Context: an optimization exercise on an open-source flow, tuned for small area, a short achievable clock period and few clock cycles per item. The choices shown serve that exercise and are no tape-out recipe. Where RTL was checked, it was by simulation tests only, not by an equivalence proof against the original. The series may have gaps, and a smaller design here may also do less where the tests do not look. Function not checked in run 4: the RTL went through the layout flow alone. Power is estimated from default activity; no workload was simulated.

**design.v**
```verilog
module registers (
    input rst,
    input clk,
    input [4:0] r1_addr,
    input [4:0] r2_addr,
    input [4:0] rd1_addr,  
    input [4:0] rd2_addr,  
    input [31:0] rd1_data,
    input [31:0] rd2_data,
    output reg [31:0]  r1_data,
    output reg [31:0]  r2_data
);
reg [31:0] r [0:31];
always @ (*)
    if (r1_addr == 0) r1_data = 0;
    else if (r1_addr == rd2_addr) r1_data = rd2_data;
    else if (r1_addr == rd1_addr) r1_data = rd1_data;
    else r1_data = r[r1_addr];
always @ (*)
    if (r2_addr == 0) r2_data = 0;
    else if (r2_addr == rd2_addr) r2_data = rd2_data;
    else if (r2_addr == rd1_addr) r2_data = rd1_data;
    else r2_data = r[r2_addr];
integer i;
always @ (posedge clk, posedge rst)
if (rst)
    for (i = 0; i < 32; i = i + 1) r[i] <= 0;
else begin
    if (rd1_addr != 0) r[rd1_addr] <= rd1_data;
    if (rd2_addr != 0) r[rd2_addr] <= rd2_data;
end
endmodule
module instr_fetch(
    input rst,
    input clk,
    input en,
    input pc_set,
    input [31:0] pc_data,
    input [31:0] mem_data,
    output reg [31:0] mem_addr,
    output wire [31:0] ir,
    output reg [31:0] pc
);
assign ir = mem_data;
always @ (posedge clk, posedge rst)
begin
    if (rst) pc <= 0;
    else if (en)
    begin
        if (pc_set)
        begin
            mem_addr <= pc_data;
            pc <= pc_data + 4;
        end
        else
        begin
            mem_addr <= pc;
            pc <= pc + 4;
        end
    end
end
endmodule
module instr_decode(
    input rst,
    input clk,
    input en,
    input [31:0] ir_in,
    input [31:0] r1_data,
    input [31:0] r2_data,
    output reg [4:0] r1_addr,
    output reg [4:0] r2_addr,
    output wire [4:0] rd,
    output reg [31:0] op1,
    output reg [31:0] op2,
    output reg [12:0] offset,
    output wire [6:0] opcode,
    output wire [2:0] funct3,
    output wire [6:0] funct7
);
reg [31:0] ir;
wire [4:0] rs1, rs2;
assign opcode = ir[6:0];
assign rs1 = ir[19:15];
assign rs2 = ir[24:20];
assign rd = ir[11:7];
assign funct3 = ir[14:12];
assign funct7 = ir[31:25];
always @ (posedge clk, posedge rst)
if (rst) ir <= 0;
else if (en) ir <= ir_in;
always @ (*)
begin
    r1_addr = 0;
    r2_addr = 0;
    op1 = 0;
    op2 = 0;
    offset = 0;
    case (opcode)
    7'b0110011: begin
        r1_addr = rs1;
        op1 = r1_data;
        r2_addr = rs2;
        op2 = r2_data;
    end
    7'b0010011: begin
        r1_addr = rs1;
        op1 = r1_data;
        if (funct3 == 3'b001 || funct3 == 3'b101)
            op2 = ir[24:20];
        else
            op2 = { {20{ir[31]}}, ir[31:20] };
    end
    7'b1100011: begin
        r1_addr = rs1;
        op1 = r1_data;
        r2_addr = rs2;
        op2 = r2_data;
        offset = { ir[31], ir[7], ir[30:25], ir[11:8], 1'b0 };
    end
    default: ;
    endcase
end
endmodule
module instr_exec(
    input clk,
    input rst,
    input en,
    input [6:0] opcode,
    input [2:0] funct3,
    input [6:0] funct7,
    input [31:0] op1,
    input [31:0] op2,
    input [12:0] offset,
    input [31:0] pc,
    input [4:0] rd,
    output reg [4:0] reg_addr,
    output reg [31:0] reg_data,
    output reg [31:0] pc_data,
    output reg pc_set
);
wire alt = (opcode == 7'b0110011 || funct3 == 3'b101) && funct7 != 0;
always @ (posedge clk, posedge rst)
if (rst) begin
    reg_addr <= 0;
    pc_set <= 0;
end
else if (en) begin
    case (opcode)
    0: begin
        reg_addr <= 0;
        pc_set <= 0;
    end
    7'b0110011, 7'b0010011: begin
        reg_addr <= rd;
        pc_set <= 0;
        case (funct3)
        3'b000:
            if (!alt) reg_data <= op1 + op2;  
            else reg_data <= op1 + ~op2 + 1'b1;  
        3'b001: reg_data <= op1 << op2[4:0];
        3'b010: reg_data <= ($signed(op1) < $signed(op2)) ? 1 : 0;
        3'b011: reg_data <= (op1 < op2) ? 1 : 0;
        3'b100: reg_data <= op1 ^ op2;
        3'b101:
            if (!alt) reg_data <= op1 >> op2[4:0];  
            else reg_data <= $signed(op1) >>> op2[4:0];  
        3'b110: reg_data <= op1 | op2;
        3'b111: reg_data <= op1 & op2;
        endcase
    end
    7'b1100011: begin
        reg_addr <= 0;
        pc_data <= pc + { {19{offset[12]}}, offset[12:0] };
        case (funct3)
        3'b000: pc_set <= op1 == op2;
        3'b001: pc_set <= op1 != op2;
        3'b100: pc_set <= $signed(op1) < $signed(op2);
        3'b101: pc_set <= $signed(op1) >= $signed(op2);
        3'b110: pc_set <= op1 < op2;
        3'b111: pc_set <= op1 >= op2;
        default: pc_set <= 0;
        endcase
    end
    default: ;
    endcase
end
endmodule
module core (
    input [31:0] data_in,
    input rst,
    input clk,
    output wire [31:0] addr,
    output wire [31:0] data_out,
    output wire mem_ren,
    output wire mem_wen
);
wire fetch;
wire decode;
wire execute;
reg [2:0] state;
reg [2:0] next_state;
wire [31:0] fetch_ir, fetch_pc;
wire [4:0] r1_addr, r2_addr, rd1_addr, rd2_addr, decode_rd;
wire [31:0] r1_data, r2_data, rd1_data, rd2_data, decode_op1, decode_op2, exec_pc;
wire [12:0] decode_offset;
wire [6:0] decode_opcode, decode_funct7;
wire [2:0] decode_funct3;
wire exec_pc_set;
assign fetch = state == 3'b001;
assign decode = state == 3'b010;
assign execute = state == 3'b011;
assign mem_ren = fetch;
assign mem_wen = 1'b0;
assign data_out = 0;
always @ (posedge clk, posedge rst)
    if (rst) state <= 3'b000;
    else state <= next_state;
always @ (*)
    case (state)
    3'b001: next_state = 3'b010;
    3'b010: next_state = 3'b011;
    3'b011: next_state = 3'b001;
    default: next_state = 3'b001;
    endcase
registers registers (
    .rst(rst),
    .clk(clk),
    .r1_addr(r1_addr),
    .r2_addr(r2_addr),
    .rd1_addr(rd1_addr),
    .rd2_addr(5'd0),
    .rd1_data(rd1_data),
    .rd2_data(32'd0),
    .r1_data(r1_data),
    .r2_data(r2_data)
);
instr_fetch instr_fetch (
    .clk(clk),
    .rst(rst),
    .en(next_state == 3'b001),
    .pc_set(exec_pc_set),
    .pc_data(exec_pc),
    .mem_data(data_in),
    .mem_addr(addr),
    .ir(fetch_ir),
    .pc(fetch_pc)
);
instr_decode instr_decode (
    .clk(clk),
    .rst(rst),
    .en(fetch),
    .ir_in(fetch_ir),
    .r1_data(r1_data),
    .r2_data(r2_data),
    .r1_addr(r1_addr),
    .r2_addr(r2_addr),
    .rd(decode_rd),
    .op1(decode_op1),
    .op2(decode_op2),
    .offset(decode_offset),
    .opcode(decode_opcode),
    .funct3(decode_funct3),
    .funct7(decode_funct7)
);
instr_exec instr_exec (
    .clk(clk),
    .rst(rst),
    .en(decode),
    .opcode(decode_opcode),
    .funct3(decode_funct3),
    .funct7(decode_funct7),
    .op1(decode_op1),
    .op2(decode_op2),
    .offset(decode_offset),
    .pc(addr),
    .rd(decode_rd),
    .reg_addr(rd1_addr),
    .reg_data(rd1_data),
    .pc_data(exec_pc),
    .pc_set(exec_pc_set)
);
endmodule
```
**run.sh**
```bash
#!/bin/bash
# synth_recipe.tcl (not shown) runs the flow's synth.tcl, then flattens the netlist and writes it again
# the make line also repeats each setting of config.mk as NAME=value (left out here)
make -C /OpenROAD-flow-scripts/flow DESIGN_CONFIG=/design/flow/config.mk WORK_HOME=/design/flow/orfs CLKGATE_MAP_FILE= SYNTH_SCRIPT=/design/flow/synth_recipe.tcl finish
```
**config.mk**
```make
export PLATFORM = sky130hd
export DESIGN_NAME = core
export DESIGN_NICKNAME = core
export VERILOG_FILES = /design/flow/design.v
export SDC_FILE = /design/flow/constraint.sdc
export NUM_CORES = 4
export LEC_CHECK = 0
export CAP_MARGIN = 20
export CORE_MARGIN = 2
export CORE_UTILIZATION = 25
export PLACE_DENSITY = 0.45
export SLEW_MARGIN = 20
```
**constraint.sdc**
```tcl
create_clock -name core_clock -period 10.0 [get_ports {clk}]
set_input_delay 2.0000 -clock core_clock [delete_from_list [all_inputs] [get_ports {clk}]]
set_output_delay 2.0000 -clock core_clock [all_outputs]
set_load 0.01 [all_outputs]
```
Run 1, sequential cells colored by instance or generate block:
The bar under the picture is 200 um long. Other sequential cells in the stronger gray, the rest of the logic in the fainter gray.
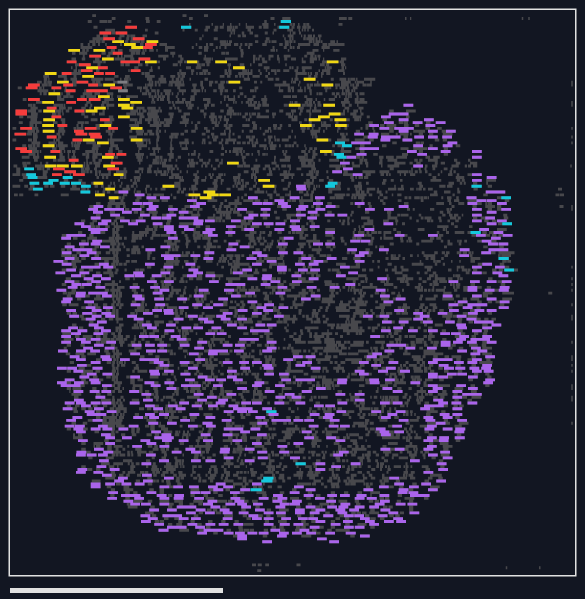
registers -> purple  # placed flops 992
instr_decode -> cyan  # placed flops 32
instr_exec -> yellow  # placed flops 70
instr_fetch -> red  # placed flops 64, where upper left
not colored = 2

Run 1, worst path highlighted:
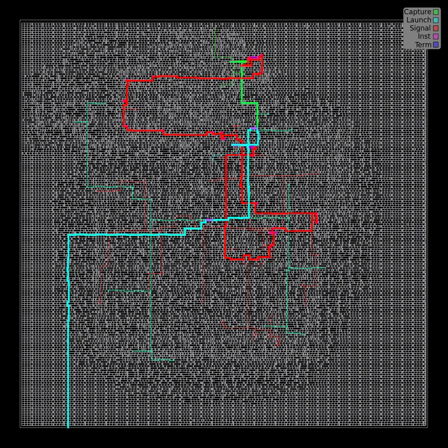
post-layout min period: 8.89 ns
setup_tns: 0 ns
post-route insts no fill: 10300
final core occ: 0.293
Setup WS post-layout: 1.11 ns

Run 1, supply voltage drop heat map:
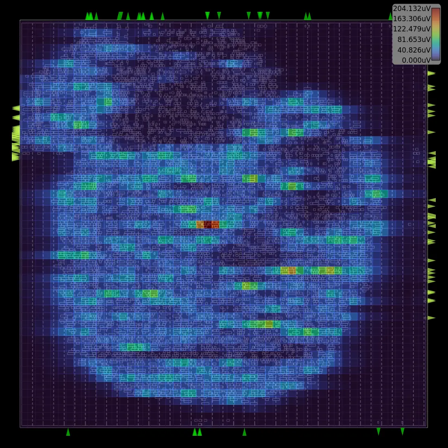
PD cells: 192 nW/um2
Final Total Pwr: 15.5 mW

==> results by group, run 1 <==
Status
  • Status: finished clean

Routing
  • Initial DRC Count: 12800
  • Routed vias: 66300
  • Initial DRT Pass Iterations: 11
  • Vias per Instance: 6.44
  • Routed Antenna Nets: 0

STA
  • Max-slew headroom: 0.0329
  • Final Hold Viols: 0
  • Least-Margin Pin Slew: 1.44 ns
  • Setup violators final: 0

CTS
  • CTS tree: done
  • Postcts setup bufs: 0
  • CTS Root Cell: clkbuf_16
  • CTS Buf Count: 144
  • CTS clk-pin slew, worst paths: 0.07 ns
  • CTS resizes: 0

Critical path
  • CP max stage delay: 0.86 ns
  • Worst setup endpoint: instr_exec.reg_data[31]$_DFFE_PP_
  • Crit path max-delay cell type: nand2b_4
  • CP delay by family, top: compound AO/OA/AOI/OAI gates
  • Crit. End Element: flop

Finish
  • Commonest non-fill, non-tap cell in the layout: mux2_2
  • Register with the most flip-flops: registers.r
  • Nets@finish: 6615

Floorplanning
  • Starting Density: 0.251
  • Die height: 532 um
  • Core area: 277000 um2
  • # IOs: 100

Logic synthesis
  • Share of the synthesized area in the top cell type: 0.383
  • Top post-synthesis cells by count: 1081 x mux2_2, 1064 x dfrtp_1, 470 x a22oi_1, 356 x clkbuf_1, 337 x nand2_1
  • Ys flop type: dfrtp_1
  • Post-synthesis mux area share: 0.193
  • Synth Area in Simple Gates: 0.106
  • Synth unique cells: 112
  • Avg Inst Size Synth: 10.7 um2
  • YS warnings: 6
  • Post-synthesis compound-gate area fraction: 0.192

Placed design
  • Port buffer count: 66
  • Dpl cells: 10000
  • Post-DP HPWL: 278 mm
  • Placed Area: 75800 um2
  • Pre-CTS setup slack: 1.68 ns

GRT
  • Initial antenna violation count: 32
  • First-pass GRT wire length: 568 mm
  • Total track usage: 0.290
  • Total gr overflow: 0

Worst hold path
  • Min-Delay Endpoint: instr_exec.pc_data[0]$_DFFE_PP_

Power
  • Seq pwr share: 0.442
  • Comb pwr share: 0.192
  • Top power group: registers

Job
  • Max-cap violation count: 0
Testbench counts for the RTL of run 1, summed over its fixed seeds: cycles 154,959, instrs 51,525.
[run 1: metal layers]
layer | up-vias | part of all wire | global-route usage
met2 | 5773 | 0.40 | 0.404
met5 | - | 0.00074 | 0.00422
met4 | 18 | 0.079 | 0.194
met1 | 33900 | 0.39 | 0.375
met3 | 1596 | 0.12 | 0.0984
li1 | 25000 | - | -
[run 1: worst reg2reg max path, stage by stage (launching register included)]
cell       delay [ns]
dfrtp_1          0.60
nand2b_4         0.86
buf_4            0.58
a2111oi_4        0.14
buf_4            0.40
a22oi_1          0.28
nand4_1          0.12
nor4_1           0.86
a21oi_2          0.39
ha_1             0.44
nand2b_1         0.18
a221oi_1         0.63
o21bai_1         0.29
o311a_1          0.42
o311a_1          0.35
o21ai_0          0.38
nand4_1          0.50
a31oi_1          0.37
a2111oi_0        0.14
a211oi_1         0.33
xor2_1           0.22
o211ai_1         0.13
[run 1: area by class of cell]
type	count	share of cell area
inverter	136	0.00635
sequential	1160	0.364
antenna	28	0.000865
multi-input combinational	4606	0.466
tap	3705	0.0572
timing repair buffer	399	0.0435
clock inverter	50	0.00995
clock buffer	210	0.0522
==> run 1 -> run 2 <==
==> design.v (replaced) <==
module core (
    input [31:0] data_in,
    input rst,
    input clk,
    output wire [31:0] addr,
    output wire [31:0] data_out,
    output wire mem_ren,
    output wire mem_wen
);
assign data_out = 32'd0;
assign mem_wen = 1'b0;
reg run;
always @(posedge clk, posedge rst)
    if (rst) run <= 1'b0;
    else run <= 1'b1;
assign mem_ren = run;
reg [31:0] ea, eb;       
reg [2:0]  ef3;          
reg        ealt;         
reg [4:0]  erd;          
reg        ebr;          
reg [29:0] epc;          
reg [10:0] eoff;         
wire [31:0] sum = ealt ? ea - eb : ea + eb;
wire        ltu = ea < eb;
wire        lts = $signed(ea) < $signed(eb);
wire        eq  = ea == eb;
wire [31:0] sra = $signed(ea) >>> eb[4:0];
wire [31:0] srl = ea >> eb[4:0];
reg [31:0] res;
always @(*)
    case (ef3)
    3'b000: res = sum;
    3'b001: res = ea << eb[4:0];
    3'b010: res = {31'd0, lts};
    3'b011: res = {31'd0, ltu};
    3'b100: res = ea ^ eb;
    3'b101: res = ealt ? sra : srl;
    3'b110: res = ea | eb;
    default: res = ea & eb;
    endcase
wire cond  = ef3[2] ? (ef3[1] ? ltu : lts) : eq;
wire taken = ebr & (cond ^ ef3[0]);
wire [29:0] pc_seq = epc + 30'd1;
wire [29:0] pc_tgt = epc + {{19{eoff[10]}}, eoff};
wire [29:0] fpc = taken ? pc_tgt : pc_seq;
assign addr = {fpc, 2'b00};
reg [31:0] r [1:31];
reg [31:1] v;
integer i;
always @(posedge clk)
    for (i = 1; i < 32; i = i + 1)
        if (erd == i) r[i] <= res;
always @(posedge clk, posedge rst)
    if (rst) v <= 31'd0;
    else
        for (i = 1; i < 32; i = i + 1)
            if (erd == i) v[i] <= 1'b1;
wire [31:0] ins = data_in;
wire [4:0]  rs1 = ins[19:15];
wire [4:0]  rs2 = ins[24:20];
wire [2:0]  f3  = ins[14:12];
wire        is_br  = ins[6];         
wire        is_imm = ~ins[5];        
wire fwd1 = (rs1 == erd) && (erd != 5'd0);
wire fwd2 = (rs2 == erd) && (erd != 5'd0);
reg [31:0] rd1, rd2;
always @(*) begin
    rd1 = 32'd0;
    rd2 = 32'd0;
    for (i = 1; i < 32; i = i + 1) begin
        if (rs1 == i && v[i]) rd1 = rd1 | r[i];
        if (rs2 == i && v[i]) rd2 = rd2 | r[i];
    end
end
wire [31:0] opa = fwd1 ? res : rd1;
wire [31:0] opb = is_imm ? {{20{ins[31]}}, ins[31:20]} : (fwd2 ? res : rd2);
always @(posedge clk) begin
    ea   <= opa;
    eb   <= opb;
    ef3  <= f3;
    ealt <= ins[30] & (ins[5] | f3 == 3'b101);
    eoff <= {ins[31], ins[7], ins[30:25], ins[11:9]};
end
always @(posedge clk, posedge rst)
    if (rst) begin
        erd <= 5'd0;
        ebr <= 1'b0;
        epc <= 30'h3ffffffe;     
    end else begin
        erd <= (run && !is_br) ? ins[11:7] : 5'd0;
        ebr <= run && is_br;
        epc <= fpc;
    end
endmodule
Run 2, where the registers sit:
The bar under the picture is 100 um long. Other sequential cells in the stronger gray, the rest of the logic in the fainter gray.
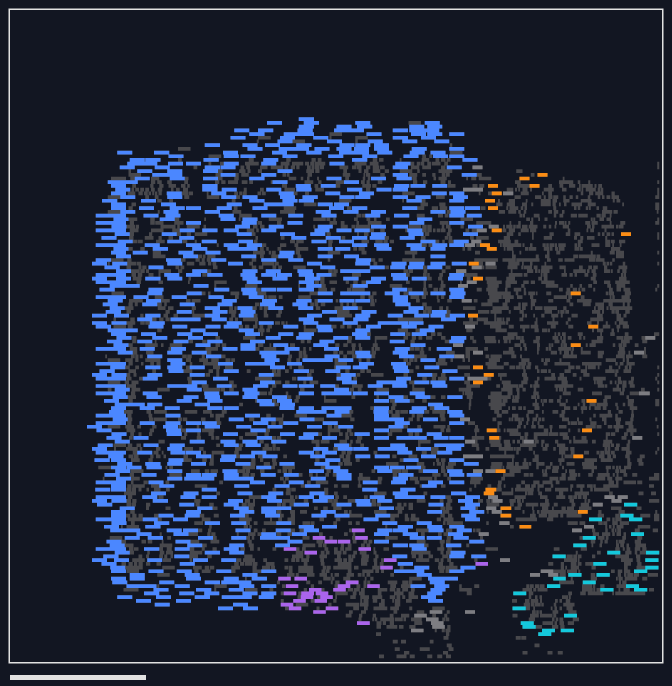
r -> blue  # placed flops 992
v -> purple  # placed flops 31, where bottom center
epc -> cyan  # placed flops 30, where lower right
eb -> orange  # placed flops 32

==> results by group, run 2 <==
Status
  • Status: finished clean

Critical path
  • CP max stage delay: 0.64 ns
  • Worst setup endpoint: addr[30]

GRT
  • First-pass GRT wire length: 406 mm
  • Initial antenna violation count: 20
  • M2 GR Usage: 0.387
  • Met3 Use GR: 0.0842

Placed design
  • Pre-CTS setup slack: 0.664 ns
  • Dpl cells: 7352
  • Placed Area: 60900 um2

Routing
  • Met2 Wirelength: 132 mm
  • M1 wire length: 113 mm
  • Initial DRC Count: 9810
  • Highest Signal Layer: met5
  • Initial DRT Pass Iterations: 11
  • Vias per Instance: 6.44

Logic synthesis
  • Ys flop type: edfxtp_1
  • Synth unique cells: 96
  • Post-synthesis compound-gate area fraction: 0.221
  • Share of the synthesized area in the top cell type: 0.529
  • Synth Area in Simple Gates: 0.0834

Power
  • Seq pwr share: 0.442
  • Top power group: registers
  • PD cells: 193 nW/um2

CTS
  • CTS resizes: 2

STA
  • Setup_tns: 0 ns
  • Least-Margin Pin Slew: 1.30 ns

Floorplanning
  • # IOs: 100
  • Starting Density: 0.251

Job
  • Max-cap violation count: 0

Finish
  • Commonest non-fill, non-tap cell in the layout: edfxtp_1
  • Nets@finish: 4656
Testbench counts for the RTL of run 2, summed over its fixed seeds: cycles 51,909, instrs 51,525.
Run 2, worst path highlighted:
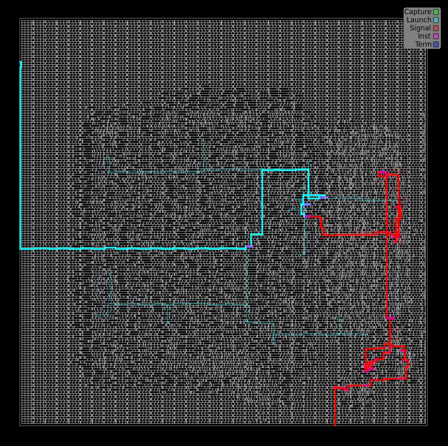
post-route insts no fill: 7601
Setup WS post-layout: 0.483 ns
final core occ: 0.291
post-layout min period: 9.52 ns

run 2: changes by cell type after synthesis, sizes merged, moves of 87 or more:
cell / change
nand2: -241
o21ai: -121
a22o: +168
a22oi: -163
nand3: -87
mux2i: -91
buf: -149
mux2: -1072
edfxtp: +896
dfrtp: -1025
a221oi: +198
run 2: how the worst min path moves through the flow:
stage,from,to,slack [ns],depth (start not counted)
floorplan,v[10]$_DFFE_PP0N_,v[10]$_DFFE_PP0N_,0.45,1
finish,v[22]$_DFFE_PP0N_,v[22]$_DFFE_PP0N_,0.48,1
global route,v[1]$_DFFE_PP0N_,v[1]$_DFFE_PP0N_,0.49,1
detailed placement,v[10]$_DFFE_PP0N_,v[10]$_DFFE_PP0N_,0.46,1
CTS,v[10]$_DFFE_PP0N_,v[10]$_DFFE_PP0N_,0.48,1
global placement,v[27]$_DFFE_PP0N_,v[27]$_DFFE_PP0N_,0.46,1
run 2: area by class of cell:
cell class              instances  area (um2)  area share
flip-flops and latches       1139       33100       0.508
repair buffers                250        2040      0.0313
inverters                     123         462     0.00708
diodes                         14        35.0    0.000537
clock inverters                67         801      0.0123
well taps                    2992        3740      0.0574
multi-input cells            2849       21600       0.331
clock buffers                 167        3470      0.0532
==> run 2 -> run 3 <==
--- a/design.v
+++ b/design.v
@@ -24,5 +24,13 @@
 wire [31:0] sum = ealt ? ea - eb : ea + eb;
-wire        ltu = ea < eb;
-wire        lts = $signed(ea) < $signed(eb);
-wire        eq  = ea == eb;
+reg  [31:0] cp, cg;
+wire        eq = &cp;
+reg         lt;
+integer k;
+always @(*) begin
+    lt = 1'b0;
+    for (k = 0; k < 32; k = k + 1)
+        lt = cg[k] | (cp[k] & lt);
+end
+wire        altu = ea < eb;
+wire        alts = $signed(ea) < $signed(eb);
 wire [31:0] sra = $signed(ea) >>> eb[4:0];
@@ -34,4 +42,4 @@
     3'b001: res = ea << eb[4:0];
-    3'b010: res = {31'd0, lts};
-    3'b011: res = {31'd0, ltu};
+    3'b010: res = {31'd0, alts};
+    3'b011: res = {31'd0, altu};
     3'b100: res = ea ^ eb;
@@ -41,3 +49,3 @@
     endcase
-wire cond  = ef3[2] ? (ef3[1] ? ltu : lts) : eq;
+wire cond  = ef3[2] ? lt : eq;
 wire taken = ebr & (cond ^ ef3[0]);
@@ -45,3 +53,3 @@
 wire [29:0] pc_tgt = epc + {{19{eoff[10]}}, eoff};
-wire [29:0] fpc = taken ? pc_tgt : pc_seq;
+wire [29:0] fpc = ({30{taken}} & pc_tgt) | ({30{~taken}} & pc_seq);
 assign addr = {fpc, 2'b00};
@@ -80,2 +88,4 @@
     eb   <= opb;
+    cp   <= ~(opa ^ opb);
+    cg   <= {f3[1] ? ~opa[31] & opb[31] : opa[31] & ~opb[31], ~opa[30:0] & opb[30:0]};
     ef3  <= f3;
--- a/config.mk
+++ b/config.mk
@@ -7,6 +7,8 @@
 export LEC_CHECK = 0
+export ABC_CLOCK_PERIOD_IN_PS = 5000
 export CAP_MARGIN = 20
 export CORE_MARGIN = 2
-export CORE_UTILIZATION = 25
-export PLACE_DENSITY = 0.45
+export CORE_UTILIZATION = 40
+export PLACE_DENSITY = 0.6
+export SETUP_SLACK_MARGIN = 4.5
 export SLEW_MARGIN = 20
Run 3, worst path highlighted:
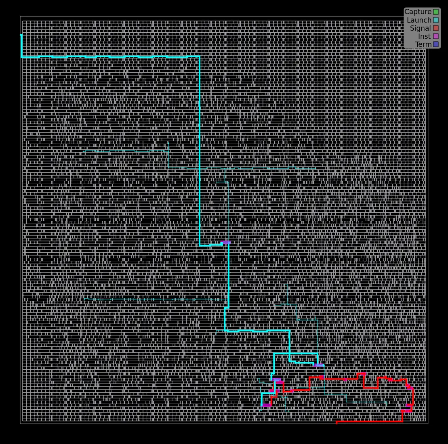
post-route insts no fill: 6820
Setup WS post-layout: 4.18 ns
final core occ: 0.462
post-layout min period: 5.82 ns

==> results by group, run 3 <==
Floorplanning
  • Die height: 388 um
  • # IOs: 100
  • Core area: 146000 um2
  • Starting Density: 0.404

GRT
  • Initial antenna violation count: 17
  • GRT busiest layer: met2

Routing
  • Initial DRT Pass Iterations: 15
  • Highest Signal Layer: met5
  • M1 wire length: 94.4 mm
  • Routed Antenna Nets: 0

Finish
  • Multi-input combinational area share: 0.349
  • Multi-input gate area: 23600 um2
  • Clock buffers: 144
  • Layout non-clock buf frac: 0.0387
  • Commonest non-fill, non-tap cell in the layout: edfxtp_1

Placed design
  • Placed Area: 62000 um2
  • Post-DP HPWL: 161 mm

STA
  • Setup violators final: 0
  • Max-slew headroom: 0.166

CTS
  • CTS Root Cell: clkbuf_16
  • CTS clk-pin slew, worst paths: 0.06 ns

Power
  • Comb pwr share: 0.201
  • PD cells: 197 nW/um2

Critical path
  • Worst setup endpoint: addr[31]

Status
  • Status: finished clean
Testbench counts for the RTL of run 3, summed over its fixed seeds: cycles 51,909, instrs 51,525.
Run 3, met2 routing:
Cells faint in the background.
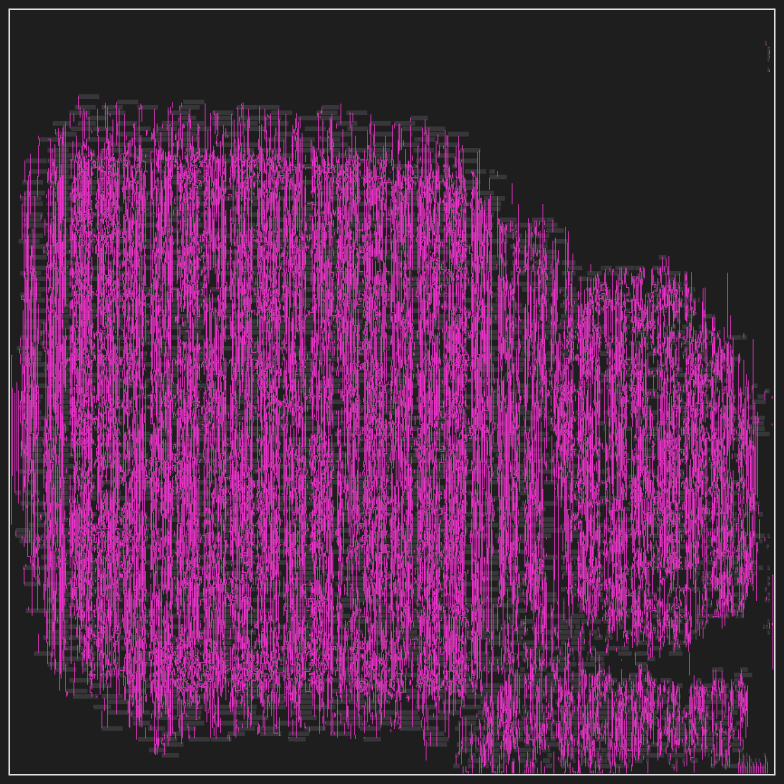
share of all routed wire = 40%
main direction = vertical

-- run 3: cell count changes in the layout (fill, tap and decap cells not counted), sizes merged, moves of 25 or more --
cell,previous run,this run
nand2,98,153
a22oi,307,393
ha,126,160
a221oi,308,268
buf,191,265
a21oi,208,183
a22o,302,261
dfxtp,79,143
nand3,115,162
o21ai,108,153
or4,20,54
clkdlybuf4s50,59,27
-- run 3: cell families (layout without fill, tap and decap cells) --
| kind of cell | count (synthesis) | count (layout) | share of synthesized area |
|---|---|---|---|
| AO/OA/AOI/OAI | 1635 | 1635 | 0.212 |
| flip-flops | 1203 | 1203 | 0.583 |
| AND/OR/NAND/NOR | 1010 | 1010 | 0.0875 |
| buffers and inverters | 567 | 659 | 0.0393 |
| adder cells (fa/ha/maj) | 163 | 163 | 0.0349 |
| multiplexers | 118 | 118 | 0.0327 |
| XOR/XNOR | 70 | 70 | 0.0104 |
| other | 2 | 45 | 0.000127 |
-- run 3: metrics by stage --
stage               total power, mW  setup WS [ns]  utilization  std cells
floorplan                      7.39           4.81            -       4802
global placement               8.22           3.13        0.424       6517
detailed placement             8.24           3.09        0.424       6517
CTS                            12.9           4.17        0.456       6767
global route                   13.7           4.00        0.462       6811
finish                         13.3           4.18        0.462       6820
==> run 3 -> run 4 <==
--- a/design.v
+++ b/design.v
@@ -21,18 +21,32 @@
 reg        ebr;          
-reg [29:0] epc;          
-reg [10:0] eoff;         
-wire [31:0] sum = ealt ? ea - eb : ea + eb;
+reg [29:0] eseq;         
+reg [29:0] etgt;         
+wire [32:0] sum1 = {ea, 1'b1} + {eb, ealt};
+wire [31:0] sum = sum1[32:1];
 reg  [31:0] cp, cg;
-wire        eq = &cp;
-reg         lt;
 integer k;
+reg         ccin, cinv;
+reg  [31:0] tg [0:5];
+reg  [31:0] tp [0:5];
+integer l, j;
 always @(*) begin
-    lt = 1'b0;
+    tg[0] = cg;
+    tp[0] = cp;
+    for (l = 0; l < 5; l = l + 1) begin
+        tg[l+1] = 32'd0;
+        tp[l+1] = 32'd0;
+        for (j = 0; j < (16 >> l); j = j + 1) begin
+            tg[l+1][j] = tg[l][2*j+1] | (tp[l][2*j+1] & tg[l][2*j]);
+            tp[l+1][j] = tp[l][2*j+1] & tp[l][2*j];
+        end
+    end
+end
+wire cmp = tg[5][0] | (tp[5][0] & ccin);
+reg  [32:0] sa;
+reg  [4:0]  sh;
+wire [32:0] sr = $signed(sa) >>> sh;
+reg  [31:0] sl;
+always @(*)
     for (k = 0; k < 32; k = k + 1)
-        lt = cg[k] | (cp[k] & lt);
-end
-wire        altu = ea < eb;
-wire        alts = $signed(ea) < $signed(eb);
-wire [31:0] sra = $signed(ea) >>> eb[4:0];
-wire [31:0] srl = ea >> eb[4:0];
+        sl[k] = sr[31-k];
 reg [31:0] res;
@@ -41,7 +55,7 @@
     3'b000: res = sum;
-    3'b001: res = ea << eb[4:0];
-    3'b010: res = {31'd0, alts};
-    3'b011: res = {31'd0, altu};
+    3'b001: res = sl;
+    3'b010: res = {31'd0, cmp};
+    3'b011: res = {31'd0, cmp};
     3'b100: res = ea ^ eb;
-    3'b101: res = ealt ? sra : srl;
+    3'b101: res = sr[31:0];
     3'b110: res = ea | eb;
@@ -49,7 +63,4 @@
     endcase
-wire cond  = ef3[2] ? lt : eq;
-wire taken = ebr & (cond ^ ef3[0]);
-wire [29:0] pc_seq = epc + 30'd1;
-wire [29:0] pc_tgt = epc + {{19{eoff[10]}}, eoff};
-wire [29:0] fpc = ({30{taken}} & pc_tgt) | ({30{~taken}} & pc_seq);
+wire taken = ebr & (cmp ^ cinv);
+wire [29:0] fpc = ({30{taken}} & etgt) | ({30{~taken}} & eseq);
 assign addr = {fpc, 2'b00};
@@ -72,2 +83,6 @@
 wire        is_imm = ~ins[5];        
+wire is_shift   = ~is_br & (f3[1:0] == 2'b01);        
+wire is_sub     = ~is_br & ~is_imm & ins[30] & (f3 == 3'b000);    
+wire cmp_eq     = is_br & ~f3[2];                   
+wire cmp_signed = is_br ? ~f3[1] : ~f3[0];           
 wire fwd1 = (rs1 == erd) && (erd != 5'd0);
@@ -84,2 +99,6 @@
 wire [31:0] opa = fwd1 ? res : rd1;
+reg  [31:0] opa_rev;
+always @(*)
+    for (k = 0; k < 32; k = k + 1)
+        opa_rev[k] = opa[31-k];
 wire [31:0] opb = is_imm ? {{20{ins[31]}}, ins[31:20]} : (fwd2 ? res : rd2);
@@ -87,8 +106,12 @@
     ea   <= opa;
-    eb   <= opb;
+    eb   <= opb ^ {32{is_sub}};
+    sa   <= {is_shift & f3[2] & ins[30] & opa[31], (f3[2] ? opa : opa_rev) & {32{is_shift}}};
+    sh   <= opb[4:0] & {5{is_shift}};
     cp   <= ~(opa ^ opb);
-    cg   <= {f3[1] ? ~opa[31] & opb[31] : opa[31] & ~opb[31], ~opa[30:0] & opb[30:0]};
+    cg   <= {cmp_signed ? opa[31] & ~opb[31] : ~opa[31] & opb[31], ~opa[30:0] & opb[30:0]} & {32{~cmp_eq}};
+    ccin <= cmp_eq;
+    cinv <= is_br & f3[0];
     ef3  <= f3;
-    ealt <= ins[30] & (ins[5] | f3 == 3'b101);
-    eoff <= {ins[31], ins[7], ins[30:25], ins[11:9]};
+    ealt <= is_sub;
+    etgt <= fpc + {{20{ins[31]}}, ins[7], ins[30:25], ins[11:9]};
 end
@@ -98,3 +121,3 @@
         ebr <= 1'b0;
-        epc <= 30'h3ffffffe;     
+        eseq <= 30'h3fffffff;    
     end else begin
@@ -102,3 +125,3 @@
         ebr <= run && is_br;
-        epc <= fpc;
+        eseq <= fpc + 30'd1;
     end
--- a/config.mk
+++ b/config.mk
@@ -7,3 +7,2 @@
 export LEC_CHECK = 0
-export ABC_CLOCK_PERIOD_IN_PS = 5000
 export CAP_MARGIN = 20
@@ -11,4 +10,5 @@
 export CORE_UTILIZATION = 40
+export CTS_BUF_LIST = sky130_fd_sc_hd__clkbuf_4 sky130_fd_sc_hd__clkbuf_8
 export PLACE_DENSITY = 0.6
-export SETUP_SLACK_MARGIN = 4.5
+export SETUP_SLACK_MARGIN = 5
 export SLEW_MARGIN = 20
Run 4, worst path highlighted:
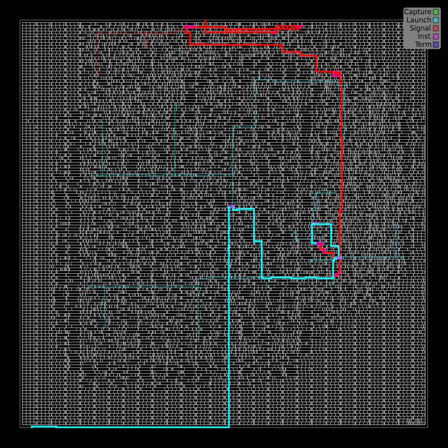
post-route insts no fill: 6916
final core occ: 0.463

==> results by group, run 4 <==
Status
  • Status: finished clean

Logic synthesis
  • YS warnings: 4
  • Adder-cell share of the synthesized area: 0.0275
  • Post-synthesis mux area share: 0.0357
  • Top post-synthesis cells by count: 992 x edfxtp_1, 358 x a22oi_1, 295 x clkbuf_1, 280 x a221oi_1, 272 x a22o_1
  • Synth unique cells: 101

Power
  • Comb pwr share: 0.186

GRT
  • Total gr overflow: 0
  • Total track usage: 0.357
  • GR Layer Usage met1: 0.438
  • GRT busiest layer: met2

STA
  • Setup violators final: 0
  • Setup_tns: 0 ns
  • Least-Margin Pin Slew: 1.27 ns

Finish
  • Multi-In Gates: 2890
  • Layout non-clock buf frac: 0.0390
  • Clock network area share: 0.0645
  • Multi-input gate area: 22500 um2
  • Register with the most flip-flops: r
  • Max-area cell class: sequential cells
  • Multi-input combinational area share: 0.330
  • Antenna cells: 4
  • Commonest non-fill, non-tap cell in the layout: edfxtp_1
  • Inverters: 154

Floorplanning
  • # IOs: 100
  • Core area: 147000 um2
  • Starting Density: 0.402

Routing
  • Highest Signal Layer: met5
  • Met2 Wirelength: 114 mm
  • M1 wire length: 93.7 mm
  • Routed Antenna Nets: 0

Critical path
  • CP delay by family, top: compound AO/OA/AOI/OAI gates

CTS
  • CTS Root Cell: clkbuf_8
  • CTS Buf Count: 201
Run 4, supply voltage drop heat map:
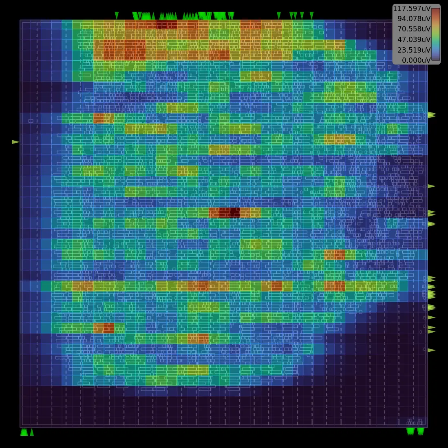
Final Total Pwr: 13.7 mW
Int Pwr: 9.76 mW
PD cells: 201 nW/um2
switching power: 3.94 mW

run 4: how the worst max path moves through the flow:
stage              startpoint                to  slack [ns]  cells past startpoint
6_report       cg[10]$_DFF_P_           addr[6]        4.56                     10
2_1_floorplan  cp[27]$_DFF_P_  etgt[29]$_DFF_P_        5.09                     20
4_1_cts        cp[11]$_DFF_P_          addr[12]        4.56                     10
3_3_place_gp      data_in[24]    cg[28]$_DFF_P_        3.01                     13
5_1_grt        cp[13]$_DFF_P_           addr[6]        4.42                     10
3_5_place_dp      data_in[20]    cg[28]$_DFF_P_        2.95                     13
run 4: power groups by stage:
stage                     Combinational (mW)  Sequential (mW)  Clock, mW
after floorplan                         1.28             6.25          0
after global placement                  2.00             6.30          0
after detailed placement                2.01             6.30          0
after CTS                               2.32             6.22       4.89
after global routing                    2.69             6.26       5.12
final                                   2.55             6.23       4.91
run 4: through the flow:
step,hold WS [ns],util,area [um2],setup WS [ns],std cells
2_1_floorplan,0.390,-,59300,5.09,4715
5_1_grt,0.501,0.463,68200,4.42,6914
3_5_place_dp,0.406,0.422,62100,2.95,6451
4_1_cts,0.481,0.459,67600,4.56,6876
6_report,0.486,0.463,68200,4.56,6916
3_3_place_gp,0.415,0.422,62100,3.01,6451
==> run 4 -> run 5 <==
--- a/design.v
+++ b/design.v
@@ -25,7 +25,7 @@
 wire [31:0] sum = sum1[32:1];
-reg  [31:0] cp, cg;
+reg  [15:0] cp, cg;       
+reg         ccin, cinv;
 integer k;
-reg         ccin, cinv;
-reg  [31:0] tg [0:5];
-reg  [31:0] tp [0:5];
+reg  [15:0] tg [0:4];
+reg  [15:0] tp [0:4];
 integer l, j;
@@ -34,6 +34,6 @@
     tp[0] = cp;
-    for (l = 0; l < 5; l = l + 1) begin
-        tg[l+1] = 32'd0;
-        tp[l+1] = 32'd0;
-        for (j = 0; j < (16 >> l); j = j + 1) begin
+    for (l = 0; l < 4; l = l + 1) begin
+        tg[l+1] = 16'd0;
+        tp[l+1] = 16'd0;
+        for (j = 0; j < (8 >> l); j = j + 1) begin
             tg[l+1][j] = tg[l][2*j+1] | (tp[l][2*j+1] & tg[l][2*j]);
@@ -43,3 +43,3 @@
 end
-wire cmp = tg[5][0] | (tp[5][0] & ccin);
+wire cmp = tg[4][0] | (tp[4][0] & ccin);
 reg  [32:0] sa;
@@ -99,2 +99,4 @@
 wire [31:0] opa = fwd1 ? res : rd1;
+wire [31:0] bp = ~(opa ^ opb);
+wire [31:0] bg = {cmp_signed ? opa[31] & ~opb[31] : ~opa[31] & opb[31], ~opa[30:0] & opb[30:0]} & {32{~cmp_eq}};
 reg  [31:0] opa_rev;
@@ -109,4 +111,6 @@
     sh   <= opb[4:0] & {5{is_shift}};
-    cp   <= ~(opa ^ opb);
-    cg   <= {cmp_signed ? opa[31] & ~opb[31] : ~opa[31] & opb[31], ~opa[30:0] & opb[30:0]} & {32{~cmp_eq}};
+    for (k = 0; k < 16; k = k + 1) begin
+        cp[k] <= bp[2*k+1] & bp[2*k];
+        cg[k] <= bg[2*k+1] | (bp[2*k+1] & bg[2*k]);
+    end
     ccin <= cmp_eq;
--- a/config.mk
+++ b/config.mk
@@ -10,3 +10,2 @@
 export CORE_UTILIZATION = 40
-export CTS_BUF_LIST = sky130_fd_sc_hd__clkbuf_4 sky130_fd_sc_hd__clkbuf_8
 export PLACE_DENSITY = 0.6
Run 5, met2 routing:
Cells faint in the background.
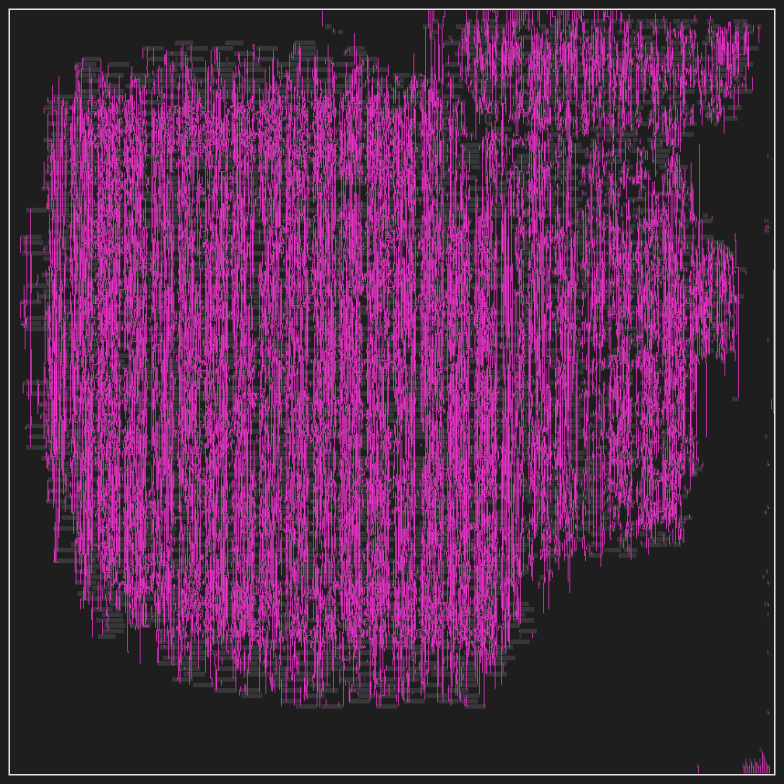
longest straight run = 153 um
wire length on this layer = 108 mm
nets with wire on the layer = 4151
routed vias: 49200
M2 GR Usage: 0.495
Routed WL: 266 mm

==> results by group, run 5 <==
STA
  • Setup violators final: 0
  • Setup_tns: 0 ns

Floorplanning
  • Core area: 144000 um2
  • # IOs: 100

Power
  • Seq pwr share: 0.462
  • Comb pwr share: 0.183
  • Int Pwr: 9.52 mW
  • Switching power: 3.67 mW

Finish
  • Nets@finish: 4834
  • Commonest non-fill, non-tap cell in the layout: edfxtp_1
  • Register with the most flip-flops: r

Worst hold path
  • Hold Path Origin: etgt[0]$_DFF_P_

Logic synthesis
  • Synth unique cells: 94
  • Share of the synthesized area in the top cell type: 0.513
  • Largest family of logic cells by synthesized area: compound AO/OA/AOI/OAI gates
  • Ys flop type: edfxtp_1
  • Synth Area in Simple Gates: 0.0860

GRT
  • First-pass GRT wire length: 360 mm
  • Initial antenna violation count: 17

Placed design
  • Dpl cells: 6370
  • Post-DP HPWL: 152 mm
  • Pre-CTS setup slack: 3.46 ns

Routing
  • Vias per Instance: 7.36

CTS
  • CTS clk-pin slew, worst paths: 0.06 ns

Status
  • Status: finished clean

Job
  • Max-cap violation count: 0
Testbench counts for the RTL of run 5, summed over its fixed seeds: cycles 51,909, instrs 51,525.
Run 5, worst path highlighted:
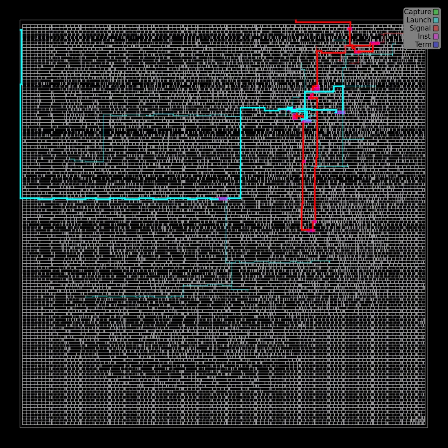
Setup WS post-layout: 4.74 ns
post-route insts no fill: 6691
final core occ: 0.465
post-layout min period: 5.26 ns

[run 5: cell count changes after synthesis, moves of 25 or more]
| cell | before | now |
|---|---|---|
| nor2_1 | 143 | 195 |
| a22oi_1 | 358 | 405 |
| a221oi_1 | 280 | 247 |
| dfxtp_1 | 202 | 170 |
| nand2_1 | 169 | 144 |
[run 5: cell type report]
type,count,share of cell area
Sequential cell,1230,0.522
Clock buffer,149,0.0483
Inverter,135,0.00757
Antenna cell,15,0.000561
Timing Repair Buffer,302,0.0403
Tap cell,1903,0.0356
Clock inverter,76,0.0116
Multi-Input combinational cell,2881,0.334
[run 5: routing by layer]
layer | wire length [um] | GRT usage | vias up
li1 | - | - | 18700
met1 | 91000 | 0.434 | 23700
met2 | 108000 | 0.495 | 5203
met3 | 44100 | 0.149 | 1538
met4 | 22600 | 0.211 | 23
met5 | 472 | 0.00942 | -
[run 5: kinds of logic (layout without fill, tap and decap cells)]
family | Yosys count | after routing
compound gates | 1517 | 1517
flops | 1230 | 1230
simple gates | 960 | 960
buf+inv | 539 | 662
mux | 150 | 150
fa+ha+maj | 129 | 129
xor+xnor | 89 | 89
other cells | 2 | 51
==> run 5 -> run 6 <==
--- a/config.mk
+++ b/config.mk
@@ -9,5 +9,8 @@
 export CORE_MARGIN = 2
-export CORE_UTILIZATION = 40
-export PLACE_DENSITY = 0.6
+export CORE_UTILIZATION = 50
+export CTS_CLUSTER_DIAMETER = 150
+export CTS_CLUSTER_SIZE = 20
+export PLACE_DENSITY = 0.65
 export SETUP_SLACK_MARGIN = 5
 export SLEW_MARGIN = 20
+export TNS_END_PERCENT = 0
Run 6, worst path highlighted:
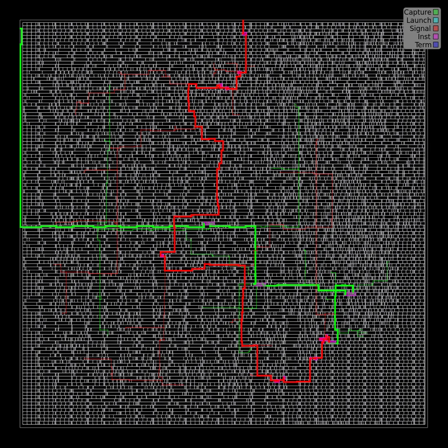
final core occ: 0.553
post-layout min period: 5.48 ns

==> results by group, run 6 <==
CTS
  • CTS Root Cell: clkbuf_16
  • CTS clk-pin slew, worst paths: 0.09 ns
  • CTS resizes: 252
  • CTS Buf Count: 71
  • Postcts setup bufs: 34

Logic synthesis
  • Adder-cell share of the synthesized area: 0.0280
  • Post-synthesis mux area share: 0.0364
  • Avg Inst Size Synth: 12.6 um2
  • Synth Area in XOR/XNOR: 0.0134
  • Ys flop type: edfxtp_1
  • Synth Area in Simple Gates: 0.0860
  • Share of the synthesized area in the top cell type: 0.513
  • Synth unique cells: 94

Worst hold path
  • Hold path depth: 1
  • Min-Delay Endpoint: v[23]$_DFFE_PP0N_

Status
  • Status: finished clean

GRT
  • GR Layer Usage met1: 0.522
  • First-pass GRT wire length: 347 mm
  • Initial antenna violation count: 3
  • Total gr overflow: 0
  • Met3 Use GR: 0.200
  • M2 GR Usage: 0.589
  • GRT busiest layer: met2

Routing
  • Routed vias: 48800
  • M1 wire length: 84.8 mm
  • Vias per Instance: 7.92
  • Met2 Wirelength: 103 mm
  • Highest Signal Layer: met5
  • WL met3: 46.1 mm

Finish
  • Register with the most flip-flops: r
  • Nets@finish: 4753
  • Commonest non-fill, non-tap cell in the layout: edfxtp_1

Placed design
  • Placed Area: 60700 um2
  • Port buffer count: 59
  • Post-DP HPWL: 147 mm
  • Pre-CTS setup slack: 3.50 ns

Power
  • Seq group: 6.08 mW
  • Clock Power: 3.11 mW
  • Int Pwr: 8.19 mW
  • Top power group: registers
  • Comb group: 2.21 mW
  • Final Total Pwr: 11.4 mW
  • Comb pwr share: 0.194

Critical path
  • Crit path max-delay cell type: clkdlybuf4s50_1
  • CP Launch Point: data_in[16]
  • Crit. End Element: flop

Floorplanning
  • Die height: 345 um

STA
  • Setup WS post-layout: 4.52 ns
  • Least-Margin Pin Slew: 1.26 ns
  • Final Hold Viols: 0

Job
  • Max-cap violation count: 0
Run 6, logic cells by family:
The bar under the picture is 100 um long.
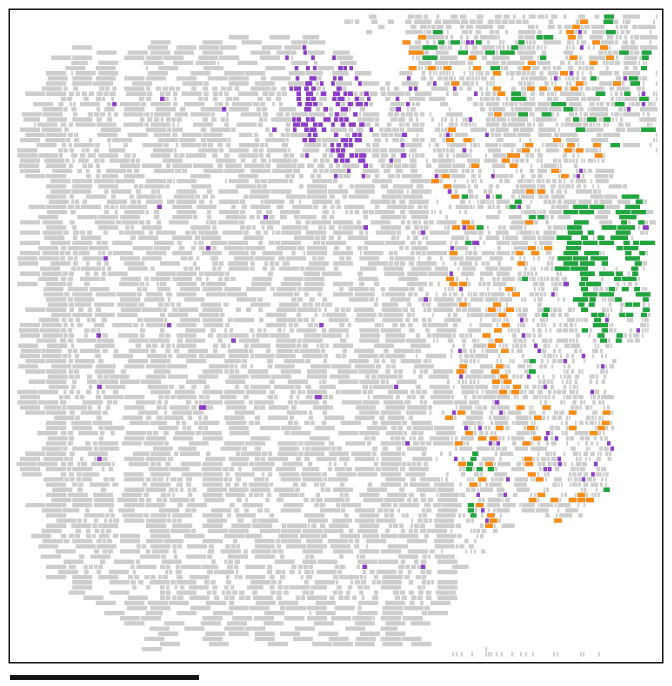
AND and OR gates -> purple  # cells 206
adder and majority cells -> orange  # cells 129, where a vertical strip on the right
multiplexers -> green  # cells 150

-- run 6: cell count changes in the layout (fill, tap and decap cells not counted), moves of 8 or more --
cell       previous run  this run
and3_4               30        21
clkbuf_16           123        76
buf_2                 2        12
buf_6                58        32
clkinv_1             27         0
o21ai_2              25        15
diode_2              15         5
clkinv_2             19         0
clkbuf_1             19        32
and3_2               32        41
buf_4               201       181
bufinv_16            11         0
clkbuf_8              8         0
-- run 6: worst max-delay path by stage --
stage                       end  cells after the start
3_3_place_gp      cg[8]$_DFF_P_                     13
2_1_floorplan  etgt[28]$_DFF_P_                     23
6_report         cg[13]$_DFF_P_                     14
5_1_grt           cp[7]$_DFF_P_                     12
3_5_place_dp      cp[1]$_DFF_P_                     13
4_1_cts                addr[22]                     12
-- run 6: area by class of cell --
class	instances	area (um2)	share of cell area
inverters	135	507	0.00792
multi-input cells	2881	22100	0.346
repair buffers	271	2390	0.0374
clock inverters	3	36.3	0.000567
well taps	1524	1910	0.0298
flip-flops and latches	1230	34900	0.546
clock buffers	108	2020	0.0316
diodes	5	12.5	0.000196
==> run 6 -> run 7 <==
--- a/design.v
+++ b/design.v
@@ -25,7 +25,7 @@
 wire [31:0] sum = sum1[32:1];
-reg  [15:0] cp, cg;       
-reg         ccin, cinv;
+reg  [7:0]  cp, cg;
+reg         ccin;
 integer k;
-reg  [15:0] tg [0:4];
-reg  [15:0] tp [0:4];
+reg  [7:0]  tg [0:3];
+reg  [7:0]  tp [0:3];
 integer l, j;
@@ -34,6 +34,6 @@
     tp[0] = cp;
-    for (l = 0; l < 4; l = l + 1) begin
-        tg[l+1] = 16'd0;
-        tp[l+1] = 16'd0;
-        for (j = 0; j < (8 >> l); j = j + 1) begin
+    for (l = 0; l < 3; l = l + 1) begin
+        tg[l+1] = 8'd0;
+        tp[l+1] = 8'd0;
+        for (j = 0; j < (4 >> l); j = j + 1) begin
             tg[l+1][j] = tg[l][2*j+1] | (tp[l][2*j+1] & tg[l][2*j]);
@@ -43,3 +43,3 @@
 end
-wire cmp = tg[4][0] | (tp[4][0] & ccin);
+wire cmp = tg[3][0] | (tp[3][0] & ccin);
 reg  [32:0] sa;
@@ -63,3 +63,3 @@
     endcase
-wire taken = ebr & (cmp ^ cinv);
+wire taken = ebr & cmp;
 wire [29:0] fpc = ({30{taken}} & etgt) | ({30{~taken}} & eseq);
@@ -85,3 +85,7 @@
 wire is_sub     = ~is_br & ~is_imm & ins[30] & (f3 == 3'b000);    
-wire cmp_eq     = is_br & ~f3[2];                   
+wire cmp_ne     = is_br & (f3 == 3'b001);
+wire cmp_ge     = is_br & f3[2] & f3[0];
+wire cmp_x      = cmp_ge | cmp_ne;
+wire cmp_y      = ~is_br | (f3[2] & ~f3[0]) | cmp_ne;
+wire cmp_cin    = is_br & ((f3 == 3'b000) | (f3[2] & f3[0]));
 wire cmp_signed = is_br ? ~f3[1] : ~f3[0];           
@@ -100,3 +104,8 @@
 wire [31:0] bp = ~(opa ^ opb);
-wire [31:0] bg = {cmp_signed ? opa[31] & ~opb[31] : ~opa[31] & opb[31], ~opa[30:0] & opb[30:0]} & {32{~cmp_eq}};
+wire [30:0] ab = opa[30:0] & ~opb[30:0];         
+wire [30:0] ba = ~opa[30:0] & opb[30:0];         
+wire        ab31 = opa[31] & ~opb[31];
+wire        ba31 = ~opa[31] & opb[31];
+wire [31:0] bg = {cmp_signed ? (ab31 & cmp_y) | (ba31 & cmp_x) : (ab31 & cmp_x) | (ba31 & cmp_y),
+                  (ab & {31{cmp_x}}) | (ba & {31{cmp_y}})};
 reg  [31:0] opa_rev;
@@ -111,8 +120,8 @@
     sh   <= opb[4:0] & {5{is_shift}};
-    for (k = 0; k < 16; k = k + 1) begin
-        cp[k] <= bp[2*k+1] & bp[2*k];
-        cg[k] <= bg[2*k+1] | (bp[2*k+1] & bg[2*k]);
+    for (k = 0; k < 8; k = k + 1) begin
+        cp[k] <= &bp[4*k +: 4];
+        cg[k] <= bg[4*k+3] | (bp[4*k+3] & bg[4*k+2]) | (&bp[4*k+2 +: 2] & bg[4*k+1])
+               | (&bp[4*k+1 +: 3] & bg[4*k]);
     end
-    ccin <= cmp_eq;
-    cinv <= is_br & f3[0];
+    ccin <= cmp_cin;
     ef3  <= f3;
==> flow/run.sh (new file) <==
#!/bin/bash
set -o pipefail
export BUFFER_PORTS_ARGS="-buffer_cell sky130_fd_sc_hd__buf_4"
bash standard.sh finish > standard.log 2>&1
==> standard.sh (new file) <==
#!/bin/bash
# synth_recipe.tcl (not shown) runs the flow's synth.tcl, then flattens the netlist and writes it again
# the make line also repeats each setting of config.mk as NAME=value (left out here)
make -C /OpenROAD-flow-scripts/flow DESIGN_CONFIG=/design/flow/config.mk WORK_HOME=/design/flow/orfs CLKGATE_MAP_FILE= SYNTH_SCRIPT=/design/flow/synth_recipe.tcl "${@:-finish}"
--- a/config.mk
+++ b/config.mk
@@ -15,2 +15 @@
 export SLEW_MARGIN = 20
-export TNS_END_PERCENT = 0
removed: run.sh
Run 7, worst path highlighted:
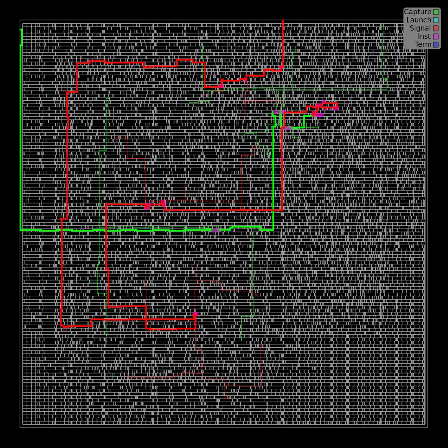
post-layout min period: 5.16 ns
post-route insts no fill: 6226
final core occ: 0.555

==> results by group, run 7 <==
CTS
  • CTS Buf Count: 70
  • CTS Root Cell: clkbuf_16
  • CTS tree: done

Floorplanning
  • Die height: 346 um

GRT
  • Met3 Use GR: 0.214
  • M2 GR Usage: 0.586
  • Total gr overflow: 0
  • Initial antenna violation count: 15

Logic synthesis
  • YS warnings: 4
  • Post-synthesis compound-gate area fraction: 0.205
  • Post-synthesis mux area share: 0.0314
  • Largest family of logic cells by synthesized area: compound AO/OA/AOI/OAI gates
  • Avg Inst Size Synth: 12.5 um2
  • Synth Area in Simple Gates: 0.0841

Critical path
  • WP depth: 16
  • CP delay by family, top: simple AND/OR/NAND/NOR gates
  • CP Launch Point: data_in[22]

Finish
  • Antenna cells: 9
  • Non-Clock Buffer Count: 291
  • Multi-input combinational area share: 0.353
  • Multi-In Gates: 2927
  • Seq. cell area: 34600 um2
  • Commonest non-fill, non-tap cell in the layout: edfxtp_1
  • Sequential share of cell area: 0.537
  • Clock buffers: 92

Placed design
  • Port buffer count: 59
  • Post-DP HPWL: 151 mm
  • Placed Area: 60900 um2

Routing
  • Routed vias: 50200
  • Vias per Instance: 8.07

STA
  • Final Hold Viols: 0
  • Least-Margin Pin Slew: 1.31 ns

Worst hold path
  • Hold Path Origin: v[10]$_DFFE_PP0N_
  • Min-Delay Endpoint: v[10]$_DFFE_PP0N_

Status
  • Status: finished clean
Testbench counts for the RTL of run 7, summed over its fixed seeds: cycles 51,909, instrs 51,525.
Run 7, supply voltage drop heat map:
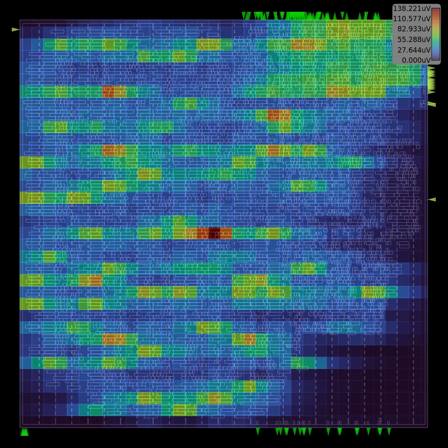
PD cells: 172 nW/um2
Int Pwr: 7.94 mW

[run 7: changes by cell type after synthesis, sizes merged, moves of 13 or more]
cell and change:
o21ai -26, a221oi +14, nand2 +23, a21o +24, a22oi -18, nand3 -22
ha +31, nor2 -28, inv +25, mux2 -14, o31ai +13, dfxtp -17
[run 7: per-stage QoR]
| step | hold WS, ns | worst slack [ns] |
|---|---|---|
| after floorplan | 0.408 | 4.99 |
| after global placement | 0.460 | 3.58 |
| after detailed placement | 0.464 | 3.59 |
| after CTS | 0.489 | 4.94 |
| after global routing | 0.511 | 4.96 |
| final | 0.502 | 4.84 |
[run 7: repair_timing]
| item | in CTS | in global routing |
|---|---|---|
| resized for setup | 119 | 125 |
| cloned | 4 | 2 |
| pin swaps | 6 | 27 |
| setup buffers | 7 | 48 |
| setup endpoints to repair | 53 | 34 |
[run 7: power by group]
group | total, mW | switching (mW) | internal [mW] | leakage (nW)
Combinational | 2.11 | 1.33 | 0.780 | 10.5
Clock | 3.02 | 1.68 | 1.34 | 0.942
Sequential | 5.98 | 0.157 | 5.82 | 11.2
Total | 11.1 | 3.16 | 7.94 | 22.6
==> run 7 -> run 8 <==
==> run.sh (new file) <==
#!/bin/bash
# synth_recipe.tcl (not shown) runs the flow's synth.tcl, then flattens the netlist and writes it again
# the make line also repeats each setting of config.mk as NAME=value (left out here)
make -C /OpenROAD-flow-scripts/flow DESIGN_CONFIG=/design/flow/config.mk WORK_HOME=/design/flow/orfs CLKGATE_MAP_FILE= SYNTH_SCRIPT=/design/flow/synth_recipe.tcl finish
removed: flow/run.sh
removed: standard.sh
Run 8, supply voltage drop heat map:
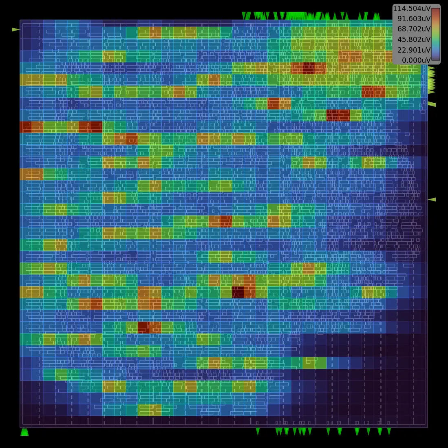
PD cells: 173 nW/um2
Final Total Pwr: 11.2 mW

==> results by group, run 8 <==
Status
  • Status: finished clean

Routing
  • Routed WL: 265 mm
  • Routed vias: 50400
  • Vias per Instance: 8.07
  • Routed Antenna Nets: 0
  • Initial DRC Count: 13400
  • Initial DRT Pass Iterations: 13
  • WL met3: 49.4 mm
  • Met2 Wirelength: 104 mm
  • Highest Signal Layer: met5

Critical path
  • Worst setup endpoint: cg[7]$_DFF_P_
  • Crit path max-delay cell type: clkdlybuf4s18_2
  • CP max stage delay: 0.30 ns
  • CP delay by family, top: simple AND/OR/NAND/NOR gates
  • CP Launch Point: data_in[19]
  • Crit. End Element: flop
  • WP depth: 18

Floorplanning
  • Die height: 346 um
  • Die Area: 120000 um2
  • Core area: 116000 um2

STA
  • Least-Margin Pin Slew: 1.16 ns
  • Hold Slack: 0.498 ns
  • Post-layout min period: 5.17 ns
  • Final Hold Viols: 0
  • Setup_tns: 0 ns
  • Setup violators final: 0

Finish
  • Design area: 64800 um2
  • Seq. cell area: 34600 um2
  • Register with the most flip-flops: r
  • Final core occ: 0.558
  • Nets@finish: 4878
  • Commonest non-fill, non-tap cell in the layout: edfxtp_1
  • Post-route insts no fill: 6252
  • Multi-input gate area: 22900 um2

Worst hold path
  • Min-Delay Endpoint: v[15]$_DFFE_PP0N_
  • Hold Path Origin: v[15]$_DFFE_PP0N_
  • Hold path depth: 1

Logic synthesis
  • Ys flop type: edfxtp_1
  • Top post-synthesis cells by count: 992 x edfxtp_1, 387 x a22oi_1, 307 x clkbuf_1, 261 x a221oi_1, 259 x a22o_1

CTS
  • CTS tree: done
  • CTS clk-pin slew, worst paths: 0.11 ns

GRT
  • Initial antenna violation count: 21
  • M2 GR Usage: 0.591
  • Total gr overflow: 0
  • First-pass GRT wire length: 358 mm
  • Total track usage: 0.427
  • GRT busiest layer: met2
  • GR Layer Usage met1: 0.512

Placed design
  • Pre-CTS setup slack: 3.09 ns
  • Placed Area: 61100 um2
  • Post-DP HPWL: 150 mm
Run 8, met2 routing:
Cells faint in the background.
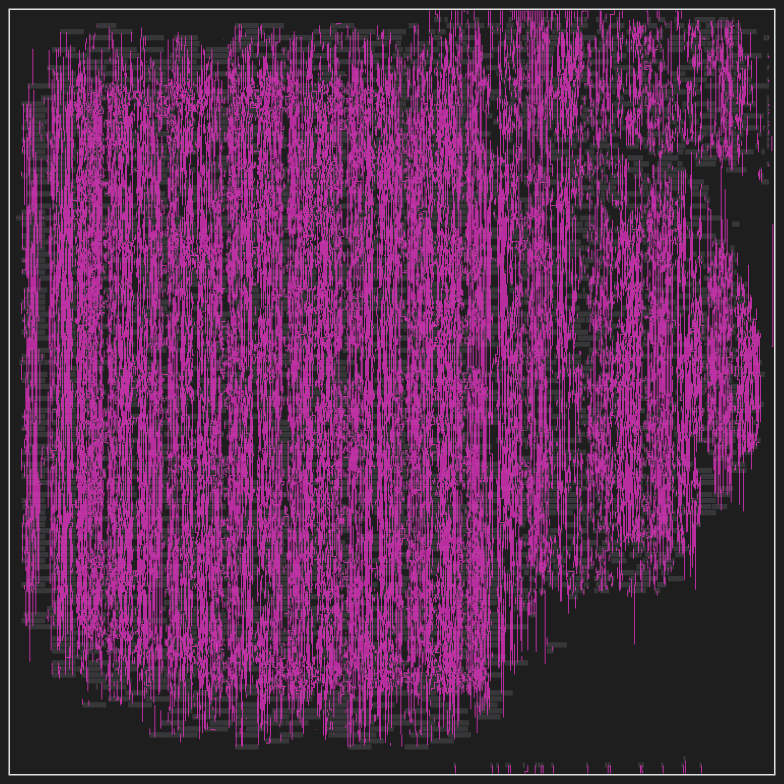
share of all routed wire = 39%
wire length on this layer = 104 mm

[run 8: cell counts after synthesis]
Identical to the previous run, type by type.
[run 8: where the power goes]
group	internal (mW)	switching [mW]
Clock	1.32	1.72
Combinational	0.834	1.35
Sequential	5.82	0.165
[run 8: layout make-up]
class / instances / share of cell area
Multi-Input combinational cell: 2930 / 0.354
Timing Repair Buffer: 304 / 0.0423
Clock inverter: 6 / 0.00160
Timing Repair inverter: 1 / 0.0000772
Tap cell: 1524 / 0.0294
Inverter: 164 / 0.00967
Sequential cell: 1213 / 0.534
Antenna cell: 18 / 0.000695
Clock buffer: 92 / 0.0286
[run 8: cells by family (layout without fill, tap and decap cells)]
group           Yosys count  count (layout)  share of synthesized area
buf+inv                 569             567                     0.0399
flops                  1213            1213                      0.592
other cells               2              54                   0.000129
xor+xnor                 81              81                     0.0121
mux                     131             131                     0.0314
simple gates            934             937                     0.0841
compound gates         1584            1585                      0.205
fa+ha+maj               160             160                     0.0345
[run 8: timing repair]
action / CTS / global route
setup buffers: 32 / 41
hold buffers: 0 / 0
hold endpoints to repair: 0 / 0
setup endpoints to repair: 139 / 44
gates cloned: 6 / 2
resized for setup: 264 / 121
pin swaps: 26 / 13
==> run 8 -> run 9 <==
==> flow/run.sh (new file) <==
#!/bin/bash
set -o pipefail
export BUFFER_PORTS_ARGS="-buffer_cell sky130_fd_sc_hd__buf_4"
bash standard.sh finish > standard.log 2>&1
==> standard.sh (new file) <==
#!/bin/bash
# synth_recipe.tcl (not shown) runs the flow's synth.tcl, then flattens the netlist and writes it again
# the make line also repeats each setting of config.mk as NAME=value (left out here)
make -C /OpenROAD-flow-scripts/flow DESIGN_CONFIG=/design/flow/config.mk WORK_HOME=/design/flow/orfs CLKGATE_MAP_FILE= SYNTH_SCRIPT=/design/flow/synth_recipe.tcl "${@:-finish}"
--- a/config.mk
+++ b/config.mk
@@ -9,6 +9,6 @@
 export CORE_MARGIN = 2
-export CORE_UTILIZATION = 50
+export CORE_UTILIZATION = 40
 export CTS_CLUSTER_DIAMETER = 150
 export CTS_CLUSTER_SIZE = 20
-export PLACE_DENSITY = 0.65
+export PLACE_DENSITY = 0.6
 export SETUP_SLACK_MARGIN = 5
removed: run.sh
Run 9, supply voltage drop heat map:
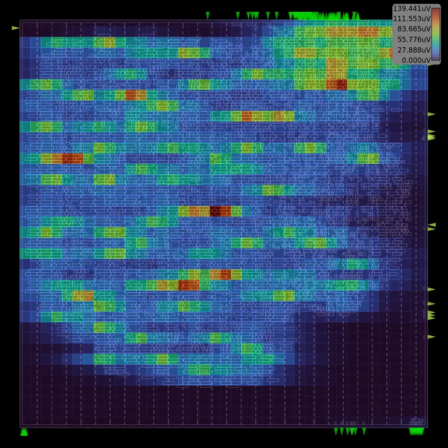
PD cells: 174 nW/um2
Final Total Pwr: 11.4 mW
Int Pwr: 8.08 mW

==> results by group, run 9 <==
Status
  • Status: finished clean

GRT
  • M2 GR Usage: 0.498
  • Initial antenna violation count: 9
  • Total track usage: 0.349
  • GRT busiest layer: met2
  • Total gr overflow: 0

Routing
  • M1 wire length: 91.0 mm
  • Routed vias: 50000
  • Initial DRT Pass Iterations: 15
  • Routed Antenna Nets: 0
  • Highest Signal Layer: met5

Power
  • Comb pwr share: 0.205
  • Clock power frac: 0.269
  • Switching power: 3.31 mW
  • Seq pwr share: 0.526
  • Comb group: 2.34 mW
  • Clock Power: 3.06 mW
  • Seq group: 6.00 mW

Finish
  • Seq. cell area: 34600 um2
  • Nets@finish: 4887
  • Design area: 65500 um2
  • Final core occ: 0.451
  • Post-route insts no fill: 6641
  • Register with the most flip-flops: r
  • Multi-input gate area: 23000 um2

Floorplanning
  • Die Area: 149000 um2
  • Starting Density: 0.402
  • Core area: 145000 um2
  • # IOs: 100

Worst hold path
  • Hold Path Origin: etgt[0]$_DFF_P_
  • Min-Delay Endpoint: eseq[0]$_DFF_PP1_
  • Hold path depth: 1

Logic synthesis
  • Top post-synthesis cells by count: 992 x edfxtp_1, 387 x a22oi_1, 307 x clkbuf_1, 261 x a221oi_1, 259 x a22o_1
  • Avg Inst Size Synth: 12.5 um2
  • Ys flop type: edfxtp_1
  • Share of the synthesized area in the top cell type: 0.510

Placed design
  • Pre-CTS setup slack: 3.50 ns
  • Port buffer count: 59
  • Placed Area: 61400 um2
  • Dpl cells: 6441

CTS
  • CTS tree: done
  • CTS Buf Count: 70
  • CTS Root Cell: clkbuf_16
  • CTS clk-pin slew, worst paths: 0.09 ns

Critical path
  • Crit. End Element: flop
  • CP Launch Point: data_in[17]
  • CP delay by family, top: compound AO/OA/AOI/OAI gates

Job
  • Max-cap violation count: 0

STA
  • Setup violators final: 0
Run 9, logic cells by family:
The bar under the picture is 100 um long.
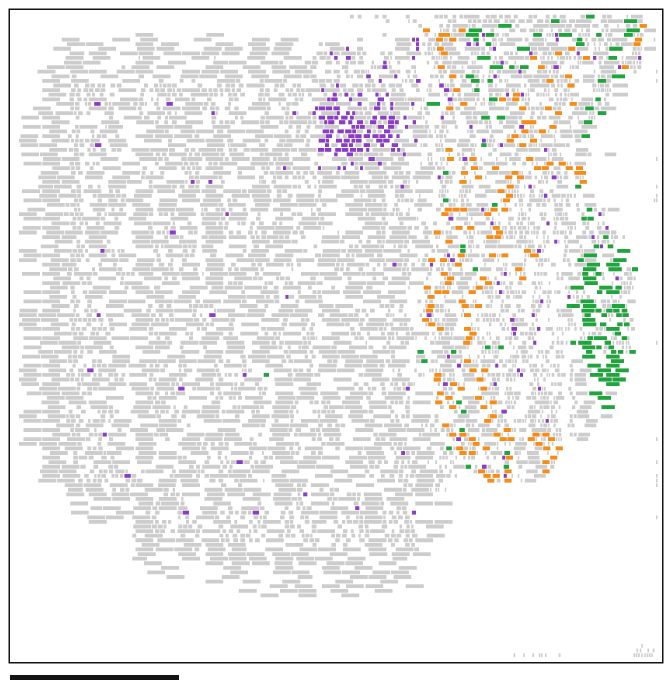
multiplexers -> green  # cells 131
AND and OR gates -> purple  # cells 213
adder and majority cells -> orange  # cells 160
commonest non-fill, non-tap cell in the layout: edfxtp_1
multi-input combinational area share: 0.351

==> run 9: changes by cell type in the layout (fill, tap and decap cells not counted), moves of 8 or more <==
cell	previous run	this run
clkbuf_2	14	0
clkdlybuf4s50_1	23	0
inv_2	11	19
buf_2	9	0
diode_2	18	5
buf_6	28	56
buf_4	192	240
==> run 9: kinds of logic (layout without fill, tap and decap cells) <==
group                      after synthesis  count (layout)  share of synthesized area
muxes                                  131             131                     0.0314
other                                    2              41                   0.000129
buffers and inverters                  569             579                     0.0399
and+or+nand+nor                        934             935                     0.0841
xor gates and xnor gates                81              81                     0.0121
adders and majority gates              160             160                     0.0345
DFF                                   1213            1213                      0.592
AOI/OAI and AO/OA                     1584            1584                      0.205
==> run 9: cell type report <==
cell class                 instances  area share
antenna                            5    0.000191
clock buffer                      92      0.0285
clock inverter                     6     0.00161
inverter                         164     0.00946
multi-input combinational       2927       0.351
sequential                      1213       0.528
tap                             1917      0.0366
timing repair buffer             316      0.0437
timing repair inverter             1   0.0000764
==> run 9: timing repair <==
item / 4_1_cts / 5_1_grt
gates cloned: 4 / 3
hold buffers: 0 / 0
pin swaps: 11 / 30
buffers inserted: 39 / 51
gates resized for setup: 175 / 133
setup endpoints to repair: 63 / 48

==> screenshots <==
Met2 routing.
Cells faint in the background.
picture 1
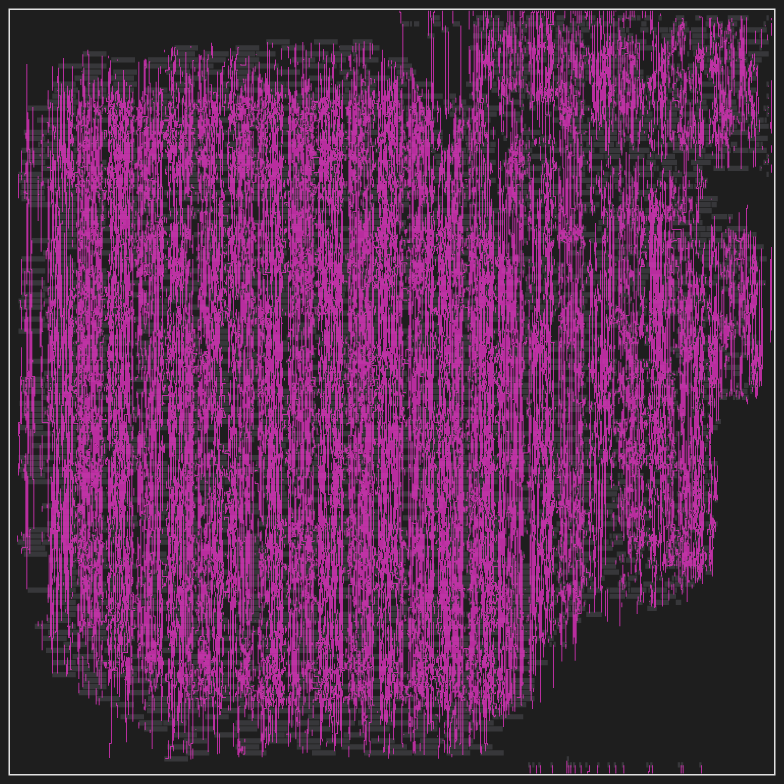
picture 2
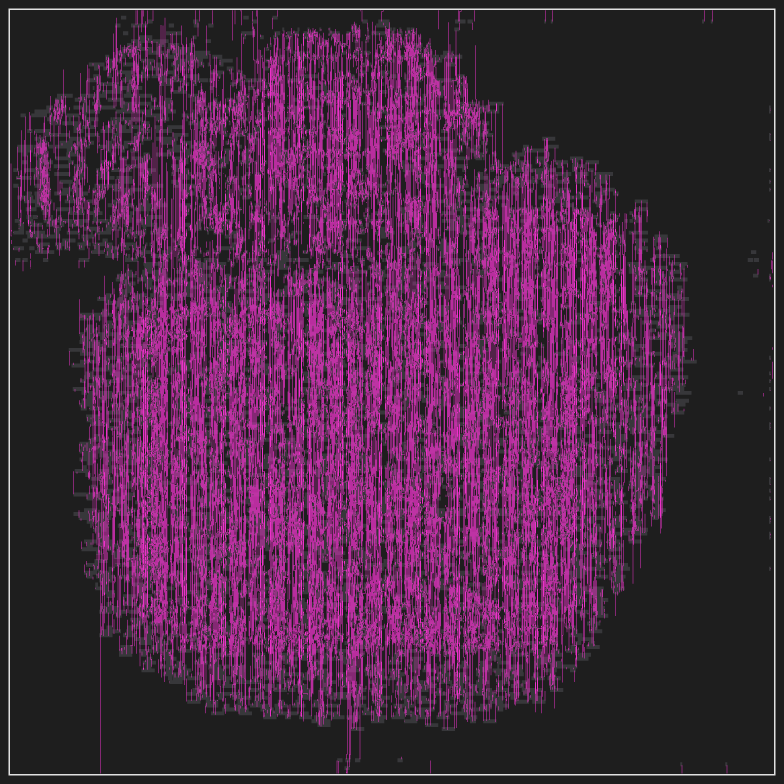
picture 3
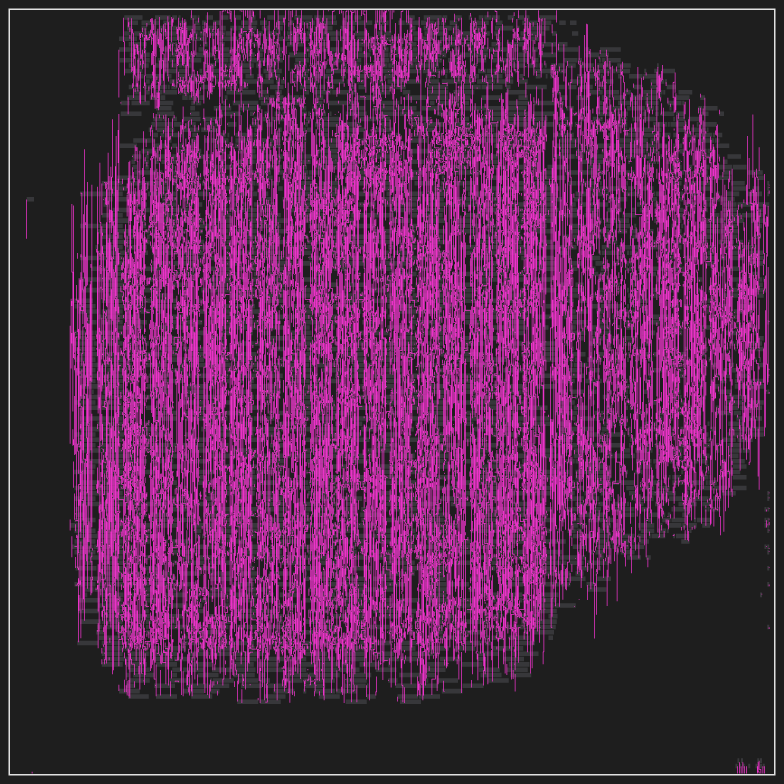
picture 4
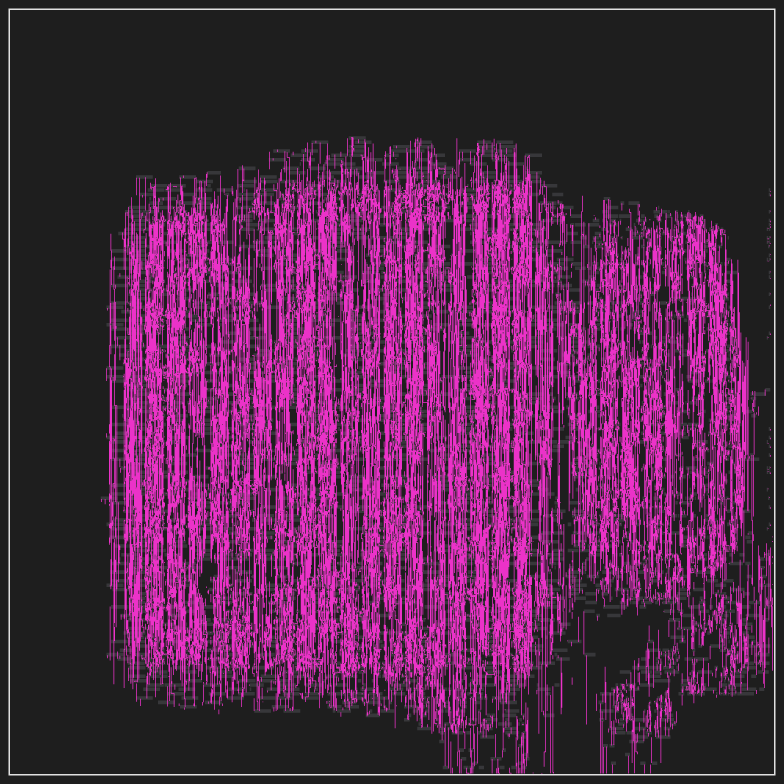
picture 1 -> run 6
picture 2 -> run 1
picture 4 -> run 2
picture 3 -> run 4

Key to picture 4:
share of all routed wire = 43%
wire length on this layer = 132 mm


==> layout pictures side by side <==
Where the registers sit.
The bar under the picture is 100 um long. Other sequential cells in the stronger gray, the rest of the logic in the fainter gray.
shot_01.png
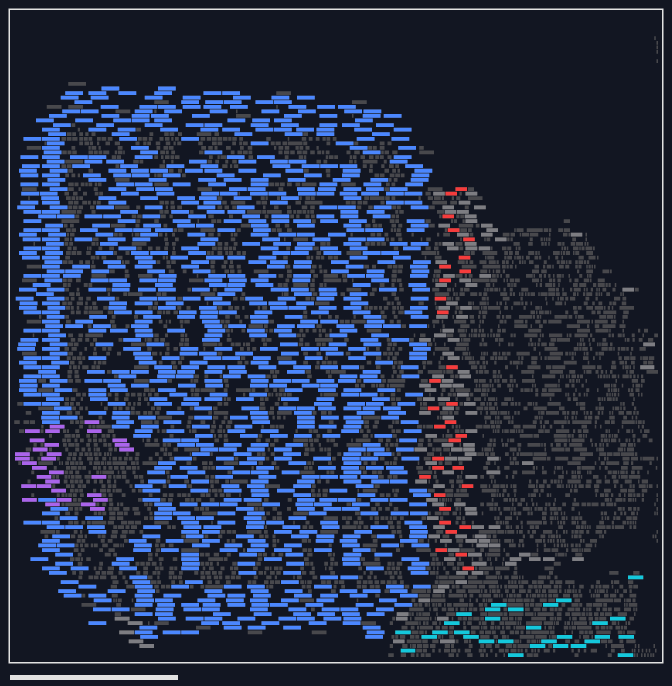
shot_02.png
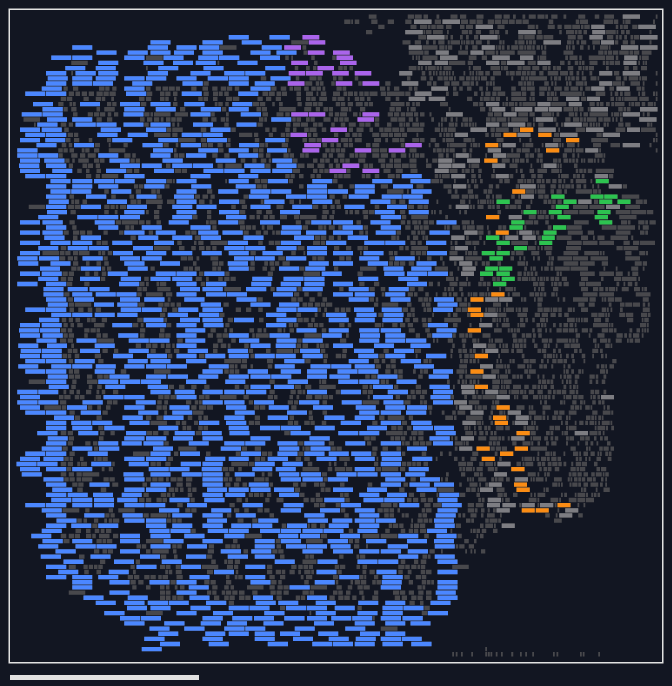
shot_03.png
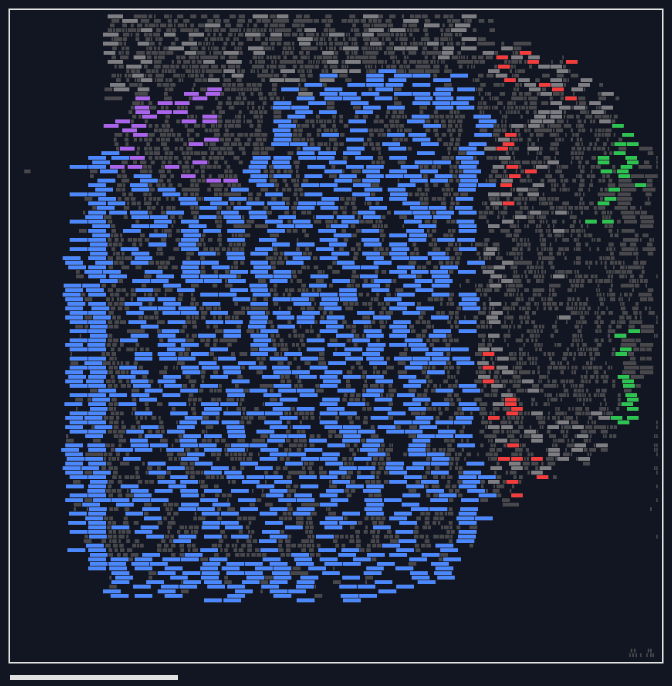
shot_02.png comes from run 6.
shot_03.png comes from run 4.
shot_01.png comes from run 3.

==> afterwards: timing with drivers on the ports <==
Ports are ideal in the flow. The routed layouts listed here were re-timed in OpenROAD. Step 1 sets driving cells, clkbuf_16 on the clock port and buf_2 on the other inputs (assumed; they add their load-dependent delay and slew). Step 2 also shifts input and output timing later by t, the mid clock arrival at the registers, as if the neighbouring blocks saw the same clock. Three values: ideal ports, drivers, drivers and shift; two values: the first two.
run	shift t [ns]	setup slack, ns	worst hold slack (ns)
run 1	0.928	1.109 / 1.109 / 1.109	0.463 / 0.463 / 0.463
run 2	0.872	0.483 / 0.389 / 1.261	0.482 / 0.482 / 0.482
run 3	0.851	4.179 / 4.096 / 3.501	0.485 / 0.485 / 0.485
run 4	1.030	4.562 / 4.487 / 3.871	0.486 / 0.486 / 0.486
run 5	0.828	4.741 / 4.665 / 4.139	0.461 / 0.461 / 0.461
run 6	0.765	4.515 / 4.560 / 3.795	0.502 / 0.502 / 0.502
run 7	0.746	4.841 / 4.873 / 4.127	0.502 / 0.502 / 0.502
run 8	0.776	4.828 / 4.781 / 4.103	0.498 / 0.498 / 0.498
run 9	0.797	4.880 / 4.919 / 4.138	0.486 / 0.486 / 0.486
After both steps setup and hold are still met in every run listed. For run 9, which loses most, drivers alone change the setup slack by +0.039 ns; drivers and shift together by -0.742 ns.
